Context: an optimization exercise on an open-source flow, tuned for small area. The choices shown serve that exercise and are no tape-out recipe. Function was checked by simulation only, so behaviour that the tests miss may differ from the original. Not every run is shown, and edits may drop behaviour that the tests do not exercise. No activity file was given, so power comes from the tool's default toggle rates.

==> design.v <==
module top_module (
  in_clk,
  in_restart,
  in_inserted_5,
  in_inserted_1,
  in_inserted_05,
  in_inserted_025,
  in_sel_a,
  in_sel_b,
  in_sel_c,
  in_sel_d,
  in_next,
  in_finish,
  out_change,
  out_stock_a,
  out_stock_b,
  out_stock_c,
  out_stock_d,
  out_csel_a,
  out_csel_b,
  out_csel_c,
  out_csel_d,
  out_change_1,
  out_change_05,
  out_change_025,
  out_spit_a,
  out_spit_b,
  out_spit_c,
  out_spit_d,
  out_state,
  out_sol_ok
);
wire [1:0] cmd;
input wire in_clk;
input wire in_restart;
input wire in_inserted_5;
input wire in_inserted_1;
input wire in_inserted_05;
input wire in_inserted_025;
input wire in_sel_a;
input wire in_sel_b;
input wire in_sel_c;
input wire in_sel_d;
input wire in_next;
input wire in_finish;
output wire signed [15:0] out_change;
output wire out_stock_a;
output wire out_stock_b;
output wire out_stock_c;
output wire out_stock_d;
output wire out_csel_a;
output wire out_csel_b;
output wire out_csel_c;
output wire out_csel_d;
output wire [7:0] out_change_1;
output wire out_change_05;
output wire out_change_025;
output wire out_spit_a;
output wire out_spit_b;
output wire out_spit_c;
output wire out_spit_d;
output wire [1:0] out_state;
output wire out_sol_ok;
main_FSM main_FSM_dut (
  .in_clk (in_clk ),
  .in_restart (in_restart ),
  .in_next ( in_next ),
  .in_finish ( in_finish ),
  .out_state (out_state ),
  .out_cmd  ( cmd)
);
dp dp_dut (
  .in_clk (in_clk ),
  .in_restart ( in_restart ),
  .in_cmd (cmd ),
  .in_inserted_5 (in_inserted_5 ),
  .in_inserted_1 (in_inserted_1 ),
  .in_inserted_05 (in_inserted_05 ),
  .in_inserted_025 (in_inserted_025 ),
  .in_sel_a (in_sel_a ),
  .in_sel_b (in_sel_b ),
  .in_sel_c (in_sel_c ),
  .in_sel_d (in_sel_d ),
  .out_change (out_change ),
  .out_stock_a (out_stock_a ),
  .out_stock_b (out_stock_b ),
  .out_stock_c (out_stock_c ),
  .out_stock_d (out_stock_d ),
  .out_csel_a (out_csel_a ),
  .out_csel_b (out_csel_b ),
  .out_csel_c (out_csel_c ),
  .out_csel_d (out_csel_d ),
  .out_change_1 (out_change_1 ),
  .out_change_05 (out_change_05 ),
  .out_change_025 (out_change_025 ),
  .out_spit_a (out_spit_a ),
  .out_spit_b (out_spit_b ),
  .out_spit_c (out_spit_c ),
  .out_spit_d (out_spit_d),
  .out_sol_ok (out_sol_ok)
);
endmodule  
module main_FSM (in_clk, in_restart, in_next, in_finish, out_state, out_cmd);
  parameter SIZE = 2;
  parameter IDLE = 2'b00, START = 2'b01, SITEM = 2'b10, SMONEY = 2'b11;
  parameter SITEM_CMD = 2'b00, SMONEY_CMD = 2'b01, CLEAR_CMD = 2'b10, START_CMD = 2'b11;
  input wire in_clk, in_next, in_finish, in_restart;
  output wire [SIZE-1:0] out_state;
  output reg [1:0] out_cmd;
  wire [SIZE-1:0] temp_out_state;
  reg [SIZE-1:0] next_out_state;
  assign temp_out_state = fsm_function(out_state, in_next);
  function [SIZE-1:0] fsm_function;
  input  [SIZE-1:0] out_state;
  input in_next;
  case(out_state)
    IDLE: begin
      fsm_function = START;
    end
    START: begin
      if(in_next) begin
        fsm_function = SITEM;
      end else if (in_finish) begin
        fsm_function = SMONEY;
      end else begin
        fsm_function = START;
      end
    end
    SITEM: begin
        fsm_function = START;
    end
    SMONEY: begin
        fsm_function = START;
    end
    default: fsm_function = IDLE;
    endcase
  endfunction
  always @ (posedge in_clk)
  begin : FSM_SEQ
    if (in_restart) begin
      next_out_state <= IDLE;
    end else begin
      next_out_state <= temp_out_state;
    end
  end
  assign out_state = next_out_state;
  always @ (*)
  begin : OUTPUT_LOGIC
    case(next_out_state)
    IDLE:    out_cmd = CLEAR_CMD;
    START:   out_cmd = START_CMD;
    SITEM:   out_cmd = SITEM_CMD;
    SMONEY:  out_cmd = SMONEY_CMD;
    default: out_cmd = CLEAR_CMD;
    endcase
  end  
endmodule   
module dp (
in_clk,        in_restart,    in_cmd, 
in_sel_a,      in_sel_b,      in_sel_c,      in_sel_d,
in_inserted_5, in_inserted_1, in_inserted_05, in_inserted_025,
out_stock_a,   out_stock_b,   out_stock_c,   out_stock_d, 
out_csel_a,    out_csel_b,    out_csel_c,    out_csel_d,
out_spit_a,    out_spit_b,    out_spit_c,    out_spit_d,
out_change,
out_change_1, out_change_05, out_change_025, out_sol_ok
);
parameter SITEM_CMD = 2'b00, SMONEY_CMD = 2'b01, CLEAR_CMD = 2'b10, START_CMD = 2'b11;
parameter ITEM_PRICE_A = 16'b1110, ITEM_PRICE_B = 16'b1100, ITEM_PRICE_C = 16'b1010, ITEM_PRICE_D = 16'b1000;
parameter DOLLAR_1_NUM = 8'b10, DOLLAR_05_NUM = 8'b10, DOLLAR_025_NUM = 8'b00;
input wire in_clk, in_restart;
input wire [1:0] in_cmd;
input wire in_inserted_5;
input wire in_inserted_1;
input wire in_inserted_05;
input wire in_inserted_025;
input wire in_sel_a;
input wire in_sel_b;
input wire in_sel_c;
input wire in_sel_d;
output wire signed [15:0] out_change;
output wire out_stock_a;
output wire out_stock_b;
output wire out_stock_c;
output wire out_stock_d;
output reg out_csel_a;
output reg out_csel_b;
output reg out_csel_c;
output reg out_csel_d;
output reg [7:0] out_change_1;
output reg out_change_05;
output reg out_change_025;
output reg out_spit_a;
output reg out_spit_b;
output reg out_spit_c;
output reg out_spit_d;
output wire out_sol_ok;
reg [7:0] item_a_num;
reg [7:0] item_b_num;
reg [7:0] item_c_num;
reg [7:0] item_d_num;
wire  [15:0] total_price;
reg  [15:0] inserted_money;
reg [7:0] dollar_1_num;
reg [7:0] dollar_05_num;
reg [7:0] dollar_025_num;
wire [7:0] out_change_1_sol1;
wire out_change_05_sol1;
wire out_change_025_sol1;
assign out_stock_a = (item_a_num == 0) ? 0 : 1;
assign out_stock_b = (item_b_num == 0) ? 0 : 1;
assign out_stock_c = (item_c_num == 0) ? 0 : 1;
assign out_stock_d = (item_d_num == 0) ? 0 : 1;
assign total_price = (in_cmd == CLEAR_CMD)?0:((out_csel_a ? ITEM_PRICE_A:0)+(out_csel_b ? ITEM_PRICE_B:0)+(out_csel_c ? ITEM_PRICE_C:0)+(out_csel_d ? ITEM_PRICE_D:0));
assign out_change = (in_cmd == CLEAR_CMD)?0:(inserted_money - total_price);
assign out_change_1_sol1 = out_change[15] ? 0:out_change[15:3];
assign out_change_05_sol1 = out_change[15] ? 0:out_change[2];
assign out_change_025_sol1 = out_change[15] ? 0:out_change[1];
assign out_sol_ok = (dollar_1_num>=out_change_1_sol1)&&(dollar_05_num>=out_change_05_sol1)&&(dollar_025_num>=out_change_025_sol1);
always @ (posedge in_clk)
begin
   if (in_restart) begin
   end else if (in_cmd == CLEAR_CMD) begin
      out_csel_a <= 0;
      out_csel_b <= 0;
      out_csel_c <= 0;
      out_csel_d <= 0;
      item_a_num <= 1;
      item_b_num <= 4;
      item_c_num <= 4;
      item_d_num <= 4;
      out_spit_a <= 0;
      out_spit_b <= 0;
      out_spit_c <= 0;
      out_spit_d <= 0;
      inserted_money <= 0;
      dollar_1_num <= DOLLAR_1_NUM;
      dollar_05_num <= DOLLAR_05_NUM;
      dollar_025_num <= DOLLAR_025_NUM;
   end else if (in_cmd == START_CMD) begin
      if (in_sel_a)
         out_csel_a <= (!out_stock_a) ? 0 : !out_csel_a;
      else
         out_csel_a <= out_csel_a;   
      if (in_sel_b)
         out_csel_b <= (!out_stock_b) ? 0 : !out_csel_b;
      else
         out_csel_b <= out_csel_b;  
      if (in_sel_c)
         out_csel_c <= (!out_stock_c) ? 0 : !out_csel_c;
      else
         out_csel_c <= out_csel_c;  
      if (in_sel_d)
         out_csel_d <= (!out_stock_d) ? 0 : !out_csel_d;
      else
         out_csel_d <= out_csel_d; 
      inserted_money <= inserted_money + (in_inserted_5 << 3) + (in_inserted_5<<5) + 
                        (in_inserted_1<<3) + 
                        (in_inserted_05<<2) + 
                        (in_inserted_025<<1);
      dollar_1_num <= dollar_1_num + in_inserted_1;
      dollar_05_num <= dollar_05_num + in_inserted_05;
      dollar_025_num <= dollar_025_num + in_inserted_025;
      out_change_1 <= 0;
      out_change_05 <= 0;
      out_change_025 <= 0;
      out_spit_a <= 0;
      out_spit_b <= 0;
      out_spit_c <= 0;
      out_spit_d <= 0;
   end else if (in_cmd == SITEM_CMD) begin
      if((inserted_money>=total_price)&&(out_sol_ok)) begin
         inserted_money <= inserted_money - total_price;
         out_spit_a <= out_csel_a;
         out_spit_b <= out_csel_b;
         out_spit_c <= out_csel_c;
         out_spit_d <= out_csel_d;
         out_csel_a <= 0;
         out_csel_b <= 0;
         out_csel_c <= 0;
         out_csel_d <= 0;
         item_a_num <= item_a_num - out_csel_a;
         item_b_num <= item_b_num - out_csel_b;
         item_c_num <= item_c_num - out_csel_c;
         item_d_num <= item_d_num - out_csel_d;
      end
   end else if (in_cmd == SMONEY_CMD) begin
      if((inserted_money>=total_price)&&(out_sol_ok)) begin
         inserted_money <= 0;
         out_spit_a <= out_csel_a;
         out_spit_b <= out_csel_b;
         out_spit_c <= out_csel_c;
         out_spit_d <= out_csel_d;
         out_csel_a <= 0;
         out_csel_b <= 0;
         out_csel_c <= 0;
         out_csel_d <= 0;
         item_a_num <= item_a_num - out_csel_a;
         item_b_num <= item_b_num - out_csel_b;
         item_c_num <= item_c_num - out_csel_c;
         item_d_num <= item_d_num - out_csel_d;
         out_change_1 <= out_sol_ok?out_change_1_sol1:inserted_money[15:3];
         out_change_05 <= out_sol_ok?out_change_05_sol1:inserted_money[2];
         out_change_025 <= out_sol_ok?out_change_025_sol1:inserted_money[1];
         dollar_1_num <= dollar_1_num - (out_sol_ok?out_change_1_sol1:inserted_money[15:3]);
         dollar_05_num <= dollar_05_num - (out_sol_ok?out_change_05_sol1:inserted_money[2]);
         dollar_025_num <= dollar_025_num - (out_sol_ok?out_change_025_sol1:inserted_money[1]);
      end
      else begin
         inserted_money <= 0;
         out_csel_a <= 0;
         out_csel_b <= 0;
         out_csel_c <= 0;
         out_csel_d <= 0;
         out_change_1 <= inserted_money[15:3];
         out_change_05 <= inserted_money[2];
         out_change_025 <= inserted_money[1];
         dollar_1_num <= dollar_1_num - inserted_money[15:3];
         dollar_05_num <= dollar_05_num - inserted_money[2];
         dollar_025_num <= dollar_025_num -   inserted_money[1];
      end
   end
   end
endmodule  
==> run.sh <==
#!/bin/bash
# synth_recipe.tcl (not shown) runs the flow's synth.tcl, then flattens the netlist and writes it again
# the make line also repeats each setting of config.mk as NAME=value (left out here)
make -C /OpenROAD-flow-scripts/flow DESIGN_CONFIG=/design/flow/config.mk WORK_HOME=/design/flow/orfs CLKGATE_MAP_FILE= SYNTH_SCRIPT=/design/flow/synth_recipe.tcl finish
==> config.mk <==
export PLATFORM = sky130hd
export DESIGN_NAME = top_module
export DESIGN_NICKNAME = top_module
export VERILOG_FILES = /design/flow/design.v
export SDC_FILE = /design/flow/constraint.sdc
export NUM_CORES = 4
export LEC_CHECK = 0
export CAP_MARGIN = 20
export CORE_MARGIN = 2
export CORE_UTILIZATION = 40
export SLEW_MARGIN = 20
==> constraint.sdc <==
create_clock -name core_clock -period 10.0 [get_ports {in_clk}]
set_input_delay 2.0000 -clock core_clock [delete_from_list [all_inputs] [get_ports {in_clk}]]
set_output_delay 2.0000 -clock core_clock [all_outputs]
set_load 0.01 [all_outputs]
**Run 1: ports around the boundary**

Pins as bars across the die edge, other pins in gray.
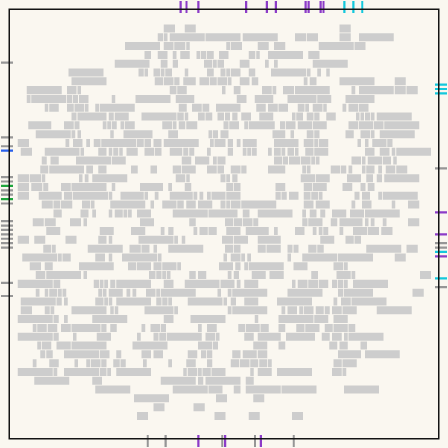
port	color	pins	direction	edge
`in_sel_b`	blue	1	input	left
`out_state`	green	2	output	left
`out_change_1`	cyan	8	output	5 right, 3 top
`out_change`	purple	16	output	10 top, 3 bottom, 3 right
Die Y: 132 µm
die width: 132 µm
port bufs: 52

**Run 1: clock nets**

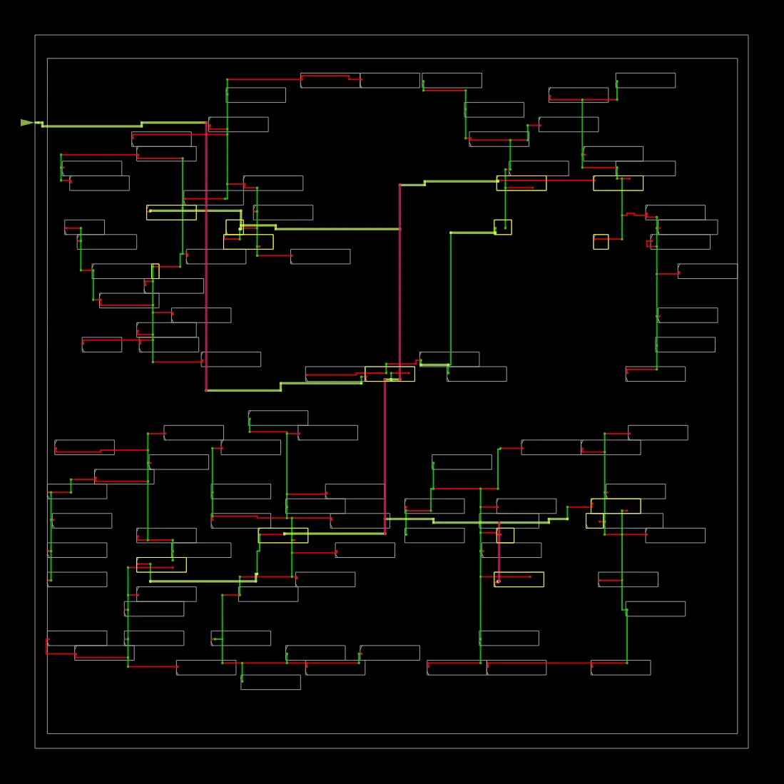
clk_buf instances: 9
Worst Clk Skew: 0.00844 ns
CTS Sinks: 92

**Run 1: cells colored by class**

The bar under the picture is 50 µm long.
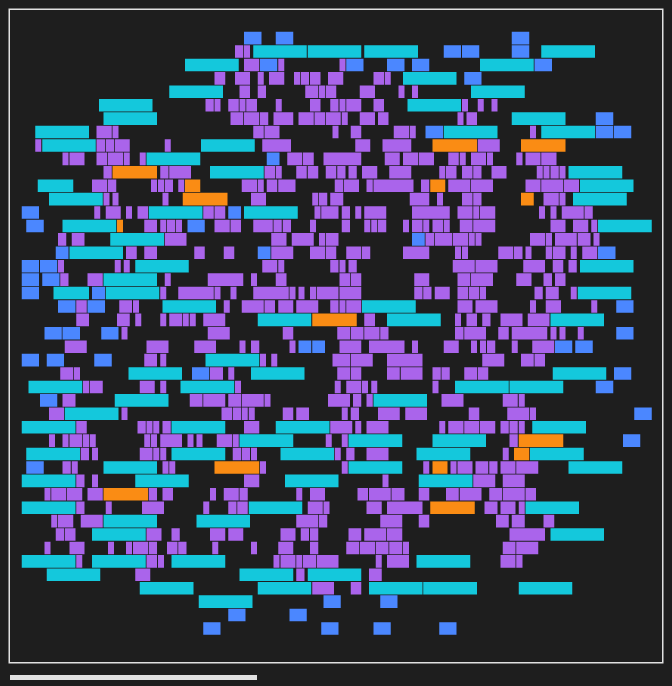
class	color	cells
all other logic	purple	537
clock drivers and dummy loads	orange	15
other buffers and delay cells	blue	60
flip-flops	cyan	92
fin util: 47.3%
core box area: 0.0160 mm²
Rows: 46
sequential cell area share: 36.3%
Final Cell Area: 0.00756 mm²

==> results.toml, run 1 <==
[status]
status = "finished clean"

[cells_and_area]
multiInputGateArea_mm2 = 0.00361
final_cell_mix = "nor2_1 (109), edfxtp_1 (90), ha_1 (57)"
nFillCells = 1506
layout-drive-gt1-share_pct = 7.53
multi_input_area_share_pct = 47.7
buffer_area_share_pct = 7.67

[drt]
drt_wl_total_um = 15700
routed-wl-met2_um = 7220
vias_per_cell = 5.41
ant_nets = 0
top_layer_used = "met4"
drcViolationCount = 0

[power_and_ir_drop]
peakVddDrop_mv = 0.117
p_per_area_mw_per_mm2 = 267
combPwrFrac_pct = 53.7

[global_route]
grt_busiest_layer = "met2"
grtUsageTotal_pct = 18.5
grt_pass1_wl_um = 25600
gr-usage-met2_pct = 29.3
overflow = 0

[cts]
clk_pin_slew_worst_paths_ns = 0.07
htreeDepth = 3
root_buffer = "clkbuf_16"
hold_buffers = 0
post_cts_buffers = 0
clockBufferDepth = 2
cts_tree = "built"

[sta]
slew_viol_final = 0
fin_crit_ns = 8.65
maxClockFrequency_mhz = 116
finalHoldViolCount = 0
max_slew.worst_pin.slew_ns = 0.862
maxSlewHeadroom_pct = 41.8

[synth]
yosys.area.top_type = "edfxtp_1"
ys_seq_area_share_pct = 41.7
synth_area_per_cell_um2 = 10.0
async_flop_share_pct = 0
netlist.area_leader.share_pct = 41.1
synth.top_cells.by_area = "edfxtp_1 (41%), ha_1 (11%), nor2_1 (6.4%)"
synth_edf_count = 90

[setup_path]
critPathSlowestCell = "a311o_2"
end_kind = "flop"
r2r_start = "dp_dut.out_csel_b$_SDFFCE_PP0P_"
r2r-end = "dp_dut.dollar_1_num[7]$_SDFFCE_PP0P_"
crit_end = "dp_dut.dollar_1_num[7]$_SDFFCE_PP0P_"
crit_cells = 31

[placed_design]
place_congestion = 0.846
dpl.hpwl_um = 11400

[floorplanning]
start_util_pct = 41.1

[min_path]
worstHoldEndpoint = "dp_dut.item_b_num[5]$_SDFFCE_PP0P_"
run 1: synth_stat cells, drive strengths merged, types with 11 or more instances:
library cell and instances:
inv 24, buf 12, a21o 21, nand3 11
nor2 114, nor3 26, a21oi 29, clkbuf 14
edfxtp 90, ha 57, o21ai 16, nand2 45
xnor2 38, xor2 31
run 1: power groups by stage:
stage	clock (W)	sequential, W	combinational [W]
after floorplan	0	0.000592	0.000853
after global routing	0.000353	0.000619	0.00122
after detailed placement	0	0.000615	0.00108
final	0.000328	0.000608	0.00109
after CTS	0.000340	0.000608	0.00109
after global placement	0	0.000613	0.00105
run 1: kinds of logic (layout without fill, tap and decap cells):
group	Yosys count	in the layout	synth area share (%)
adders and majority gates	65	65	13.3
AOI/OAI and AO/OA	116	116	12.4
buffers and inverters	50	99	3.58
muxes	4	4	0.800
DFF	92	92	41.7
xor gates and xnor gates	69	69	9.31
and+or+nand+nor	259	259	18.9
run 1: per-stage QoR:
stage	instances	instance area (µm²)	power, W	setup slack, ns
after floorplan	655	6570	0.00145	1.94
after global placement	905	7290	0.00166	1.66
after detailed placement	905	7290	0.00170	1.36
after CTS	920	7560	0.00204	1.34
after global routing	920	7560	0.00219	0.743
final	920	7560	0.00202	1.35
--- run 2 (changed files replaced; the others as in run 1) ---
==> design.v <==
module top_module (
  in_clk, in_restart,
  in_inserted_5, in_inserted_1, in_inserted_05, in_inserted_025,
  in_sel_a, in_sel_b, in_sel_c, in_sel_d,
  in_next, in_finish,
  out_change,
  out_stock_a, out_stock_b, out_stock_c, out_stock_d,
  out_csel_a, out_csel_b, out_csel_c, out_csel_d,
  out_change_1, out_change_05, out_change_025,
  out_spit_a, out_spit_b, out_spit_c, out_spit_d,
  out_state, out_sol_ok
);
input wire in_clk;
input wire in_restart;
input wire in_inserted_5;
input wire in_inserted_1;
input wire in_inserted_05;
input wire in_inserted_025;
input wire in_sel_a;
input wire in_sel_b;
input wire in_sel_c;
input wire in_sel_d;
input wire in_next;
input wire in_finish;
output wire signed [15:0] out_change;
output wire out_stock_a;
output wire out_stock_b;
output wire out_stock_c;
output wire out_stock_d;
output wire out_csel_a;
output wire out_csel_b;
output wire out_csel_c;
output wire out_csel_d;
output wire [7:0] out_change_1;
output wire out_change_05;
output wire out_change_025;
output wire out_spit_a;
output wire out_spit_b;
output wire out_spit_c;
output wire out_spit_d;
output wire [1:0] out_state;
output wire out_sol_ok;
main_FSM main_FSM_dut (
  .in_clk (in_clk),
  .in_restart (in_restart),
  .in_next (in_next),
  .in_finish (in_finish),
  .out_state (out_state)
);
dp dp_dut (
  .in_clk (in_clk),
  .in_restart (in_restart),
  .in_state (out_state),
  .in_inserted_5 (in_inserted_5),
  .in_inserted_1 (in_inserted_1),
  .in_inserted_05 (in_inserted_05),
  .in_inserted_025 (in_inserted_025),
  .in_sel_a (in_sel_a),
  .in_sel_b (in_sel_b),
  .in_sel_c (in_sel_c),
  .in_sel_d (in_sel_d),
  .out_change (out_change),
  .out_stock_a (out_stock_a),
  .out_stock_b (out_stock_b),
  .out_stock_c (out_stock_c),
  .out_stock_d (out_stock_d),
  .out_csel_a (out_csel_a),
  .out_csel_b (out_csel_b),
  .out_csel_c (out_csel_c),
  .out_csel_d (out_csel_d),
  .out_change_1 (out_change_1),
  .out_change_05 (out_change_05),
  .out_change_025 (out_change_025),
  .out_spit_a (out_spit_a),
  .out_spit_b (out_spit_b),
  .out_spit_c (out_spit_c),
  .out_spit_d (out_spit_d),
  .out_sol_ok (out_sol_ok)
);
endmodule
module main_FSM (in_clk, in_restart, in_next, in_finish, out_state);
  input wire in_clk, in_restart, in_next, in_finish;
  output reg [1:0] out_state;
  wire st_start = ~out_state[1] & out_state[0];
  always @(posedge in_clk) begin
    out_state[0] <= ~(in_restart | (st_start & in_next));
    out_state[1] <= ~in_restart & st_start & (in_next | in_finish);
  end
endmodule
module dp (
  in_clk, in_restart, in_state,
  in_sel_a, in_sel_b, in_sel_c, in_sel_d,
  in_inserted_5, in_inserted_1, in_inserted_05, in_inserted_025,
  out_stock_a, out_stock_b, out_stock_c, out_stock_d,
  out_csel_a, out_csel_b, out_csel_c, out_csel_d,
  out_spit_a, out_spit_b, out_spit_c, out_spit_d,
  out_change, out_change_1, out_change_05, out_change_025, out_sol_ok
);
  input wire in_clk, in_restart;
  input wire [1:0] in_state;
  input wire in_sel_a, in_sel_b, in_sel_c, in_sel_d;
  input wire in_inserted_5, in_inserted_1, in_inserted_05, in_inserted_025;
  output wire out_stock_a, out_stock_b, out_stock_c, out_stock_d;
  output reg out_csel_a, out_csel_b, out_csel_c, out_csel_d;
  output reg out_spit_a, out_spit_b, out_spit_c, out_spit_d;
  output wire signed [15:0] out_change;
  output reg [7:0] out_change_1;
  output reg out_change_05, out_change_025;
  output wire out_sol_ok;
  wire idle   = ~in_state[1] & ~in_state[0];
  wire start  = ~in_state[1] &  in_state[0];
  wire sitem  =  in_state[1] & ~in_state[0];
  wire smoney =  in_state[1] &  in_state[0];
  reg       item_a;
  reg [2:0] item_b, item_c, item_d;
  reg [14:0] money;
  reg [7:0] dollar_1_num, dollar_05_num, dollar_025_num;
  assign out_stock_a = item_a;
  assign out_stock_b = item_b[2];
  assign out_stock_c = item_c[2];
  assign out_stock_d = item_d[2];
  wire [4:0] price = (out_csel_a ? 5'd7 : 5'd0) + (out_csel_b ? 5'd6 : 5'd0) +
                     (out_csel_c ? 5'd5 : 5'd0) + (out_csel_d ? 5'd4 : 5'd0);
  wire        borrow;
  wire [14:0] change;
  assign {borrow, change} = {1'b0, money} - {11'd0, price};
  assign out_change = {change, 1'b0};
  assign out_sol_ok = change[14] |
                      ((dollar_1_num >= change[9:2]) &
                       ((|dollar_05_num) | ~change[1]) &
                       ((|dollar_025_num) | ~change[0]));
  wire buy = in_state[1] & ~borrow & out_sol_ok;
  wire [9:0] pay = ~smoney ? 10'd0 :
                   buy ? (change[14] ? 10'd0 : change[9:0]) : money[9:0];
  wire [4:0] coins = {in_inserted_5, 1'b0, in_inserted_5, 2'b00} +
                     {2'b00, in_inserted_1, in_inserted_05, in_inserted_025};
  wire [4:0] coins_g = start ? coins : 5'd0;
  always @(posedge in_clk) begin
    if (in_restart)
      money <= {10'd0, price};
    else if (idle | smoney)
      money <= 15'd0;
    else if (sitem & buy)
      money <= change;
    else
      money <= money + {10'd0, coins_g};
    if (idle) begin
      dollar_1_num   <= 8'd2;
      dollar_05_num  <= 8'd2;
      dollar_025_num <= 8'd0;
    end else begin
      dollar_1_num   <= dollar_1_num + (start ? {7'd0, in_inserted_1} : ~{pay[9:2]}) + {7'd0, ~start};
      dollar_05_num  <= dollar_05_num + {{7{pay[1]}}, pay[1] | (start & in_inserted_05)};
      dollar_025_num <= dollar_025_num + {{7{pay[0]}}, pay[0] | (start & in_inserted_025)};
    end
    if (~in_restart) begin
      if (idle | smoney | buy) begin
        out_csel_a <= 1'b0; out_csel_b <= 1'b0; out_csel_c <= 1'b0; out_csel_d <= 1'b0;
      end else if (start) begin
        if (in_sel_a) out_csel_a <= out_stock_a & ~out_csel_a;
        if (in_sel_b) out_csel_b <= out_stock_b & ~out_csel_b;
        if (in_sel_c) out_csel_c <= out_stock_c & ~out_csel_c;
        if (in_sel_d) out_csel_d <= out_stock_d & ~out_csel_d;
      end
      out_spit_a <= buy & out_csel_a;
      out_spit_b <= buy & out_csel_b;
      out_spit_c <= buy & out_csel_c;
      out_spit_d <= buy & out_csel_d;
      if (idle) begin
        item_a <= 1'b1; item_b <= 3'b101; item_c <= 3'b101; item_d <= 3'b101;
      end else if (buy) begin
        if (out_csel_a) item_a <= 1'b0;
        if (out_csel_b) item_b <= {item_b[1] | item_b[0], item_b[0], item_b[0] & ~item_b[1]};
        if (out_csel_c) item_c <= {item_c[1] | item_c[0], item_c[0], item_c[0] & ~item_c[1]};
        if (out_csel_d) item_d <= {item_d[1] | item_d[0], item_d[0], item_d[0] & ~item_d[1]};
      end
      if (in_state[0])
        {out_change_1, out_change_05, out_change_025} <= pay;
    end
  end
endmodule
==> config.mk <==
export PLATFORM = sky130hd
export DESIGN_NAME = top_module
export DESIGN_NICKNAME = top_module
export VERILOG_FILES = /design/flow/design.v
export SDC_FILE = /design/flow/constraint.sdc
export NUM_CORES = 4
export LEC_CHECK = 0
export CAP_MARGIN = 20
export CORE_MARGIN = 2
export CORE_UTILIZATION = 40
export CTS_BUF_LIST = sky130_fd_sc_hd__clkbuf_8
export CTS_CLUSTER_DIAMETER = 500
export CTS_CLUSTER_SIZE = 100
export SLEW_MARGIN = 20
**Run 2: cells colored by class**

The bar under the picture is 20 µm long.
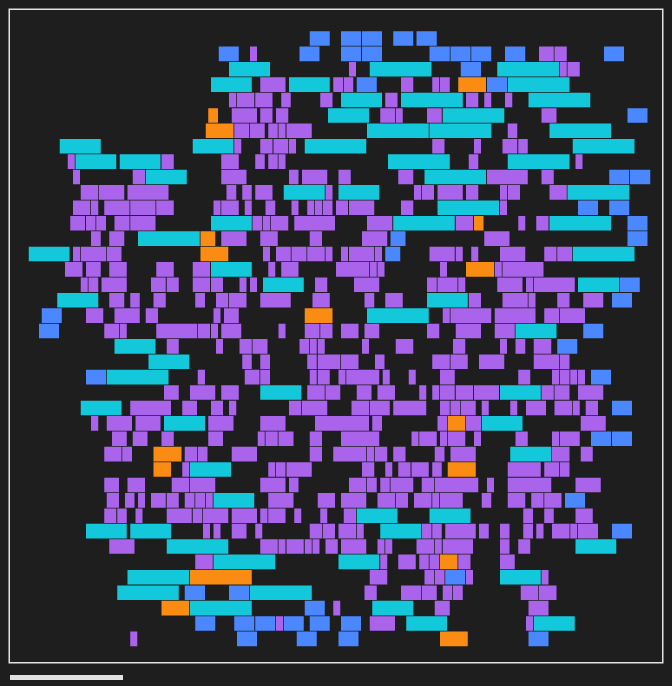
class	color	cells
other buffers and delay cells	blue	53
flip-flops	cyan	69
all other logic	purple	430
clock drivers and dummy loads	orange	16
fin util: 47.9%
sequential cell area share: 28.8%

**Run 2: ports around the boundary**

Pins as bars across the die edge, other pins in gray.
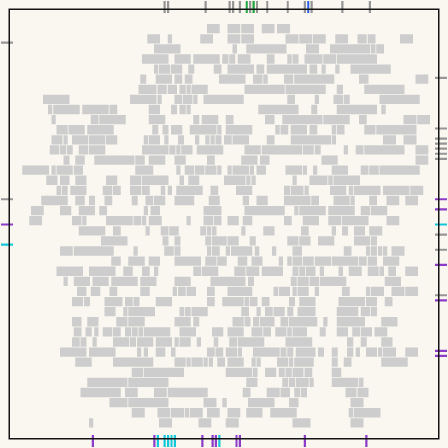
port	color	pins	direction	edge
`out_change_1`	cyan	8	output	6 bottom, 1 right, 1 left
`out_change`	purple	16	output	9 bottom, 6 right, 1 left
`out_state`	green	2	output	top
`in_sel_b`	blue	1	input	top
port bufs: 51
Die Y: 115 µm
die width: 115 µm

==> run 2 against run 1 <==
Routed wire length down 23%. Via count down 22%. Sequential share of layout area down 7.5 points. Clock-buffer cell count unchanged. Combinational power down 25%. Synthesized cell count down 21%. Largest power group unchanged. Critical path type is now flop to output port. First-iteration DRC count down 34%. Global-route usage up 0.60 points.
==> results.toml, run 2 <==
[placed_design]
placed_cell_area_mm2 = 0.00558
post-place-ws_ns = 2.15
place_inst = 720
dpl.hpwl_um = 9200

[sta]
maxSlewHeadroom_pct = 29.2
finalHoldViolCount = 0
max_slew.worst_pin.slew_ns = 1.06
setup_slack_ns = 1.99
maxClockFrequency_mhz = 125
fin_crit_ns = 8.01

[floorplanning]
core.rowCount = 40
start_util_pct = 41.0

[global_route]
grt_busiest_layer = "met2"
grt_pass1_wl_um = 19600

[cells_and_area]
postLayoutCellArea_mm2 = 0.00578
final_cell_mix = "clkdlybuf4s50_1 (51), ha_1 (45), nor2_1 (44)"
stdcell_count = 736
buffer_area_share_pct = 9.10
multiInputGateArea_mm2 = 0.00303
multi_input_area_share_pct = 52.5

[drt]
ant_nets = 0
vias_per_cell = 5.29

[power_and_ir_drop]
largestPowerGroup = "combinational logic"
combPwrFrac_pct = 57.7
p_seq_w = 0.000361
comb_power_w = 0.000817

[synth]
synth_fa_ha_area_share_pct = 15.0
ys_seq_area_share_pct = 33.6
synth_compound_area_share_pct = 17.9
ys_top_cells_by_count = "ha_1 (45), nor2_1 (44), dfxtp_1 (41)"
synth_area_per_cell_um2 = 9.56
synth.most_common_cell = "ha_1"

[status]
status = "finished clean"

[cts]
htreeDepth = 3
clk_pin_slew_worst_paths_ns = 0.08
cts_tree = "built"
root_buffer = "clkbuf_8"

[setup_path]
critPathSlowestCell = "fa_1"
**Run 2: met1 routing**

Cells faint in the background.
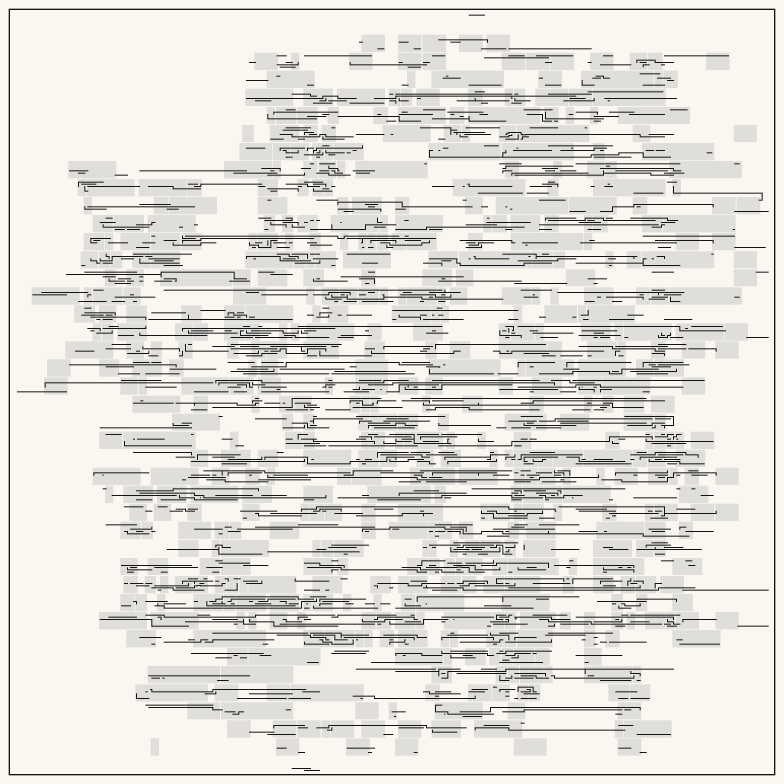
longest straight run	41.9 µm
share of all routed wire	49%
wire length on this layer	5,840 µm
GR Util met1: 26.3%
Total Routed Length: 12,000 µm
Vias: 3,891

**Run 2: clock nets**

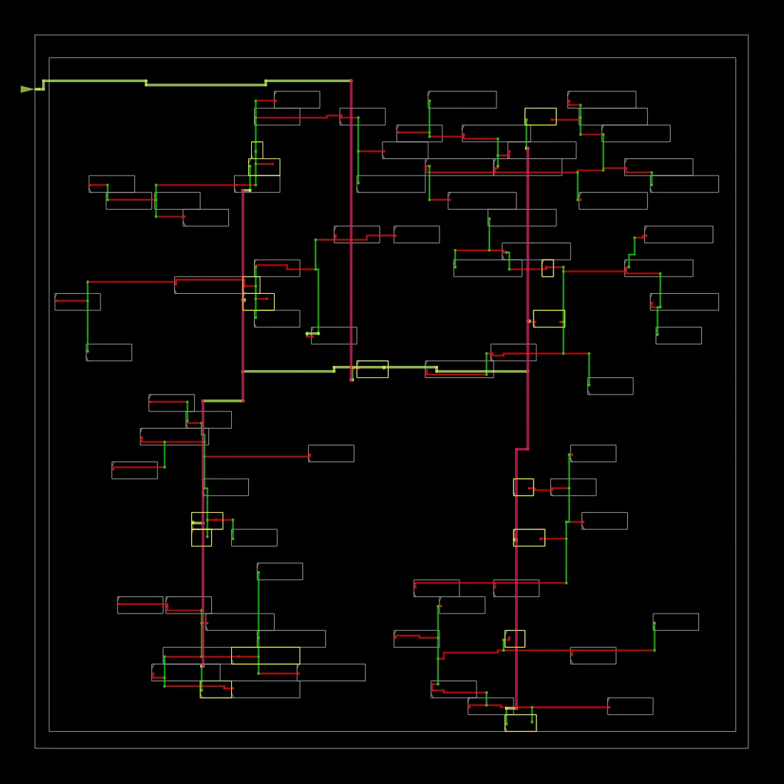
Seq Cell Count: 69
Clk power: 0.000237 W
TritonCTS buffer count: 9
CTS Sinks: 69
Worst Clk Skew: 0.0109 ns

run 2: how the worst max path moves through the flow:
stage / startpoint / to / slack [ns] / cells after the start
2_1_floorplan: dp_dut.out_csel_b$_SDFFCE_PP0P_ / dp_dut.dollar_05_num[7]$_SDFF_PP0_ / 2.84 / 33
3_3_place_gp: dp_dut.out_csel_b$_SDFFCE_PP0P_ / dp_dut.dollar_05_num[7]$_SDFF_PP0_ / 2.43 / 33
3_5_place_dp: dp_dut.out_csel_b$_SDFFCE_PP0P_ / dp_dut.dollar_05_num[7]$_SDFF_PP0_ / 2.15 / 33
4_1_cts: dp_dut.out_csel_b$_SDFFCE_PP0P_ / out_sol_ok / 1.93 / 22
5_1_grt: dp_dut.out_csel_b$_SDFFCE_PP0P_ / dp_dut.dollar_05_num[7]$_SDFF_PP0_ / 1.55 / 33
6_report: dp_dut.out_csel_b$_SDFFCE_PP0P_ / out_sol_ok / 1.99 / 22
run 2: metal layers:
| metal | share of wire [%] | routed length, µm |
|---|---|---|
| met4 | 1.8 | 217 |
| met1 | 49 | 5840 |
| met3 | 3.8 | 461 |
| met5 | 0 | 0 |
| met2 | 46 | 5500 |
==> run 3: changes to the inputs <==
--- a/config.mk
+++ b/config.mk
@@ -8,6 +8,6 @@
 export CAP_MARGIN = 20
 export CORE_MARGIN = 2
-export CORE_UTILIZATION = 40
-export CTS_BUF_LIST = sky130_fd_sc_hd__clkbuf_8
+export CORE_UTILIZATION = 60
+export CTS_BUF_LIST = sky130_fd_sc_hd__clkbuf_16
 export CTS_CLUSTER_DIAMETER = 500
 export CTS_CLUSTER_SIZE = 100
**Run 3: met1 routing**

Cells faint in the background.
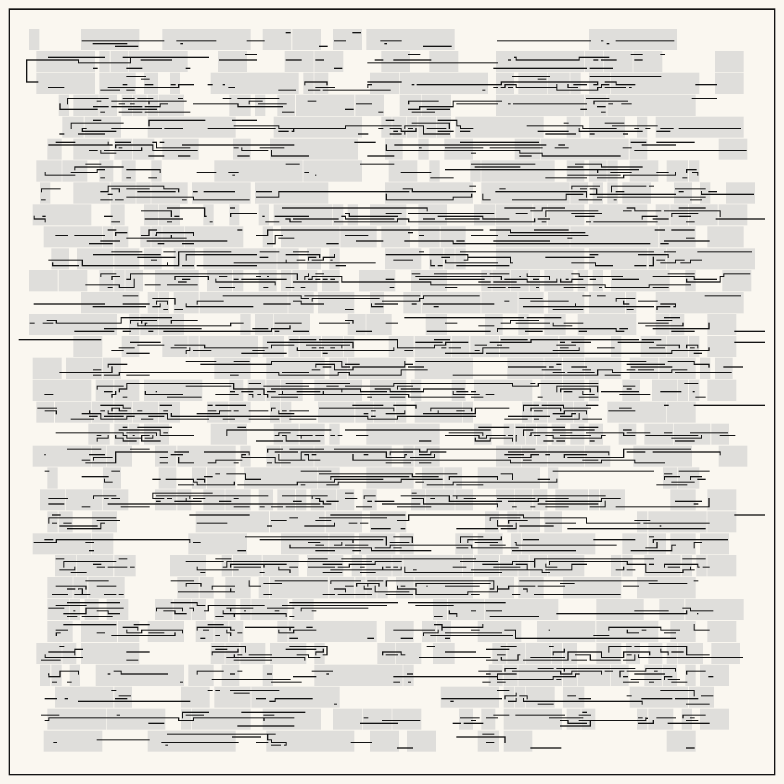
share of all routed wire	45%
main direction	horizontal
nets with wire on the layer	583
longest straight run	28.5 µm
Total Routed Length: 11,600 µm
Vias: 3,923

**Run 3: ports around the boundary**

Pins as bars across the die edge, other pins in gray.
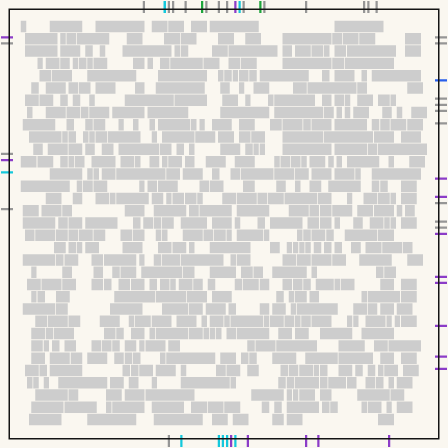
port	color	pins	direction	edge
`in_sel_b`	blue	1	input	right
`out_change`	purple	16	output	8 right, 5 bottom, 2 left, 1 top
`out_change_1`	cyan	8	output	5 bottom, 2 top, 1 left
`out_state`	green	2	output	top
Die Y: 94.8 µm
die width: 94.8 µm

==> run 3 against run 2 <==
Cell area grew 0.56%. Critical path type unchanged. Clock skew decreased by 0.0053 ns. Synthesized cell count unchanged. Global-route usage rose by 8.1 points. Register-to-register slack got worse by 0.02 ns. Non-clock buffer count fell by 1. Core utilization increased by 24 points. Clock power rose by 43%. Area after synthesis did not move. Still clean.
==> results.toml, run 3 <==
[status]
status = "finished clean"

[cells_and_area]
final_cell_mix = "clkdlybuf4s50_1 (51), ha_1 (45), nor2_1 (44)"
stdcell_count = 672

[placed_design]
place_inst = 656
port_buffers = 51
placed_cell_area_mm2 = 0.00549
post-place-ws_ns = 2.30
dpl.hpwl_um = 8840

[cts]
htreeDepth = 3
cts_made_buffers = 9
root_buffer = "clkbuf_16"
cts_sinks = 69
clk_pin_slew_worst_paths_ns = 0.06
cts_tree = "built"

[floorplanning]
start_util_pct = 61.1

[power_and_ir_drop]
pwr-share-seq_pct = 23.8
p_leak_nw = 2.43
combPwrFrac_pct = 53.7

[drt]
met3WireLength_um = 660
top_layer_used = "met4"
drt-met1-wl_um = 5160
ant_nets = 0
routed-wl-met2_um = 5500
vias_per_cell = 5.84

[setup_path]
crit_family = "adder cells"
worstPathMaxFanout = 6
crit_end = "out_sol_ok"
crit_start = "dp_dut.out_csel_b$_SDFFCE_PP0P_"
crit_cells = 20
slowest_delay_ns = 0.54

[sta]
maxClockFrequency_mhz = 126
maxSlewHeadroom_pct = 27.8
max_slew.worst_pin.slew_ns = 1.08
setup_slack_ns = 2.06
finalHoldViolCount = 0

[global_route]
grt_pass1_wl_um = 18700
met1_usage_pct = 38.0
grt_busiest_layer = "met2"
grt_max_degree = 47
overflow = 0

[synth]
synth.most_common_cell = "ha_1"
synth_area_per_cell_um2 = 9.56
ys_seq_area_share_pct = 33.6
synth_fa_ha_area_share_pct = 15.0
ys_top_cells_by_count = "ha_1 (45), nor2_1 (44), dfxtp_1 (41)"
synth_compound_area_share_pct = 17.9
**Run 3: cells colored by class**

The bar under the picture is 20 µm long.
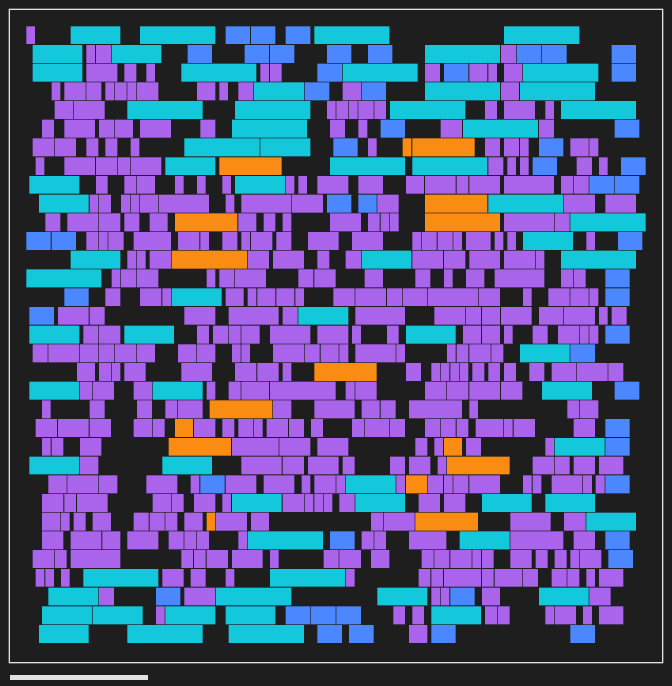
class	color	cells
all other logic	purple	430
clock drivers and dummy loads	orange	16
flip-flops	cyan	69
other buffers and delay cells	blue	52
core box area: 0.00809 mm²
sequential cell area share: 28.6%
fin util: 71.8%
Final Cell Area: 0.00581 mm²

**Run 3: clock nets**

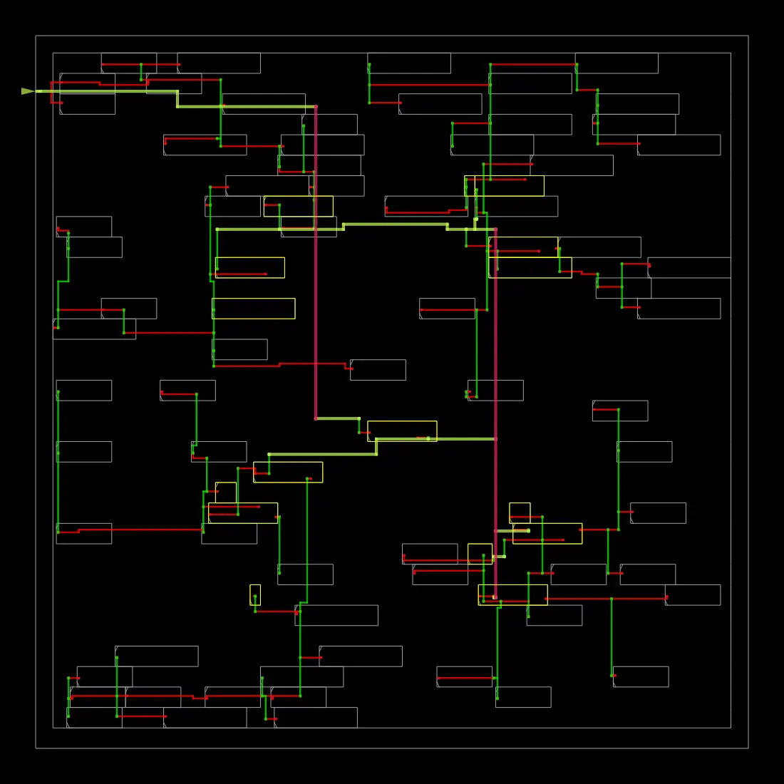
latest clock arrival within the worst-skew pair: 0.33 ns
Worst Clk Skew: 0.00562 ns
Clk power: 0.000340 W

[run 3: cell type report]
| type | count | area, µm² |
|---|---|---|
| Tap cell | 105 | 131 |
| Clock buffer | 9 | 225 |
| Clock inverter | 7 | 91.3 |
| Sequential cell | 69 | 1660 |
| Timing Repair Buffer | 52 | 518 |
| Inverter | 38 | 148 |
| Fill cell | 646 | 2280 |
| Multi-Input combinational cell | 392 | 3030 |
[run 3: kinds of logic (layout without fill, tap and decap cells)]
| logic type | Yosys count | after routing |
|---|---|---|
| muxes | 8 | 8 |
| and+or+nand+nor | 177 | 177 |
| DFF | 69 | 69 |
| adders and majority gates | 54 | 54 |
| AOI/OAI and AO/OA | 117 | 117 |
| other | 1 | 1 |
| buffers and inverters | 56 | 106 |
| xor gates and xnor gates | 35 | 35 |
[run 3: power by group through the flow]
stage	combinational, W	clock, W	sequential (W)
CTS	0.000812	0.000344	0.000360
global route	0.000893	0.000353	0.000365
finish	0.000813	0.000340	0.000361
floorplan	0.000542	0	0.000358
detailed placement	0.000804	0	0.000366
global placement	0.000791	0	0.000365
==> run 4: changes to the inputs <==
--- a/config.mk
+++ b/config.mk
@@ -8,7 +8,4 @@
 export CAP_MARGIN = 20
 export CORE_MARGIN = 2
-export CORE_UTILIZATION = 60
-export CTS_BUF_LIST = sky130_fd_sc_hd__clkbuf_16
-export CTS_CLUSTER_DIAMETER = 500
-export CTS_CLUSTER_SIZE = 100
+export CORE_UTILIZATION = 40
 export SLEW_MARGIN = 20
**Run 4: clock nets**

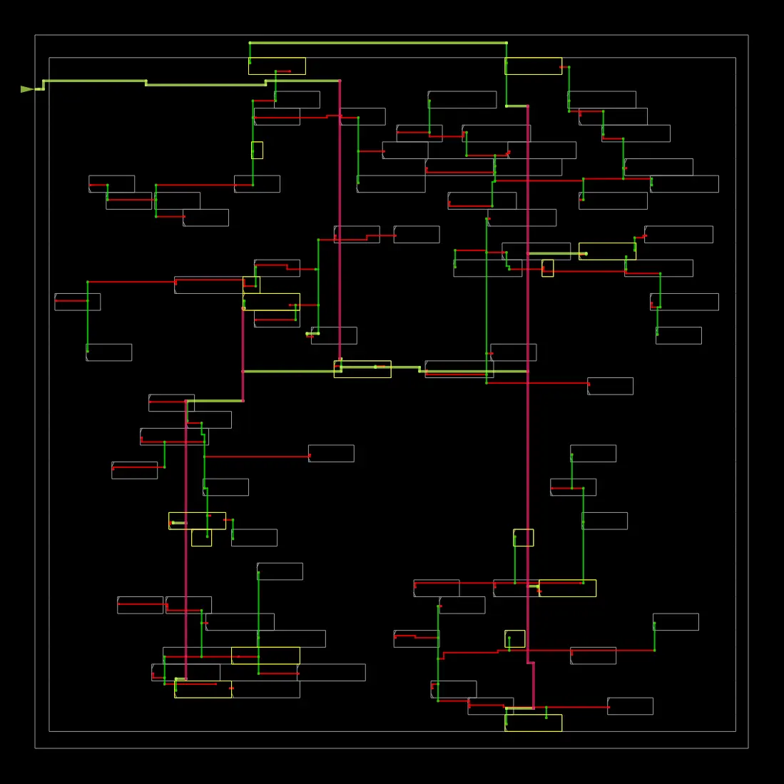
latest clock arrival within the worst-skew pair: 0.35 ns
Clk power: 0.000327 W
Worst Clk Skew: 0.0101 ns

**Run 4: where the registers sit**

The bar under the picture is 20 µm long.
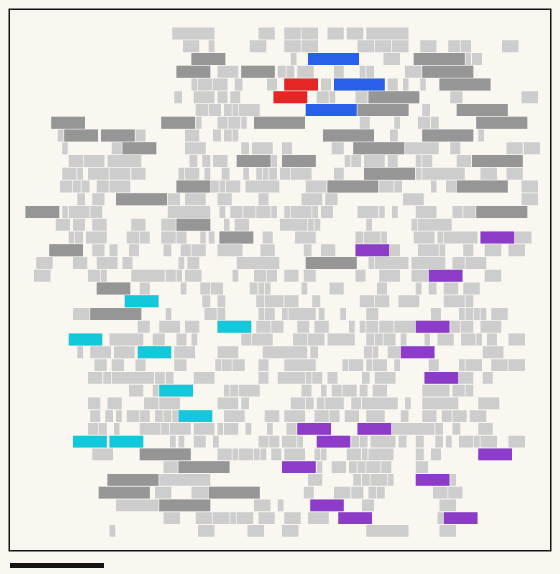
name in the netlist	color	flops
`dp_dut.money`	purple	15
`main_FSM_dut.out_state`	red	2
`dp_dut.item_d`	blue	3
`dp_dut.dollar_1_num`	cyan	8
not colored	41
register area: 0.00166 mm²
fin util: 48.7%
P_seq: 0.000361 W
sequential cell area share: 28.3%

==> run 4 against run 3 <==
Non-clock buffer count rose by 1. Power fell by 0.54%. Critical path depth rose by 2. Largest power group unchanged.
==> results.toml, run 4 <==
[cts]
cts_sinks = 69
htreeDepth = 3
root_buffer = "clkbuf_16"
cts_made_buffers = 9
clk_pin_slew_worst_paths_ns = 0.06
cts_tree = "built"

[global_route]
grt_pass1_wl_um = 19600
overflow = 0
grt_max_degree = 47

[power_and_ir_drop]
largestPowerGroup = "combinational logic"
pwr-share-seq_pct = 24.0
comb_power_w = 0.000817
p_leak_nw = 2.43
combPwrFrac_pct = 54.3

[status]
status = "finished clean"

[drt]
ant_nets = 0
vias_per_cell = 5.30
drcViolationCount = 0

[sta]
finalHoldViolCount = 0
maxClockFrequency_mhz = 125
setup_slack_ns = 2.01
maxSlewHeadroom_pct = 28.8
hold-worst-slack_ns = 0.537

[floorplanning]
fp.coreArea_mm2 = 0.0121
start_util_pct = 41.0

[placed_design]
post-place-ws_ns = 2.15
dpl.hpwl_um = 9200
port_buffers = 51

[synth]
synth_fa_ha_area_share_pct = 15.0
synth_area_per_cell_um2 = 9.56
synth_compound_area_share_pct = 17.9
ys_seq_area_share_pct = 33.6
ys_top_cells_by_count = "ha_1 (45), nor2_1 (44), dfxtp_1 (41)"
synth_xor_area_share_pct = 6.50

[setup_path]
r2r_start = "dp_dut.out_csel_b$_SDFFCE_PP0P_"
worstPathMaxFanout = 6
crit_end = "out_sol_ok"

[cells_and_area]
postLayoutCellArea_mm2 = 0.00588
diodes = 0

[min_path]
min_path_type = "flop to flop"
**Run 4: ports around the boundary**

Pins as bars across the die edge, other pins in gray.
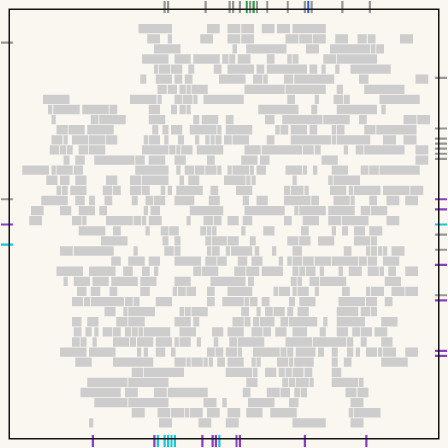
port	color	pins	direction	edge
`out_change_1`	cyan	8	output	6 bottom, 1 right, 1 left
`in_sel_b`	blue	1	input	top
`out_change`	purple	16	output	9 bottom, 6 right, 1 left
`out_state`	green	2	output	top
all pins by edge	17 top, 17 right, 15 bottom, 4 left
Die Y: 115 µm
die width: 115 µm

**Run 4: met1 routing**

Cells faint in the background.
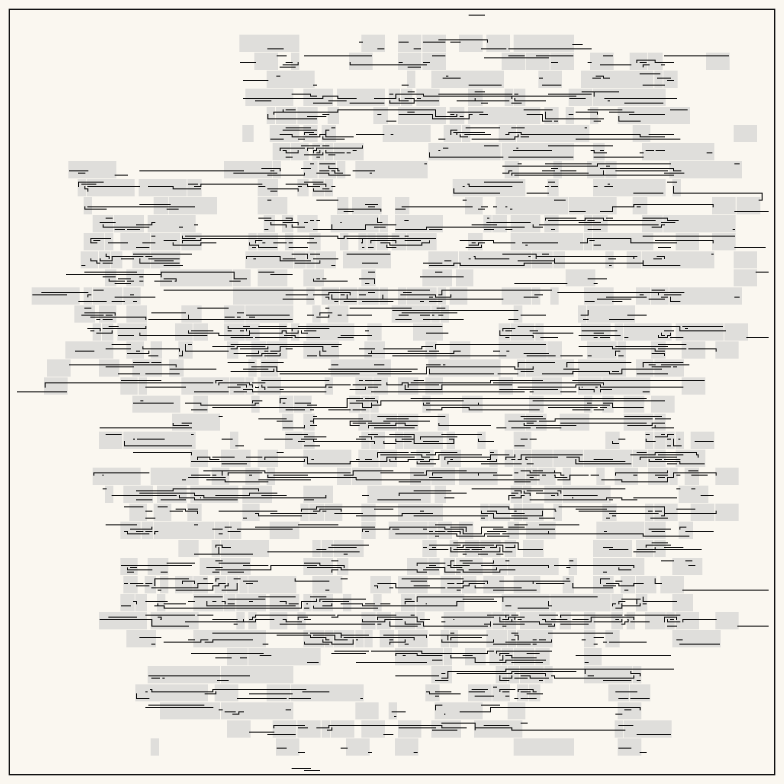
longest straight run	40.0 µm
main direction	horizontal
wire length on this layer	5,640 µm
Total Routed Length: 12,000 µm
Vias: 3,901
GR Util met1: 26.4%

run 4: cell counts after synthesis:
Identical to the previous run, type by type.
run 4: cell type report:
class	instances	area (µm²)
Clock buffer	9	225
Clock inverter	7	73.8
Fill cell	1147	6180
Inverter	38	148
Multi-Input combinational cell	392	3030
Sequential cell	69	1660
Tap cell	168	210
Timing Repair Buffer	53	526
run 4: critical path, stage by stage (launching register included):
cell	delay [ns]
edfxtp_1	0.39
inv_1	0.09
fa_1	0.54
inv_1	0.05
fa_1	0.51
ha_1	0.14
inv_1	0.04
fa_1	0.48
ha_1	0.36
a21o_1	0.19
nand2_1	0.14
nand2_1	0.13
nor2_1	0.16
xor2_1	0.34
inv_1	0.11
ha_1	0.28
nand2_1	0.06
o21ai_0	0.11
and2_1	0.21
a221oi_4	0.42
a21o_2	0.26
nand2_1	0.10
clkdlybuf4s50_1	0.51
run 4: per-layer routing:
layer | global-route usage (%) | part of all wire, % | vias up
li1 | - | - | 1930
met1 | 26.4 | 47 | 1869
met5 | 0 | 0 | -
met3 | 3.74 | 5.4 | 13
met4 | 7.87 | 1.7 | 0
met2 | 29.7 | 46 | 89
==> run 5: changes to the inputs <==
--- a/design.v
+++ b/design.v
@@ -102,6 +102,6 @@
   input wire in_inserted_5, in_inserted_1, in_inserted_05, in_inserted_025;
   output wire out_stock_a, out_stock_b, out_stock_c, out_stock_d;
-  output reg out_csel_a, out_csel_b, out_csel_c, out_csel_d;
-  output reg out_spit_a, out_spit_b, out_spit_c, out_spit_d;
+  output wire out_csel_a, out_csel_b, out_csel_c, out_csel_d;
+  output wire out_spit_a, out_spit_b, out_spit_c, out_spit_d;
   output wire signed [15:0] out_change;
   output reg [7:0] out_change_1;
@@ -115,4 +115,9 @@
   reg [2:0] item_b, item_c, item_d;
   reg [14:0] money;
+  reg [3:0] sel;
+  reg       bought;
+  assign {out_csel_a, out_csel_b, out_csel_c, out_csel_d} = sel & {4{~bought}};
+  assign {out_spit_a, out_spit_b, out_spit_c, out_spit_d} = sel & {4{bought}};
+  wire [3:0] in_sel = {in_sel_a, in_sel_b, in_sel_c, in_sel_d};
   reg [7:0] dollar_1_num, dollar_05_num, dollar_025_num;
   assign out_stock_a = item_a;
@@ -155,16 +160,11 @@
     end
     if (~in_restart) begin
-      if (idle | smoney | buy) begin
-        out_csel_a <= 1'b0; out_csel_b <= 1'b0; out_csel_c <= 1'b0; out_csel_d <= 1'b0;
+      bought <= buy;
+      if (idle | (smoney & ~buy)) begin
+        sel <= 4'd0;
       end else if (start) begin
-        if (in_sel_a) out_csel_a <= out_stock_a & ~out_csel_a;
-        if (in_sel_b) out_csel_b <= out_stock_b & ~out_csel_b;
-        if (in_sel_c) out_csel_c <= out_stock_c & ~out_csel_c;
-        if (in_sel_d) out_csel_d <= out_stock_d & ~out_csel_d;
+        sel <= ({out_csel_a, out_csel_b, out_csel_c, out_csel_d} ^ in_sel) &
+               (~in_sel | {out_stock_a, out_stock_b, out_stock_c, out_stock_d});
       end
-      out_spit_a <= buy & out_csel_a;
-      out_spit_b <= buy & out_csel_b;
-      out_spit_c <= buy & out_csel_c;
-      out_spit_d <= buy & out_csel_d;
       if (idle) begin
         item_a <= 1'b1; item_b <= 3'b101; item_c <= 3'b101; item_d <= 3'b101;
--- a/config.mk
+++ b/config.mk
@@ -6,6 +6,8 @@
 export NUM_CORES = 4
 export LEC_CHECK = 0
+export ABC_AREA = 1
 export CAP_MARGIN = 20
 export CORE_MARGIN = 2
 export CORE_UTILIZATION = 40
+export CTS_BUF_LIST = sky130_fd_sc_hd__clkbuf_8
 export SLEW_MARGIN = 20
**Run 5: met1 routing**

Cells faint in the background.
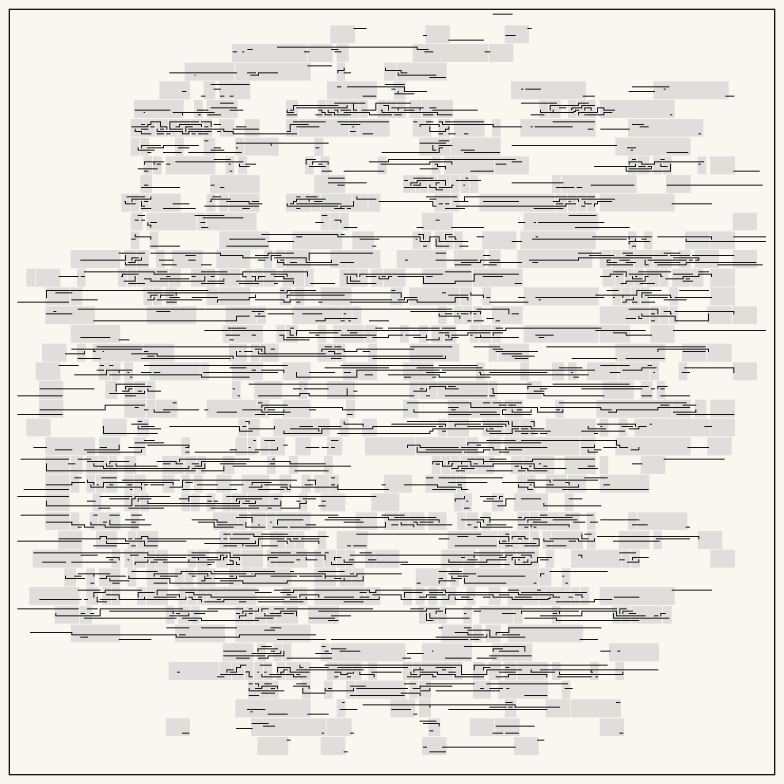
main direction	horizontal
longest straight run	54.3 µm
wire length on this layer	5,440 µm
Vias: 3,947
Total Routed Length: 11,300 µm

**Run 5: cells colored by class**

The bar under the picture is 20 µm long.
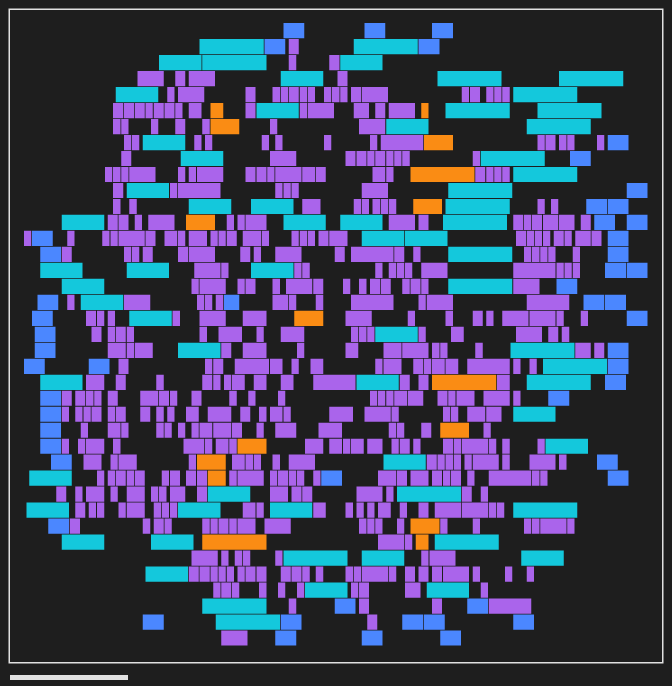
class	color	cells
all other logic	purple	512
flip-flops	cyan	66
other buffers and delay cells	blue	52
clock drivers and dummy loads	orange	16
fin util: 48.5%
Final Cell Area: 0.00546 mm²
core box area: 0.0113 mm²
sequential cell area share: 28.8%

==> run 5 against run 4 <==
Clock skew is 0.0020 ns higher. Routed wire length is 6.5% lower. Critical endpoint unchanged. Sequential power is 8.3% lower. Clock-buffer cell count stayed put. Cell count is 7.2% higher. Core utilization is 0.28 points lower. First-iteration DRC count is 27% lower. Global-route usage is 0.46 points lower. Combinational power is about 20% lower. Largest power group unchanged. Clock power is 16% lower. Cell area is 7.1% lower.
==> results.toml, run 5 <==
[setup_path]
slowest_delay_ns = 0.55
cpMostUsedCell = "inv_1"
worstPathMaxFanout = 5
r2r_start = "dp_dut.bought$_DFFE_PN_"
critPathSlowestCell = "clkdlybuf4s50_1"

[synth]
ys_seq_area_share_pct = 34.3
ys_top_cells_by_count = "inv_1 (102), nand2_1 (98), nor2_1 (65)"
synth_xor_area_share_pct = 3.83
synth_area_per_cell_um2 = 7.79
synth_compound_area_share_pct = 12.2

[cells_and_area]
nFillCells = 1087
num-multi-input-gates = 404
buffer_area_share_pct = 9.48
buffers = 52
multi_input_area_share_pct = 46.6
seq_cell_count = 66

[drt]
drcViolationCount = 0
routed-wl-met2_um = 5110
vias_per_cell = 5.00
top_layer_used = "met4"
ant_nets = 0

[global_route]
met1_usage_pct = 25.3
grt_pass1_wl_um = 18600
grt_max_degree = 30

[sta]
maxClockFrequency_mhz = 136
setup_slack_ns = 2.67

[placed_design]
dpl.hpwl_um = 8700
post-place-ws_ns = 3.05
port_buffers = 51

[cts]
root_buffer = "clkbuf_8"

[status]
status = "finished clean"
**Run 5: where the registers sit**

The bar under the picture is 20 µm long.
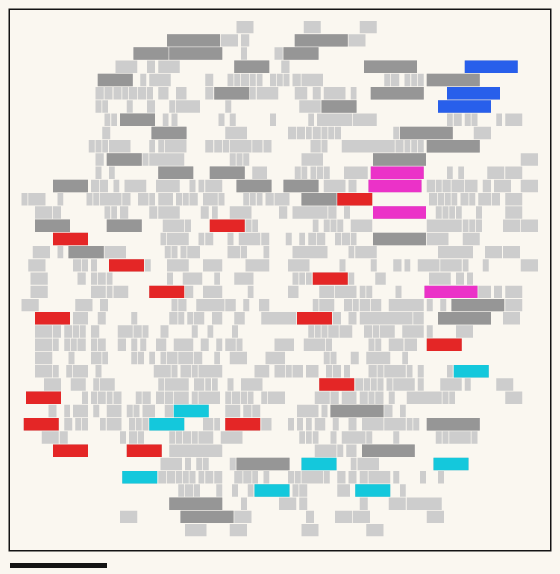
name in the netlist	color	flops
`dp_dut.item_d`	blue	3
`dp_dut.money`	red	15
`dp_dut.dollar_1_num`	cyan	8
`dp_dut.sel`	magenta	4
register area: 0.00157 mm²
P_seq: 0.000331 W

**Run 5: ports around the boundary**

Pins as bars across the die edge, other pins in gray.
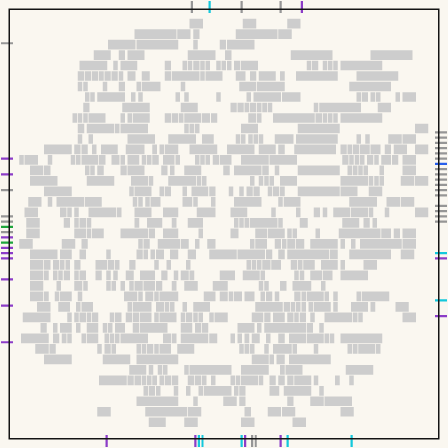
port	color	pins	direction	edge
`in_sel_b`	blue	1	input	right
`out_state`	green	2	output	left
`out_change`	purple	16	output	9 left, 4 bottom, 2 right, 1 top
`out_change_1`	cyan	8	output	5 bottom, 2 right, 1 top
all pins by edge	21 right, 16 left, 11 bottom, 5 top
die width: 111 µm
Die Y: 111 µm

-- run 5: cell types whose count changed after synthesis, moves of 14 or more --
cell	before	now
nor2_1	44	65
a21o_1	17	3
o21ai_0	11	34
nand3_1	6	31
a21oi_1	26	41
xnor2_1	20	0
nor3_1	19	3
nor2b_1	14	0
inv_1	36	102
nand2_1	25	98
-- run 5: final timing paths --
check	slack (ns)	cells past startpoint	end
max reg2reg	3.05	39	dp_dut.dollar_1_num[7]$_SDFF_PP0_
min	0.53	2	dp_dut.item_b[2]$_SDFFCE_PP1P_
min reg2reg	0.53	2	dp_dut.item_b[2]$_SDFFCE_PP1P_
max	2.67	23	out_sol_ok
-- run 5: power by group --
group	leakage, nW	total, W	switching, W	internal, W
clock	0.126	0.000275	0.000110	0.000166
combinational	1.98	0.000653	0.000381	0.000273
sequential	0.569	0.000331	0.0000223	0.000309
-- run 5: worst register-to-register path: cells and delay by family, from the launching register on --
kind                       cells  cell delay (ns)
adders and majority gates      7             2.56
xor gates and xnor gates       2             0.36
buffers and inverters          5             0.47
DFF                            1             0.46
and+or+nand+nor               17             1.53
AOI/OAI and AO/OA              8             1.49
==> run 6: changes to the inputs <==
==> flow/run.sh (new file) <==
#!/bin/bash
# Own layout flow: the standard ORFS flow (standard.sh) with
#  - synthesis: the standard flow's script, but ABC maps with the area script in
#    flow/area.abc and Yosys's adder cells are not used (ADDER_MAP_FILE empty),
#    so ABC optimises the arithmetic too; registers are unchanged;
#  - port buffers of type buf_1;
#  - a clock tree of small clock buffers, without dummy loads.
set -euo pipefail
W=$PWD
{
  echo 'proc abc {args} {'
  echo '  set i [lsearch -exact $args -script]'
  echo '  if {$i >= 0} { lset args [expr {$i + 1}] $::env(AREA_ABC_SCRIPT) }'
  echo '  yosys abc {*}$args'
  echo '}'
  cat "$W/synth_recipe.tcl"
} > "$W/area_synth.tcl"
sed -e "s|SYNTH_SCRIPT=[^ ]*|SYNTH_SCRIPT=$W/area_synth.tcl ADDER_MAP_FILE=|" "$W/standard.sh" > "$W/area_standard.sh"
grep -q "area_synth.tcl ADDER_MAP_FILE=" "$W/area_standard.sh"
export AREA_ABC_SCRIPT="$W/flow/area.abc"
export BUFFER_PORTS_ARGS="-buffer_cell sky130_fd_sc_hd__buf_1"
export CTS_ARGS="-sink_clustering_enable -repair_clock_nets -buf_list sky130_fd_sc_hd__clkbuf_4 -dont_use_dummy_load"
bash "$W/area_standard.sh" > "$W/flow.log" 2>&1
==> flow/area.abc (new file) <==
strash
&get -n
&deepsyn -T 20
&put
dch -f
&get -n
&nf -R 1000
&put
topo
==> standard.sh (new file) <==
#!/bin/bash
# synth_recipe.tcl (not shown) runs the flow's synth.tcl, then flattens the netlist and writes it again
# the make line also repeats each setting of config.mk as NAME=value (left out here)
make -C /OpenROAD-flow-scripts/flow DESIGN_CONFIG=/design/flow/config.mk WORK_HOME=/design/flow/orfs CLKGATE_MAP_FILE= SYNTH_SCRIPT=/design/flow/synth_recipe.tcl "${@:-finish}"
--- a/config.mk
+++ b/config.mk
@@ -6,8 +6,6 @@
 export NUM_CORES = 4
 export LEC_CHECK = 0
-export ABC_AREA = 1
 export CAP_MARGIN = 20
 export CORE_MARGIN = 2
-export CORE_UTILIZATION = 40
-export CTS_BUF_LIST = sky130_fd_sc_hd__clkbuf_8
+export CORE_UTILIZATION = 75
 export SLEW_MARGIN = 20
removed: run.sh
**Run 6: where the registers sit**

The bar under the picture is 20 µm long.
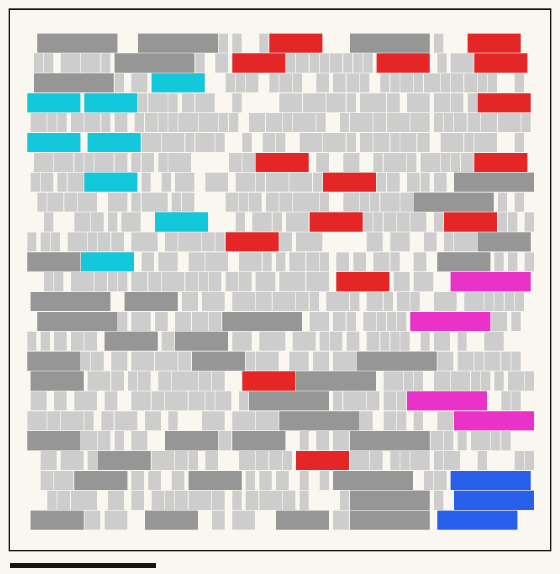
name in the netlist	color	flops
`dp_dut.dollar_1_num`	cyan	8
`dp_dut.sel`	magenta	4
`dp_dut.item_d`	blue	3
`dp_dut.money`	red	15
sequential cell area share: 38.9%
fin util: 85.4%

**Run 6: met1 routing**

Cells faint in the background.
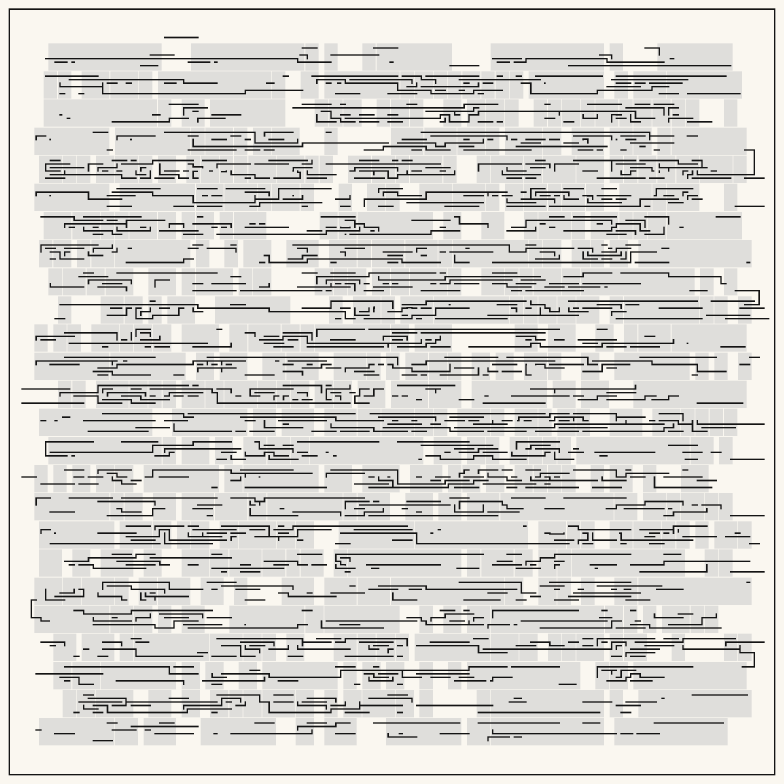
share of all routed wire	42%
longest straight run	24.4 µm
main direction	horizontal
wire length on this layer	3,760 µm
GR Util met1: 47.6%
Vias: 3,475
Total Routed Length: 8920 µm

==> run 6 against run 5 <==
Still clean. Cell area fell by 26%. Non-clock buffer count rose by 3. Via count fell by 12%. Global-route usage rose by 16 points. Cell count fell by 27%. Critical path depth rose by 11. First-iteration DRC count rose by 43%. Fmax fell by 11%. Die area fell by 56%. Synthesized cell count fell by 25%. Critical path type is now flop to flop. Critical endpoint is now dp_dut.dollar_025_num[7]$_SDFF_PP0_.
==> results.toml, run 6 <==
[setup_path]
crit_end = "dp_dut.dollar_025_num[7]$_SDFF_PP0_"
r2r_slack_ns = 1.77
r2r-end = "dp_dut.dollar_025_num[7]$_SDFF_PP0_"
r2r_start = "dp_dut.bought$_DFFE_PN_"
worstPathMaxFanout = 16
slowest_delay_ns = 0.62
reg2regPathDepth = 34

[synth]
synth_area_per_cell_um2 = 8.27
ys_top_cells_by_count = "nand2_1 (54), a21oi_1 (53), nor2_1 (43)"
ys_seq_area_share_pct = 42.9

[global_route]
grt_pass1_wl_um = 14300
grt_max_degree = 26

[power_and_ir_drop]
largestPowerGroup = "sequential cells"
combPwrFrac_pct = 40.2
switching_share_pct = 39.7
clkPwrFrac_pct = 16.4
p_seq_w = 0.000331
internal-power_w = 0.000459

[min_path]
worstHoldEndpoint = "dp_dut.dollar_025_num[7]$_SDFF_PP0_"
holdPathStages = 1

[drt]
ant_nets = 0
top_layer_used = "met4"
drcViolationCount = 0

[cells_and_area]
final-seq-area_mm2 = 0.00157
postLayoutCellArea_mm2 = 0.00404
nFillCells = 296

[placed_design]
port_buffers = 51

[sta]
maxClockFrequency_mhz = 121

[status]
status = "finished clean"
**Run 6: ports around the boundary**

Pins as bars across the die edge, other pins in gray.
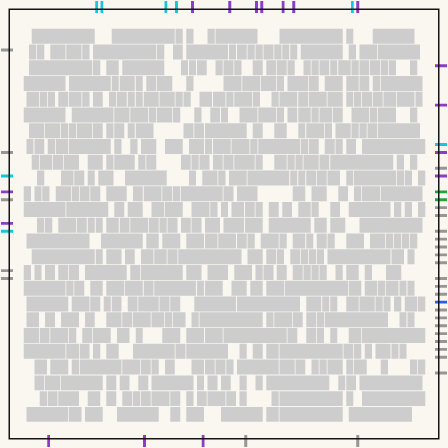
port	color	pins	direction	edge
`out_state`	green	2	output	right
`in_sel_b`	blue	1	input	right
`out_change`	purple	16	output	7 top, 4 right, 3 bottom, 2 left
`out_change_1`	cyan	8	output	5 top, 2 left, 1 right
Die Y: 73.9 µm
die width: 73.9 µm

**Run 6: cells colored by class**

The bar under the picture is 20 µm long.
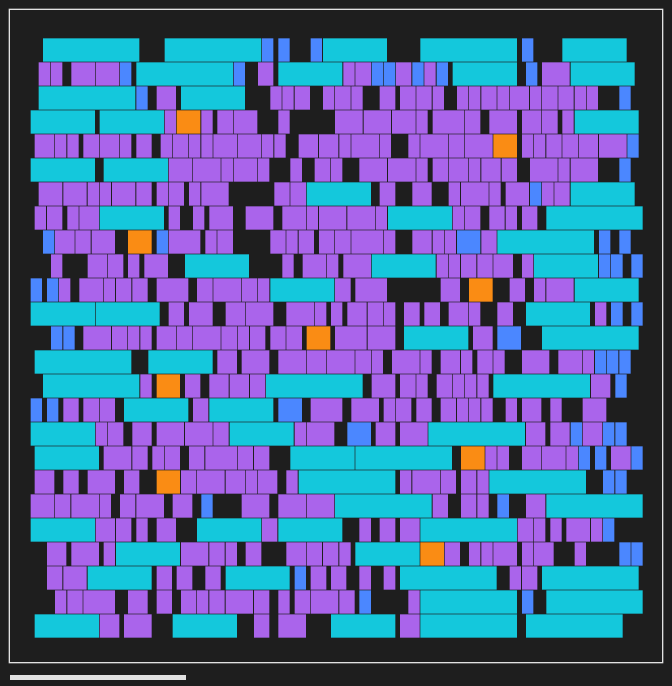
class	color	cells
cells driving clock nets	orange	9
flip-flops	cyan	66
other buffers and delay cells	blue	55
all other logic	purple	376
core box area: 0.00472 mm²
Rows: 25

[run 6: cell types whose count changed in the layout (fill, tap and decap cells not counted), sizes merged, moves of 9 or more]
cell	delta
xnor2	+27
nand3	-16
inv	-112
nor2	-26
nand2	-57
ha	-45
buf	+54
fa	-9
a21o	+9
nand2b	+10
clkinv	+28
a21oi	+11
clkdlybuf4s50	-51
[run 6: cells by family after synthesis]
logic type / synth area share (%)
XOR/XNOR: 10.0
multiplexers: 0.273
flip-flops: 42.9
AND/OR/NAND/NOR: 21.8
AO/OA/AOI/OAI: 19.9
adder cells (fa/ha/maj): 1.91
other: 0.102
buffers and inverters: 3.07
[run 6: layout make-up]
| class | instances | share of cell area (%) |
|---|---|---|
| clock buffer | 9 | 1.67 |
| tap | 67 | 2.08 |
| multi-input combinational | 348 | 49.2 |
| inverter | 28 | 2.60 |
| sequential | 66 | 38.9 |
| timing repair buffer | 55 | 5.49 |
[run 6: worst max-delay path: cells and delay by family, from the launching register on]
kind / cells / cell delay, ns
DFF: 1 / 0.46
buffers and inverters: 1 / 0.18
AOI/OAI and AO/OA: 10 / 1.60
adders and majority gates: 4 / 1.45
and+or+nand+nor: 19 / 4.43
==> run 7: changes to the inputs <==
--- a/flow/run.sh
+++ b/flow/run.sh
@@ -20,4 +20,4 @@
 export AREA_ABC_SCRIPT="$W/flow/area.abc"
 export BUFFER_PORTS_ARGS="-buffer_cell sky130_fd_sc_hd__buf_1"
-export CTS_ARGS="-sink_clustering_enable -repair_clock_nets -buf_list sky130_fd_sc_hd__clkbuf_4 -dont_use_dummy_load"
+export CTS_ARGS="-sink_clustering_enable -repair_clock_nets -buf_list sky130_fd_sc_hd__clkbuf_8 -dont_use_dummy_load"
 bash "$W/area_standard.sh" > "$W/flow.log" 2>&1
--- a/config.mk
+++ b/config.mk
@@ -8,4 +8,4 @@
 export CAP_MARGIN = 20
 export CORE_MARGIN = 2
-export CORE_UTILIZATION = 75
+export CORE_UTILIZATION = 60
 export SLEW_MARGIN = 20
**Run 7: cells colored by class**

The bar under the picture is 20 µm long.
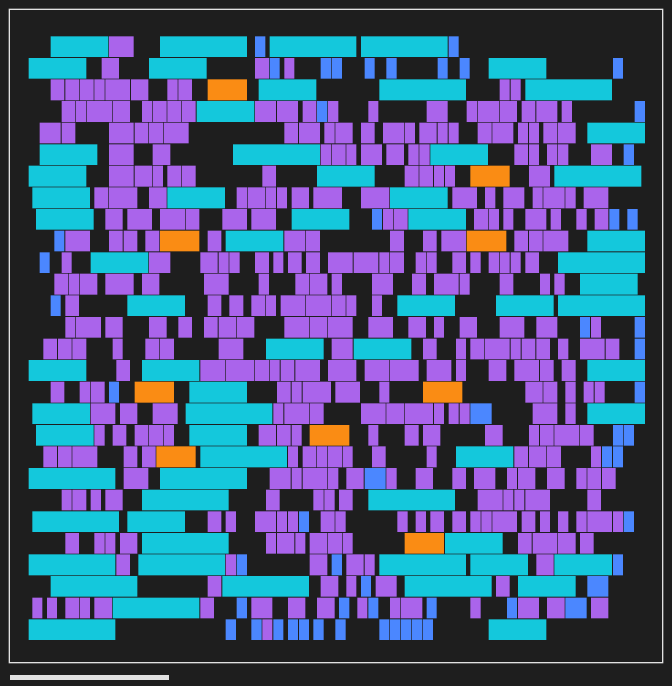
class	color	cells
other buffers and delay cells	blue	55
flip-flops	cyan	66
cells driving clock nets	orange	9
all other logic	purple	376
Final Cell Area: 0.00410 mm²
Rows: 28
sequential cell area share: 38.3%

**Run 7: ports around the boundary**

Pins as bars across the die edge, other pins in gray.
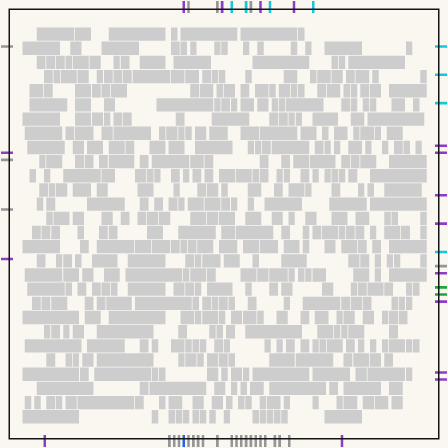
port	color	pins	direction	edge
`out_change_1`	cyan	8	output	4 top, 4 right
`out_change`	purple	16	output	8 right, 4 top, 2 bottom, 2 left
`in_sel_b`	blue	1	input	bottom
`out_state`	green	2	output	right
all pins by edge	22 bottom, 15 right, 11 top, 5 left
Die Y: 82.1 µm
die width: 82.1 µm

==> run 7 against run 6 <==
Routed wire length shrank 3.8%. Clock power increased by 34%. Cell count is 1.4% higher. Sequential cell count unchanged. Non-clock buffer count stayed put. Area after synthesis unchanged. Sequential power hardly changed. Register-to-register slack got worse by 0.08 ns. Die area is 24% higher. Critical path depth rose by 1. Still clean. Worst hold slack lost 0.012 ns.
==> results.toml, run 7 <==
[global_route]
grt_max_degree = 26
gr-usage-met2_pct = 47.4
grt_pass1_wl_um = 13800

[power_and_ir_drop]
largestPowerGroup = "sequential cells"
switching_share_pct = 37.5
internal-power_w = 0.000498
clkPwrFrac_pct = 21.0

[synth]
ys_seq_area_share_pct = 42.9
synth_area_per_cell_um2 = 8.27
synth_compound_area_share_pct = 19.9
netlist.area_leader.share_pct = 22.4
muxShareOfSynthArea_pct = 0.273
synth_xor_area_share_pct = 10.0
yosys.area_share.simple_pct = 21.8
synth_fa_ha_area_share_pct = 1.91

[cts]
cts_resized = 0
root_buffer = "clkbuf_8"

[drt]
drcViolationCount = 0
avgRoutedWirePerCell_um = 14.8
ant_nets = 0
top_layer_used = "met4"

[setup_path]
r2r-end = "dp_dut.dollar_05_num[7]$_SDFF_PP0_"
worstPathMaxFanout = 16
crit_family = "simple AND/OR/NAND/NOR gates"
path_buf_inv = 1
r2r_slack_ns = 1.69
r2r_start = "dp_dut.bought$_DFFE_PN_"
slowest_delay_ns = 0.65
required_ns = 10.26

[floorplanning]
dieArea_mm2 = 0.00675
io_pins = 53
fp.coreArea_mm2 = 0.00592

[sta]
maxClockFrequency_mhz = 120
max_slew.worst_pin.slew_ns = 0.712

[cells_and_area]
final_cell_mix = "nand2_1 (54), a21oi_1 (53), buf_1 (51)"

[min_path]
holdPathStages = 1
worstHoldEndpoint = "dp_dut.dollar_025_num[7]$_SDFF_PP0_"

[placed_design]
port_buffers = 51

[status]
status = "finished clean"
**Run 7: met1 routing**

Cells faint in the background.
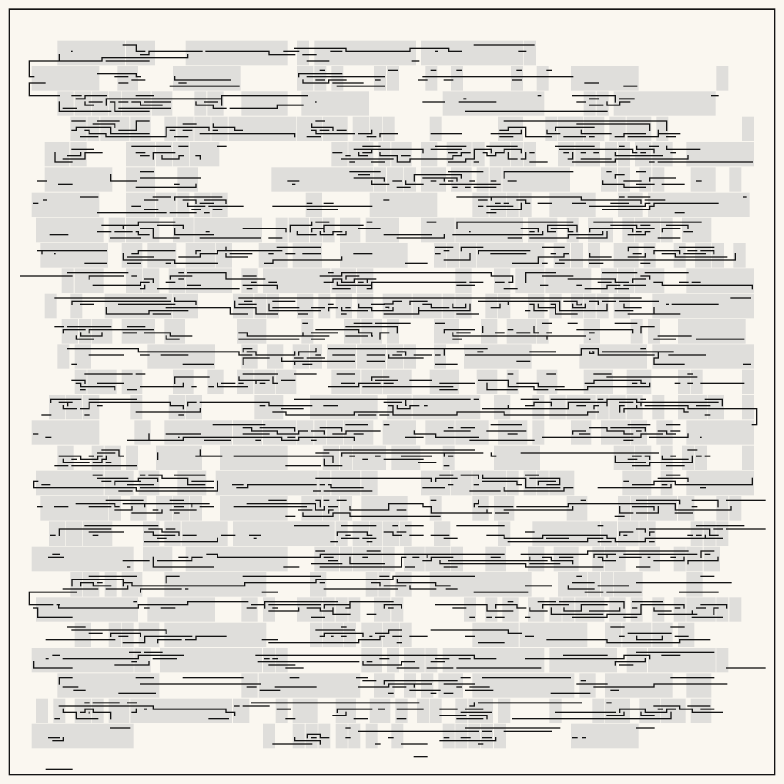
wire length on this layer	3,770 µm
main direction	horizontal
nets with wire on the layer	483
share of all routed wire	44%
longest straight run	43.2 µm
Vias: 3,289
GR Util met1: 33.9%
Total Routed Length: 8580 µm

**Run 7: where the registers sit**

The bar under the picture is 20 µm long.
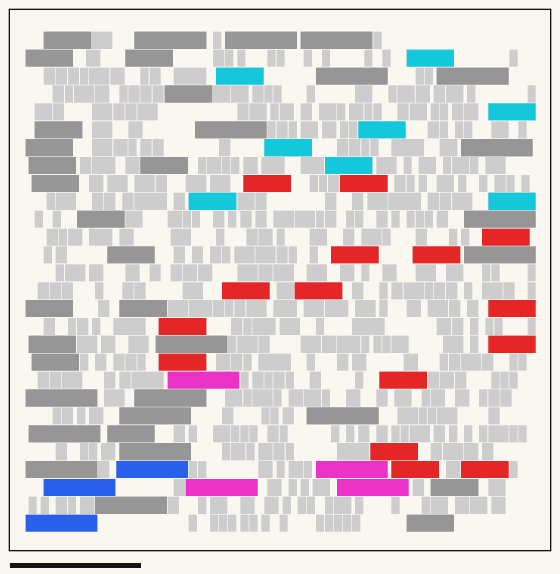
name in the netlist	color	flops
`dp_dut.money`	red	15
`dp_dut.sel`	magenta	4
`dp_dut.dollar_1_num`	cyan	8
`dp_dut.item_d`	blue	3
not colored	36
fin util: 69.2%
P_seq: 0.000330 W

[run 7: cell counts after synthesis]
Identical to the previous run, type by type.
[run 7: cell families after synthesis]
group           after synthesis
simple gates                172
mux                           1
xor+xnor                     42
compound gates              125
buf+inv                      29
other cells                   1
flops                        66
fa+ha+maj                     7
[run 7: how the worst max path moves through the flow]
stage                                                     end  slack [ns]  depth (start not counted)
final                      dp_dut.dollar_05_num[7]$_SDFF_PP0_        1.69                         35
after floorplan           dp_dut.dollar_025_num[7]$_SDFF_PP0_        2.19                         33
after global placement    dp_dut.dollar_025_num[7]$_SDFF_PP0_        2.04                         34
after detailed placement  dp_dut.dollar_025_num[7]$_SDFF_PP0_        1.58                         34
after CTS                 dp_dut.dollar_025_num[7]$_SDFF_PP0_        1.56                         34
after global routing       dp_dut.dollar_05_num[7]$_SDFF_PP0_        0.90                         35
[run 7: area by class of cell]
type	count	area [µm²]
tap	75	93.8
timing repair buffer	55	221
inverter	28	105
sequential	66	1570
clock buffer	9	124
multi-input combinational	348	1980
fill	525	1820
[run 7: stage by stage]
stage,setup WS (ns),area (µm²)
final,1.69,4100
after global routing,0.902,4100
after CTS,1.56,4100
after detailed placement,1.58,3970
after global placement,2.04,3970
after floorplan,2.19,3660
==> run 8: changes to the inputs <==
--- a/design.v
+++ b/design.v
@@ -130,6 +130,6 @@
   wire [14:0] change;
   assign {borrow, change} = {1'b0, money} - {11'd0, price};
-  assign out_change = {change, 1'b0};
-  assign out_sol_ok = change[14] |
+  assign out_change = idle ? 16'd0 : {change, 1'b0};
+  assign out_sol_ok = idle | change[14] |
                       ((dollar_1_num >= change[9:2]) &
                        ((|dollar_05_num) | ~change[1]) &
@@ -142,7 +142,5 @@
   wire [4:0] coins_g = start ? coins : 5'd0;
   always @(posedge in_clk) begin
-    if (in_restart)
-      money <= {10'd0, price};
-    else if (idle | smoney)
+    if (idle | smoney)
       money <= 15'd0;
     else if (sitem & buy)
--- a/flow/run.sh
+++ b/flow/run.sh
@@ -20,4 +20,4 @@
 export AREA_ABC_SCRIPT="$W/flow/area.abc"
 export BUFFER_PORTS_ARGS="-buffer_cell sky130_fd_sc_hd__buf_1"
-export CTS_ARGS="-sink_clustering_enable -repair_clock_nets -buf_list sky130_fd_sc_hd__clkbuf_8 -dont_use_dummy_load"
+export CTS_ARGS="-sink_clustering_enable -repair_clock_nets -buf_list sky130_fd_sc_hd__clkbuf_4 -dont_use_dummy_load"
 bash "$W/area_standard.sh" > "$W/flow.log" 2>&1
==> flow/area.abc (replaced) <==
strash
&get -n
&deepsyn -T 60
&put
dch -f
&get -n
&nf -R 1000
&put
topo
--- a/config.mk
+++ b/config.mk
@@ -8,4 +8,4 @@
 export CAP_MARGIN = 20
 export CORE_MARGIN = 2
-export CORE_UTILIZATION = 60
+export CORE_UTILIZATION = 75
 export SLEW_MARGIN = 20
**Run 8: clock nets**

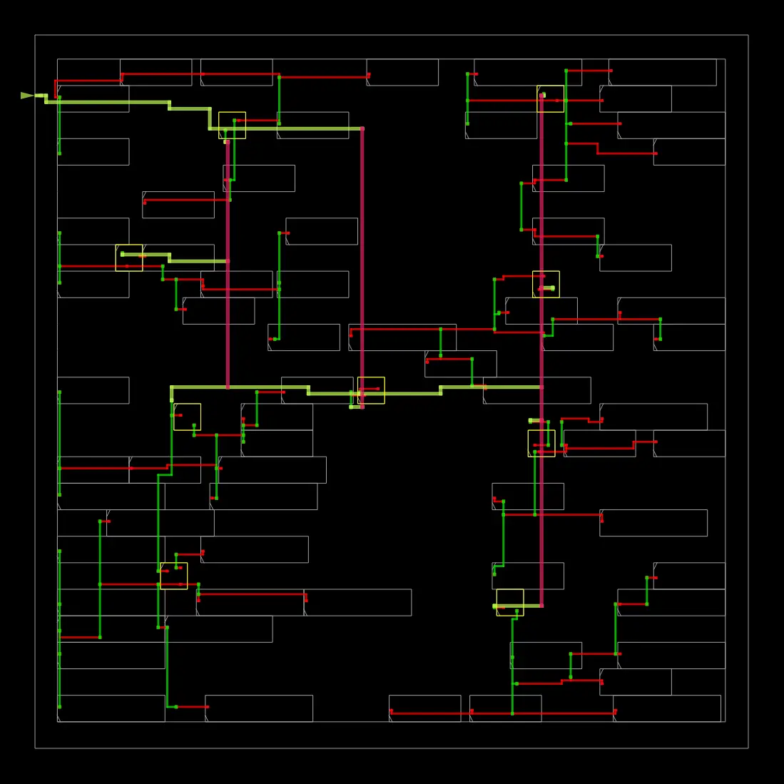
Worst Clk Skew: 0.0259 ns
Clk power: 0.000122 W
CTS Sinks: 66
latest clock arrival within the worst-skew pair: 0.41 ns
Seq Cell Count: 66

**Run 8: ports around the boundary**

Pins as bars across the die edge, other pins in gray.
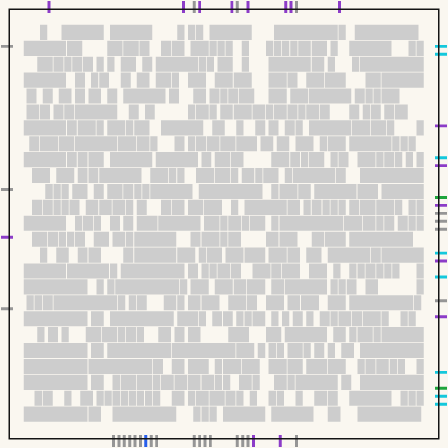
port	color	pins	direction	edge
`out_change_1`	cyan	8	output	right
`in_sel_b`	blue	1	input	bottom
`out_change`	purple	16	output	8 top, 5 right, 2 bottom, 1 left
`out_state`	green	2	output	right
die width: 73.2 µm
Die Y: 73.2 µm

==> run 8 against run 7 <==
Fmax is 0.69% lower. Largest cell class unchanged. Cell count is 8.1% lower. First-iteration DRC count is 110% higher. Routed wire length is 2.6% lower. Still clean. Synthesized cell count is 5.2% lower. Sequential power is 15% higher. Largest power group is now combinational logic. Clock-buffer cell count stayed put.
==> results.toml, run 8 <==
[power_and_ir_drop]
largestPowerGroup = "combinational logic"
internal-power_w = 0.000567
clkPwrFrac_pct = 12.1
switching_share_pct = 43.9

[setup_path]
required_ns = 10.33
r2r_start = "dp_dut.sel[1]$_SDFFCE_PP0P_"
r2r_slack_ns = 1.63
slowest_delay_ns = 0.48
worstPathMaxFanout = 10
r2r-end = "dp_dut.dollar_1_num[7]$_SDFF_PP0_"
path_buf_inv = 2
crit_family = "simple AND/OR/NAND/NOR gates"

[floorplanning]
core.rowCount = 25
dieArea_mm2 = 0.00536
fp.coreArea_mm2 = 0.00466
io_pins = 53

[sta]
max_slew.worst_pin.slew_ns = 0.906
setup_slack_ns = 1.63

[cts]
cts_resized = 0
root_buffer = "clkbuf_4"

[synth]
ys_seq_area_share_pct = 43.8
netlist.area_leader.share_pct = 22.9

[placed_design]
port_buffers = 51
placed_cell_area_mm2 = 0.00385

[global_route]
grt_max_degree = 28
grt_pass1_wl_um = 13900

[status]
status = "finished clean"

[cells_and_area]
final_cell_mix = "buf_1 (51), nor2_1 (45), dfxtp_1 (41)"
postLayoutCellArea_mm2 = 0.00392

[min_path]
worstHoldEndpoint = "dp_dut.dollar_025_num[7]$_SDFF_PP0_"
holdPathStages = 1

[drt]
avgRoutedWirePerCell_um = 15.7
drcViolationCount = 0
ant_nets = 0
**Run 8: where the registers sit**

The bar under the picture is 20 µm long.
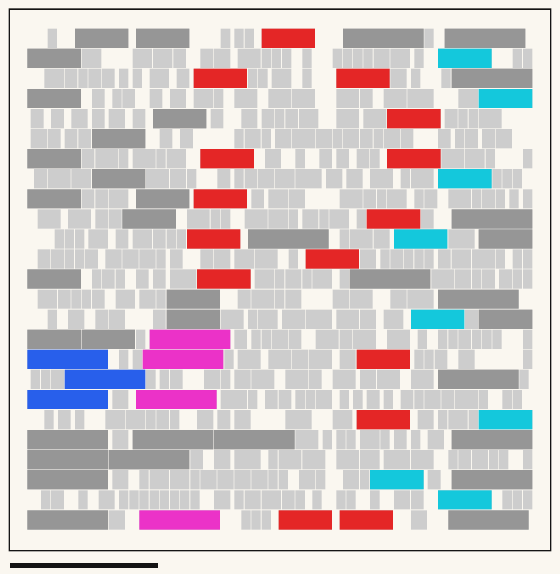
name in the netlist	color	flops
`dp_dut.money`	red	15
`dp_dut.sel`	magenta	4
`dp_dut.dollar_1_num`	cyan	8
`dp_dut.item_d`	blue	3
P_seq: 0.000378 W
fin util: 84.1%
sequential cell area share: 40.1%

**Run 8: met1 routing**

Cells faint in the background.
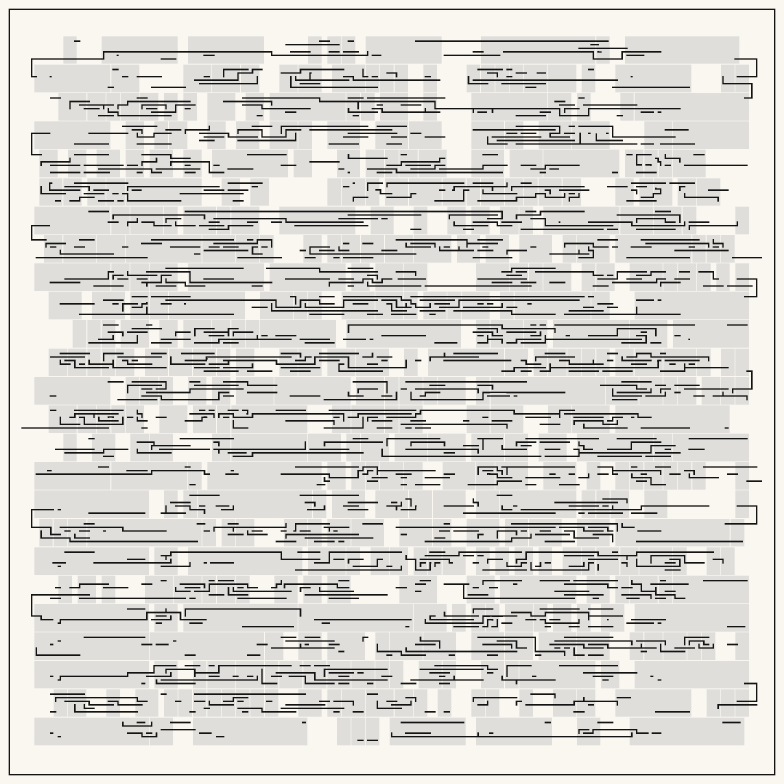
main direction	horizontal
share of all routed wire	41%
nets with wire on the layer	463
wire length on this layer	3,390 µm
longest straight run	30.4 µm
GR Util met1: 40.8%
Total Routed Length: 8360 µm
Vias: 3,333

[run 8: changes by cell type after synthesis, sizes merged, moves of 4 or more]
cell   previous run  this run
a21oi            53        32
nand2            54        39
o22ai             2        15
a21o             12         4
o21a              3        11
and3              3        10
nand3            18        13
maj3              7         3
[run 8: metal layers]
metal | part of all wire [%] | routed length, µm | GRT usage (%)
met1 | 41 | 3390 | 40.8
met3 | 6.7 | 559 | 5.94
met4 | 3.7 | 306 | 21.6
met5 | 0 | 0 | 0
met2 | 49 | 4100 | 55.5
[run 8: cells by family (layout without fill, tap and decap cells)]
logic type / count (synthesis) / in the layout / synth area share [%]
buf+inv: 29 / 89 / 3.14
fa+ha+maj: 3 / 3 / 0.836
xor+xnor: 38 / 38 / 9.27
other cells: 1 / 1 / 0.104
simple gates: 160 / 160 / 21.4
mux: 4 / 4 / 1.12
flops: 66 / 66 / 43.8
compound gates: 119 / 119 / 20.4
[run 8: area by class of cell]
| class | instances | area [µm²] |
|---|---|---|
| fillers | 290 | 743 |
| repair buffers | 52 | 199 |
| clock buffers | 9 | 67.6 |
| multi-input cells | 325 | 1910 |
| flip-flops and latches | 66 | 1570 |
| well taps | 54 | 67.6 |
| inverters | 28 | 105 |
==> run 9: changes to the inputs <==
--- a/config.mk
+++ b/config.mk
@@ -8,4 +8,4 @@
 export CAP_MARGIN = 20
 export CORE_MARGIN = 2
-export CORE_UTILIZATION = 75
+export CORE_UTILIZATION = 85
 export SLEW_MARGIN = 20
==> run 9 against run 8 <==
The flow now stops in 3_1_place_gp_skip_io. Area after synthesis unchanged. Synthesized cell count unchanged.
==> results.toml, run 9 <==
[synth]
ys_ff_latch = 66
ys_warn_count = 2
synth.most_common_cell = "nor2_1"
netlist.area_leader.share_pct = 22.9
synth_area_per_cell_um2 = 8.55
syn_area_mm2 = 0.00359
ys_seq_area_share_pct = 43.8
ys_top_cells_by_count = "nor2_1 (45), dfxtp_1 (41), nand2_1 (39)"
synthesis.nets = 432
yosysUniqueCellTypes = 45
synth.top_cells.by_area = "dfxtp_1 (23%), edfxtp_1 (21%), xnor2_1 (6.3%)"
netlist_instances = 420
synth_edf_count = 25
synth_ff_type = "dfxtp_1"
async_flop_share_pct = 0
yosys.area.top_type = "dfxtp_1"

[floorplanning]
core.rowCount = 23
die_w_um = 69.0
die_height_um = 69.0
start_util_pct = 89.1

[status]
status = "did not finish"
haltStage = "3_1_place_gp_skip_io"
error = "[ERROR GPL-0301] Utilization 100.518 % exceeds 100%."
[run 9: cell counts after synthesis]
Identical to the previous run, type by type.
[run 9: kinds of logic after synthesis]
| family | after synthesis | synth area share [%] |
|---|---|---|
| AO/OA/AOI/OAI | 119 | 20.4 |
| other | 1 | 0.104 |
| flip-flops | 66 | 43.8 |
| multiplexers | 4 | 1.12 |
| buffers and inverters | 29 | 3.14 |
| AND/OR/NAND/NOR | 160 | 21.4 |
| adder cells (fa/ha/maj) | 3 | 0.836 |
| XOR/XNOR | 38 | 9.27 |
==> run 10: changes to the inputs <==
--- a/config.mk
+++ b/config.mk
@@ -8,4 +8,5 @@
 export CAP_MARGIN = 20
 export CORE_MARGIN = 2
-export CORE_UTILIZATION = 85
+export CORE_UTILIZATION = 75
+export GPL_TIMING_DRIVEN = 0
 export SLEW_MARGIN = 20
**Run 10: cells colored by class**

The bar under the picture is 20 µm long.
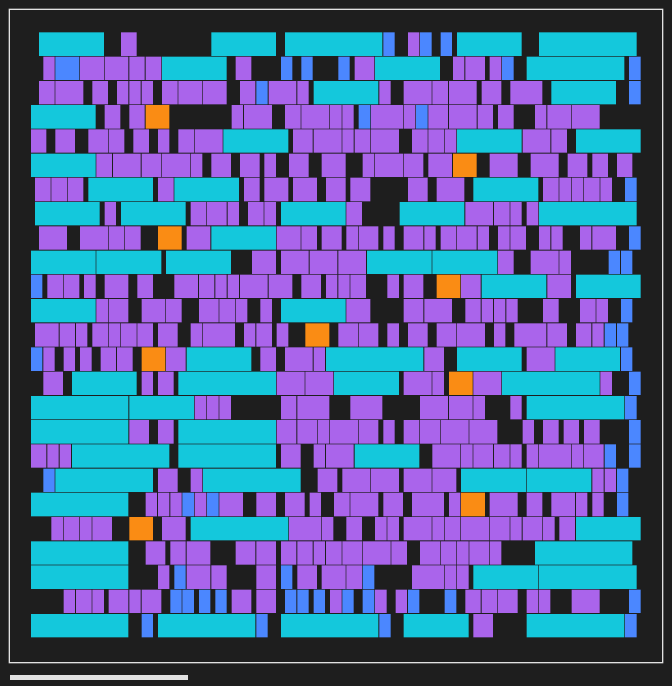
class	color	cells
other buffers and delay cells	blue	52
cells driving clock nets	orange	9
flip-flops	cyan	66
all other logic	purple	353
Final Cell Area: 0.00392 mm²
core box area: 0.00466 mm²
Rows: 25

**Run 10: met1 routing**

Cells faint in the background.
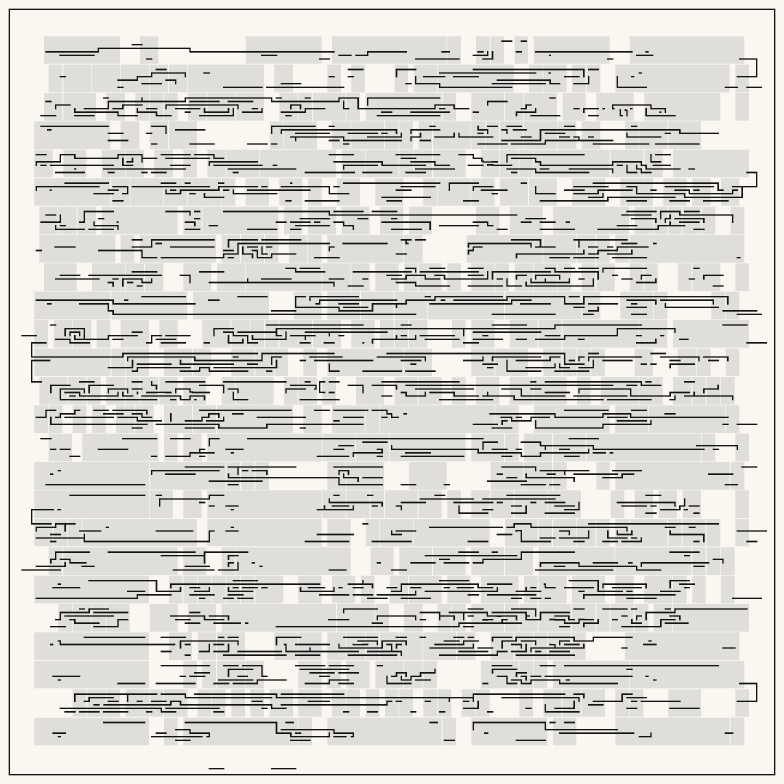
nets with wire on the layer	459
main direction	horizontal
longest straight run	29.0 µm
share of all routed wire	42%
wire length on this layer	3,340 µm
Total Routed Length: 7920 µm
GR Util met1: 36.7%
Vias: 3,310

==> run 10 against run 9 <==
Now clean on timing, DRC and antenna. Area after synthesis did not move. Synthesized cell count did not move.
==> results.toml, run 10 <==
[status]
status = "finished clean"

[cells_and_area]
largest_reg_flops = 15
syn2layout_area_growth_pct = 9.09
final_cell_mix = "buf_1 (51), nor2_1 (45), dfxtp_1 (41)"

[synth]
ys_top_cells_by_count = "nor2_1 (45), dfxtp_1 (41), nand2_1 (39)"
synth_edf_count = 25
yosys.area.top_type = "dfxtp_1"
synth_xor_area_share_pct = 9.27
synth_compound_area_share_pct = 20.4
yosysUniqueCellTypes = 45
netlist_instances = 420
synthesis.nets = 432
muxShareOfSynthArea_pct = 1.11
ys_warn_count = 2
synth_fa_ha_area_share_pct = 0.836
synth.top_cells.by_area = "dfxtp_1 (23%), edfxtp_1 (21%), xnor2_1 (6.3%)"
synth_area_per_cell_um2 = 8.55
yosys.area_share.simple_pct = 21.4
ys_ff_latch = 66
async_flop_share_pct = 0
syn_area_mm2 = 0.00359
netlist.area_leader.share_pct = 22.9
ys_seq_area_share_pct = 43.8
synth_ff_type = "dfxtp_1"

[cts]
cts_tree = "built"
htreeDepth = 3
clockBufferDepth = 2

[floorplanning]
die_w_um = 73.2
die_height_um = 73.2
start_util_pct = 77.0

[setup_path]
crit_family = "simple AND/OR/NAND/NOR gates"
critPathLaunchType = "flop"
end_kind = "flop"
r2r_start = "dp_dut.sel[1]$_SDFFCE_PP0P_"

[drt]
ant_nets = 0
vias_per_cell = 6.20

[global_route]
grtUsageTotal_pct = 31.6
**Run 10: where the registers sit**

The bar under the picture is 20 µm long.
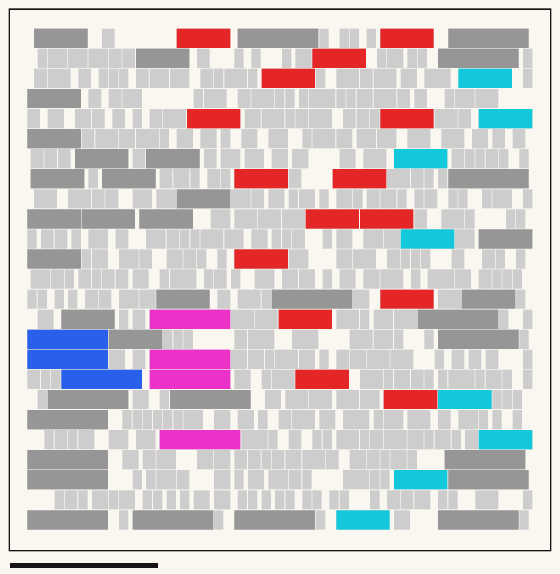
name in the netlist	color	flops
`dp_dut.item_d`	blue	3
`dp_dut.money`	red	15
`dp_dut.dollar_1_num`	cyan	8
`dp_dut.sel`	magenta	4
P_seq: 0.000375 W

**Run 10: clock nets**

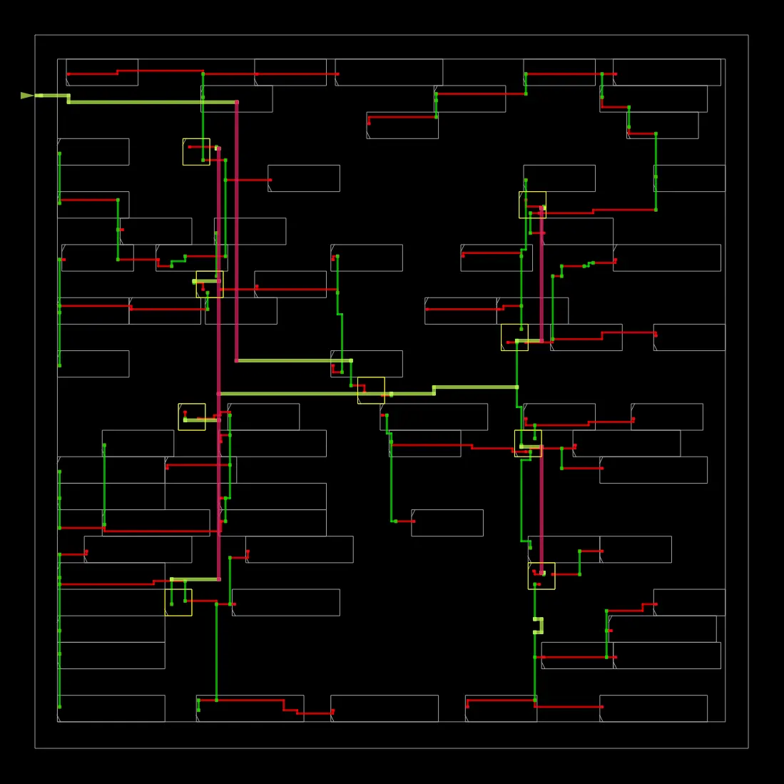
latest clock arrival within the worst-skew pair: 0.39 ns
Clk power: 0.000123 W
Worst Clk Skew: 0.0137 ns

## run 10: cell counts after synthesis
No cell type changed its count.
## run 10: worst paths after layout
path,endpoint,slack [ns]
worst max-delay path,dp_dut.dollar_1_num[7]$_SDFF_PP0_,1.22
worst min-delay path,dp_dut.dollar_025_num[7]$_SDFF_PP0_,0.45
worst max register to register,dp_dut.dollar_1_num[7]$_SDFF_PP0_,1.22
worst min register to register,dp_dut.dollar_025_num[7]$_SDFF_PP0_,0.45
## run 10: layout make-up
| class | instances | area (µm²) | share of cell area (%) |
|---|---|---|---|
| buffer | 1 | 7.51 | 0.192 |
| clock buffer | 9 | 67.6 | 1.72 |
| inverter | 28 | 105 | 2.68 |
| multi-input combinational | 325 | 1910 | 48.7 |
| sequential | 66 | 1570 | 40.1 |
| tap | 54 | 67.6 | 1.72 |
| timing repair buffer | 51 | 191 | 4.89 |
## run 10: cells by family (layout without fill, tap and decap cells)
logic type	after synthesis	after routing
compound gates	119	119
xor+xnor	38	38
fa+ha+maj	3	3
buf+inv	29	89
flops	66	66
mux	4	4
other cells	1	1
simple gates	160	160
## run 10: power breakdown
group | switching [W] | internal, W
logic | 0.000312 | 0.000202
clock network | 0.0000810 | 0.0000418
registers | 0.0000520 | 0.000323
==> run 11: changes to the inputs <==
==> flow/area.abc (replaced) <==
strash
&get -n
&deepsyn -T 30
&dch -f
&nf -R 2000
&st
&dch -f
&nf -R 2000
&put
topo
--- a/config.mk
+++ b/config.mk
@@ -9,4 +9,3 @@
 export CORE_MARGIN = 2
 export CORE_UTILIZATION = 75
-export GPL_TIMING_DRIVEN = 0
 export SLEW_MARGIN = 20
**Run 11: ports around the boundary**

Pins as bars across the die edge, other pins in gray.
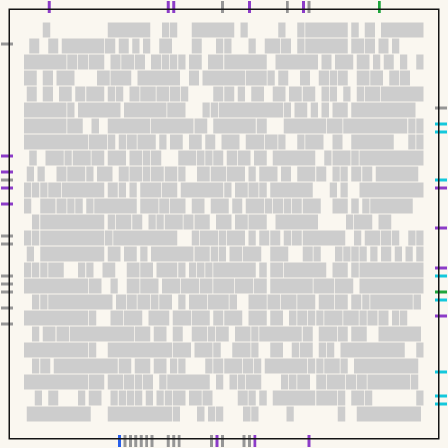
port	color	pins	direction	edge
`out_state`	green	2	output	1 top, 1 right
`out_change`	purple	16	output	5 top, 4 left, 4 right, 3 bottom
`out_change_1`	cyan	8	output	right
`in_sel_b`	blue	1	input	bottom
Die Y: 72.8 µm
die width: 72.8 µm

**Run 11: met1 routing**

Cells faint in the background.
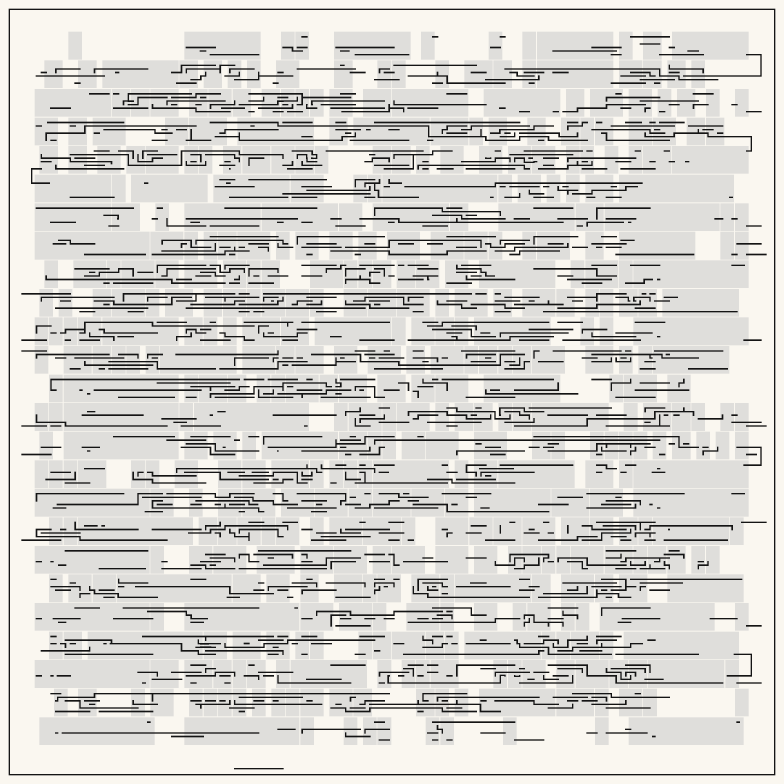
main direction	horizontal
wire length on this layer	3,490 µm
longest straight run	28.1 µm
Vias: 3,330
GR Util met1: 41.7%
Total Routed Length: 8430 µm

==> run 11 against run 10 <==
Worst hold slack better by 0.040 ns. Register-to-register slack improved by 0.32 ns. Non-clock buffer count up 1. Synthesized cell count did not move. Sequential cell count did not move. Cell count is 0.19% higher. Critical endpoint unchanged. Highest routed layer unchanged.
==> results.toml, run 11 <==
[status]
status = "finished clean"

[synth]
netlist_instances = 420
ys_top_cells_by_count = "nor2_1 (58), nand2_1 (44), dfxtp_1 (41)"
synth_xor_area_share_pct = 9.63
ys_warn_count = 2
synth_area_per_cell_um2 = 8.44
synth_edf_count = 25
synthesis.nets = 432
ys_ff_latch = 66
yosys.area.top_type = "dfxtp_1"
muxShareOfSynthArea_pct = 1.13

[cells_and_area]
largest_reg_flops = 15
syn2layout_area_growth_pct = 9.42
final_cell_mix = "nor2_1 (58), buf_1 (51), nand2_1 (44)"

[power_and_ir_drop]
switchingPower_w = 0.000480
largestPowerGroup = "combinational logic"
switching_share_pct = 45.5
combPwrFrac_pct = 52.6
comb_power_w = 0.000556
clkPwrFrac_pct = 11.6

[setup_path]
r2r-end = "dp_dut.dollar_1_num[7]$_SDFF_PP0_"
r2r_slack_ns = 1.55

[global_route]
grtUsageTotal_pct = 33.6

[floorplanning]
start_util_pct = 76.6
core.rowCount = 25

[drt]
vias_per_cell = 6.22

[cts]
cts_tree = "built"
clockBufferDepth = 2
**Run 11: cells colored by class**

The bar under the picture is 20 µm long.
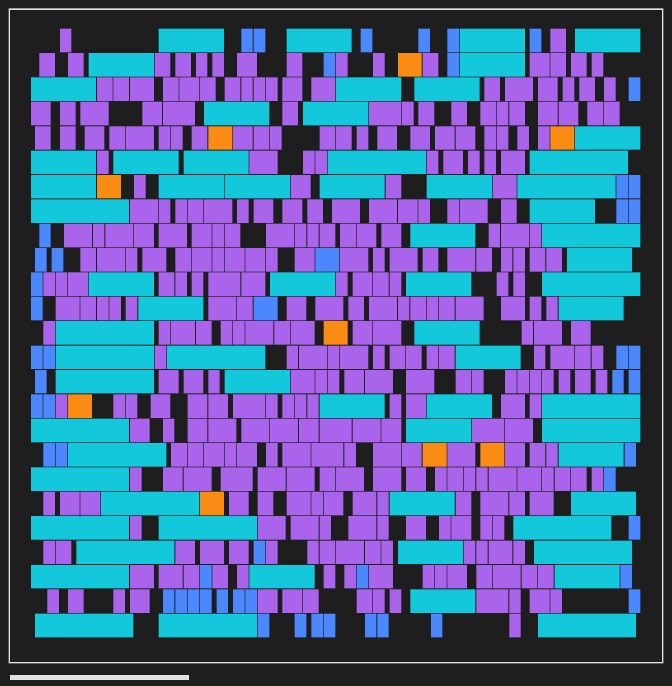
class	color	cells
other buffers and delay cells	blue	53
cells driving clock nets	orange	9
all other logic	purple	353
flip-flops	cyan	66
fin util: 83.8%
Final Cell Area: 0.00388 mm²
sequential cell area share: 40.5%
core box area: 0.00463 mm²

**Run 11: where the registers sit**

The bar under the picture is 20 µm long.
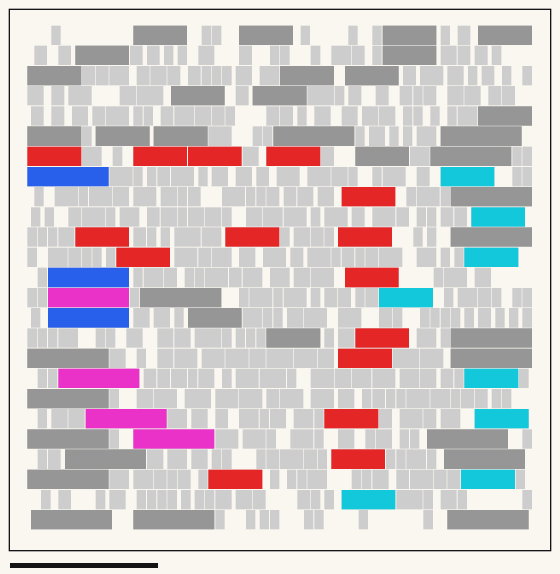
name in the netlist	color	flops
`dp_dut.sel`	magenta	4
`dp_dut.item_d`	blue	3
`dp_dut.money`	red	15
`dp_dut.dollar_1_num`	cyan	8
P_seq: 0.000377 W

## run 11: critical path, delay by kind of cell (launching register included)
family                     cells  cell delay [ns]
AOI/OAI and AO/OA             12             2.73
xor gates and xnor gates       5             0.92
adders and majority gates      1             0.39
buffers and inverters          2             0.38
DFF                            1             0.53
muxes                          1             0.30
and+or+nand+nor               15             3.12
## run 11: cell families after synthesis
group,Yosys count
simple gates,164
compound gates,115
flops,66
xor+xnor,39
buf+inv,28
mux,4
fa+ha+maj,3
other cells,1
## run 11: layout make-up
| class | instances | area, µm² | area share [%] |
|---|---|---|---|
| clock buffer | 9 | 67.6 | 1.74 |
| multi-input combinational | 326 | 1870 | 48.1 |
| tap | 54 | 67.6 | 1.74 |
| timing repair buffer | 53 | 206 | 5.32 |
| inverter | 27 | 101 | 2.61 |
| sequential | 66 | 1570 | 40.5 |
## run 11: through the flow
step	total power [W]	hold WS, ns	utilization [%]
2_1_floorplan	0.000785	0.455	-
3_3_place_gp	0.000906	0.466	82.4
3_5_place_dp	0.000926	0.476	82.4
4_1_cts	0.00105	0.492	83.8
5_1_grt	0.00113	0.518	83.8
6_report	0.00106	0.491	83.8

==> layout pictures side by side <==
Clock nets.
picture 1
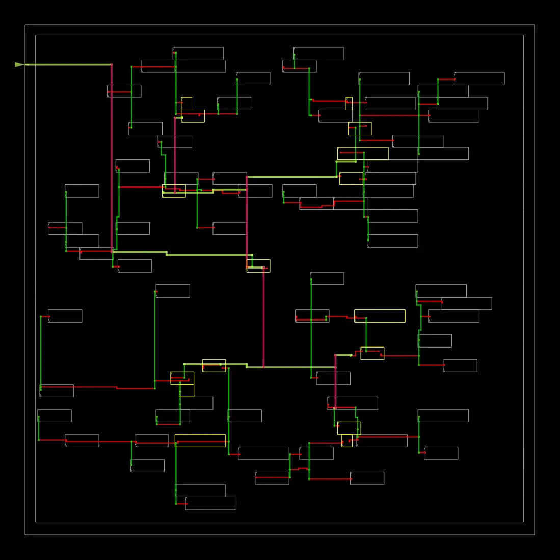
picture 2
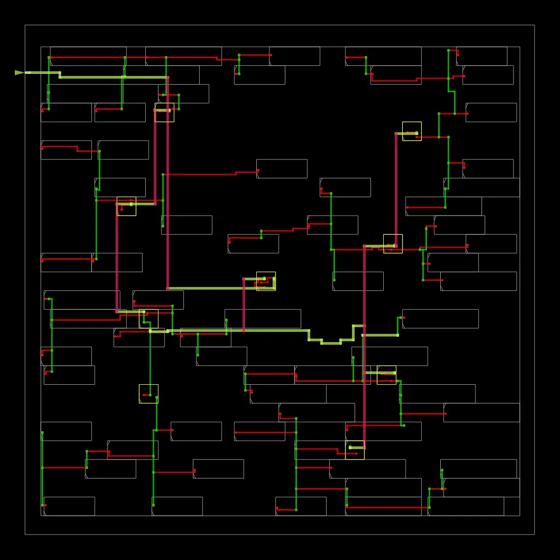
picture 3
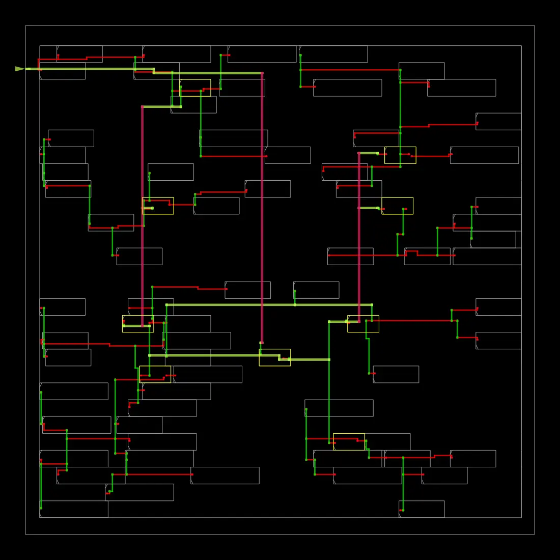
picture 4
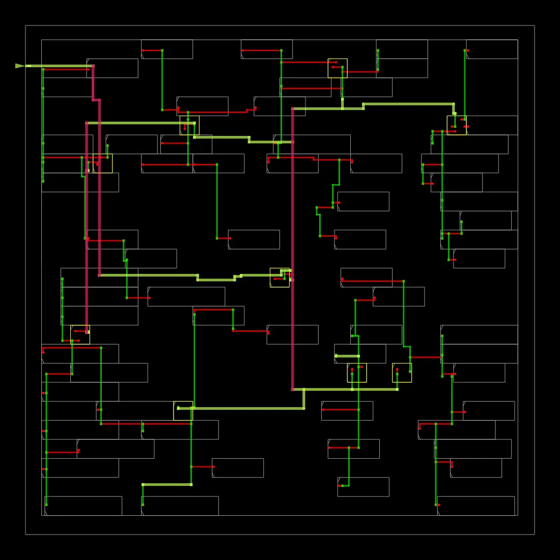
Picture 2 comes from run 6.
Picture 4 comes from run 11.
Picture 3 comes from run 7.
Picture 1 comes from run 5.


==> screenshots <==
Where the registers sit.
image #1
The bar under the picture is 50 µm long.
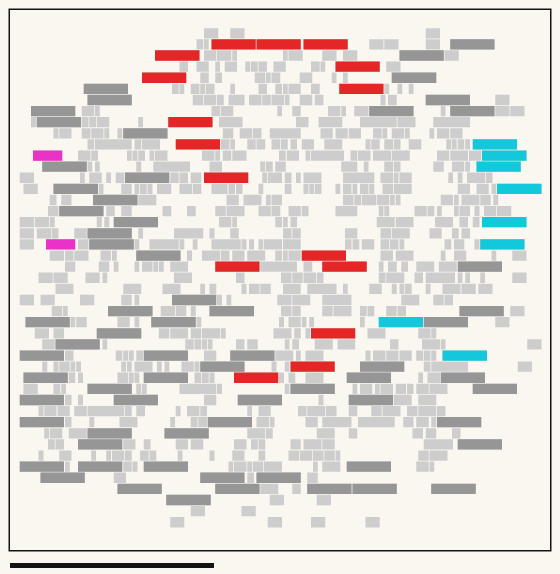
image #2
The bar under the picture is 20 µm long.
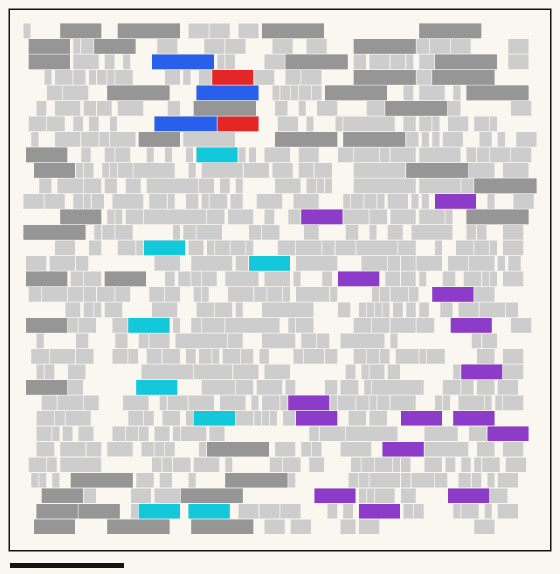
image #3
The bar under the picture is 20 µm long.
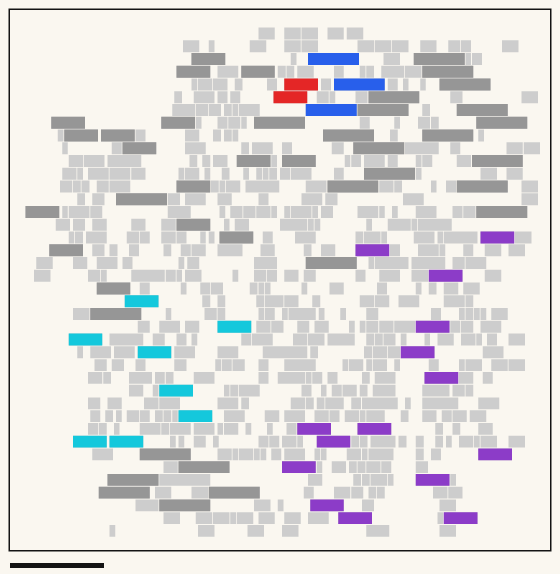
The one with the most sequential cells is image #1.
The one with the most cells is image #1.
Image #3 is run 2.
Image #1 is run 1.
Image #2 is run 3.

## what the ideal ports hide
Ports are ideal in the flow. The routed layouts listed here were re-timed in OpenROAD.
Step 1 assumes that a clkbuf_16 drives the clock port and a buf_2 every other input.
Step 2 adds t to the input delays and takes it off the output delays; t is the mean of the earliest and latest rising clock arrival at the registers after step 1. Input paths then give back, and output paths get back, about the clock's delay inside the block.
Three values: no drivers, after step 1, after step 2; two values: the first two.
| run | shift t [ns] | slack for setup (ns) | slew at the worst register clock pin (ns) | worst slew at a driven data input, ns | cell pins on the clock port's net |
|---|---|---|---|---|---|
| run 1 | 0.396 | 1.345 / 1.345 / 1.345 | 0.07 / 0.07 | 0.04 | 1 |
| run 2 | 0.402 | 1.992 / 1.959 / 2.190 | 0.08 / 0.08 | 0.03 | 1 |
| run 3 | 0.366 | 2.055 / 2.017 / 2.166 | 0.06 / 0.06 | 0.04 | 1 |
| run 4 | 0.386 | 2.010 / 1.973 / 2.169 | 0.06 / 0.06 | 0.03 | 1 |
| run 5 | 0.381 | 2.673 / 2.638 / 3.019 | 0.08 / 0.08 | 0.04 | 1 |
| run 6 | 0.435 | 1.766 / 1.766 / 1.766 | 0.10 / 0.10 | 0.04 | 1 |
| run 7 | 0.361 | 1.686 / 1.686 / 1.686 | 0.07 / 0.07 | 0.04 | 1 |
| run 8 | 0.430 | 1.629 / 1.629 / 1.629 | 0.11 / 0.11 | 0.04 | 1 |
| run 10 | 0.413 | 1.224 / 1.224 / 1.224 | 0.10 / 0.10 | 0.04 | 1 |
| run 11 | 0.435 | 1.548 / 1.548 / 1.548 | 0.11 / 0.11 | 0.03 | 1 |
After both steps every run listed still meets setup and hold.
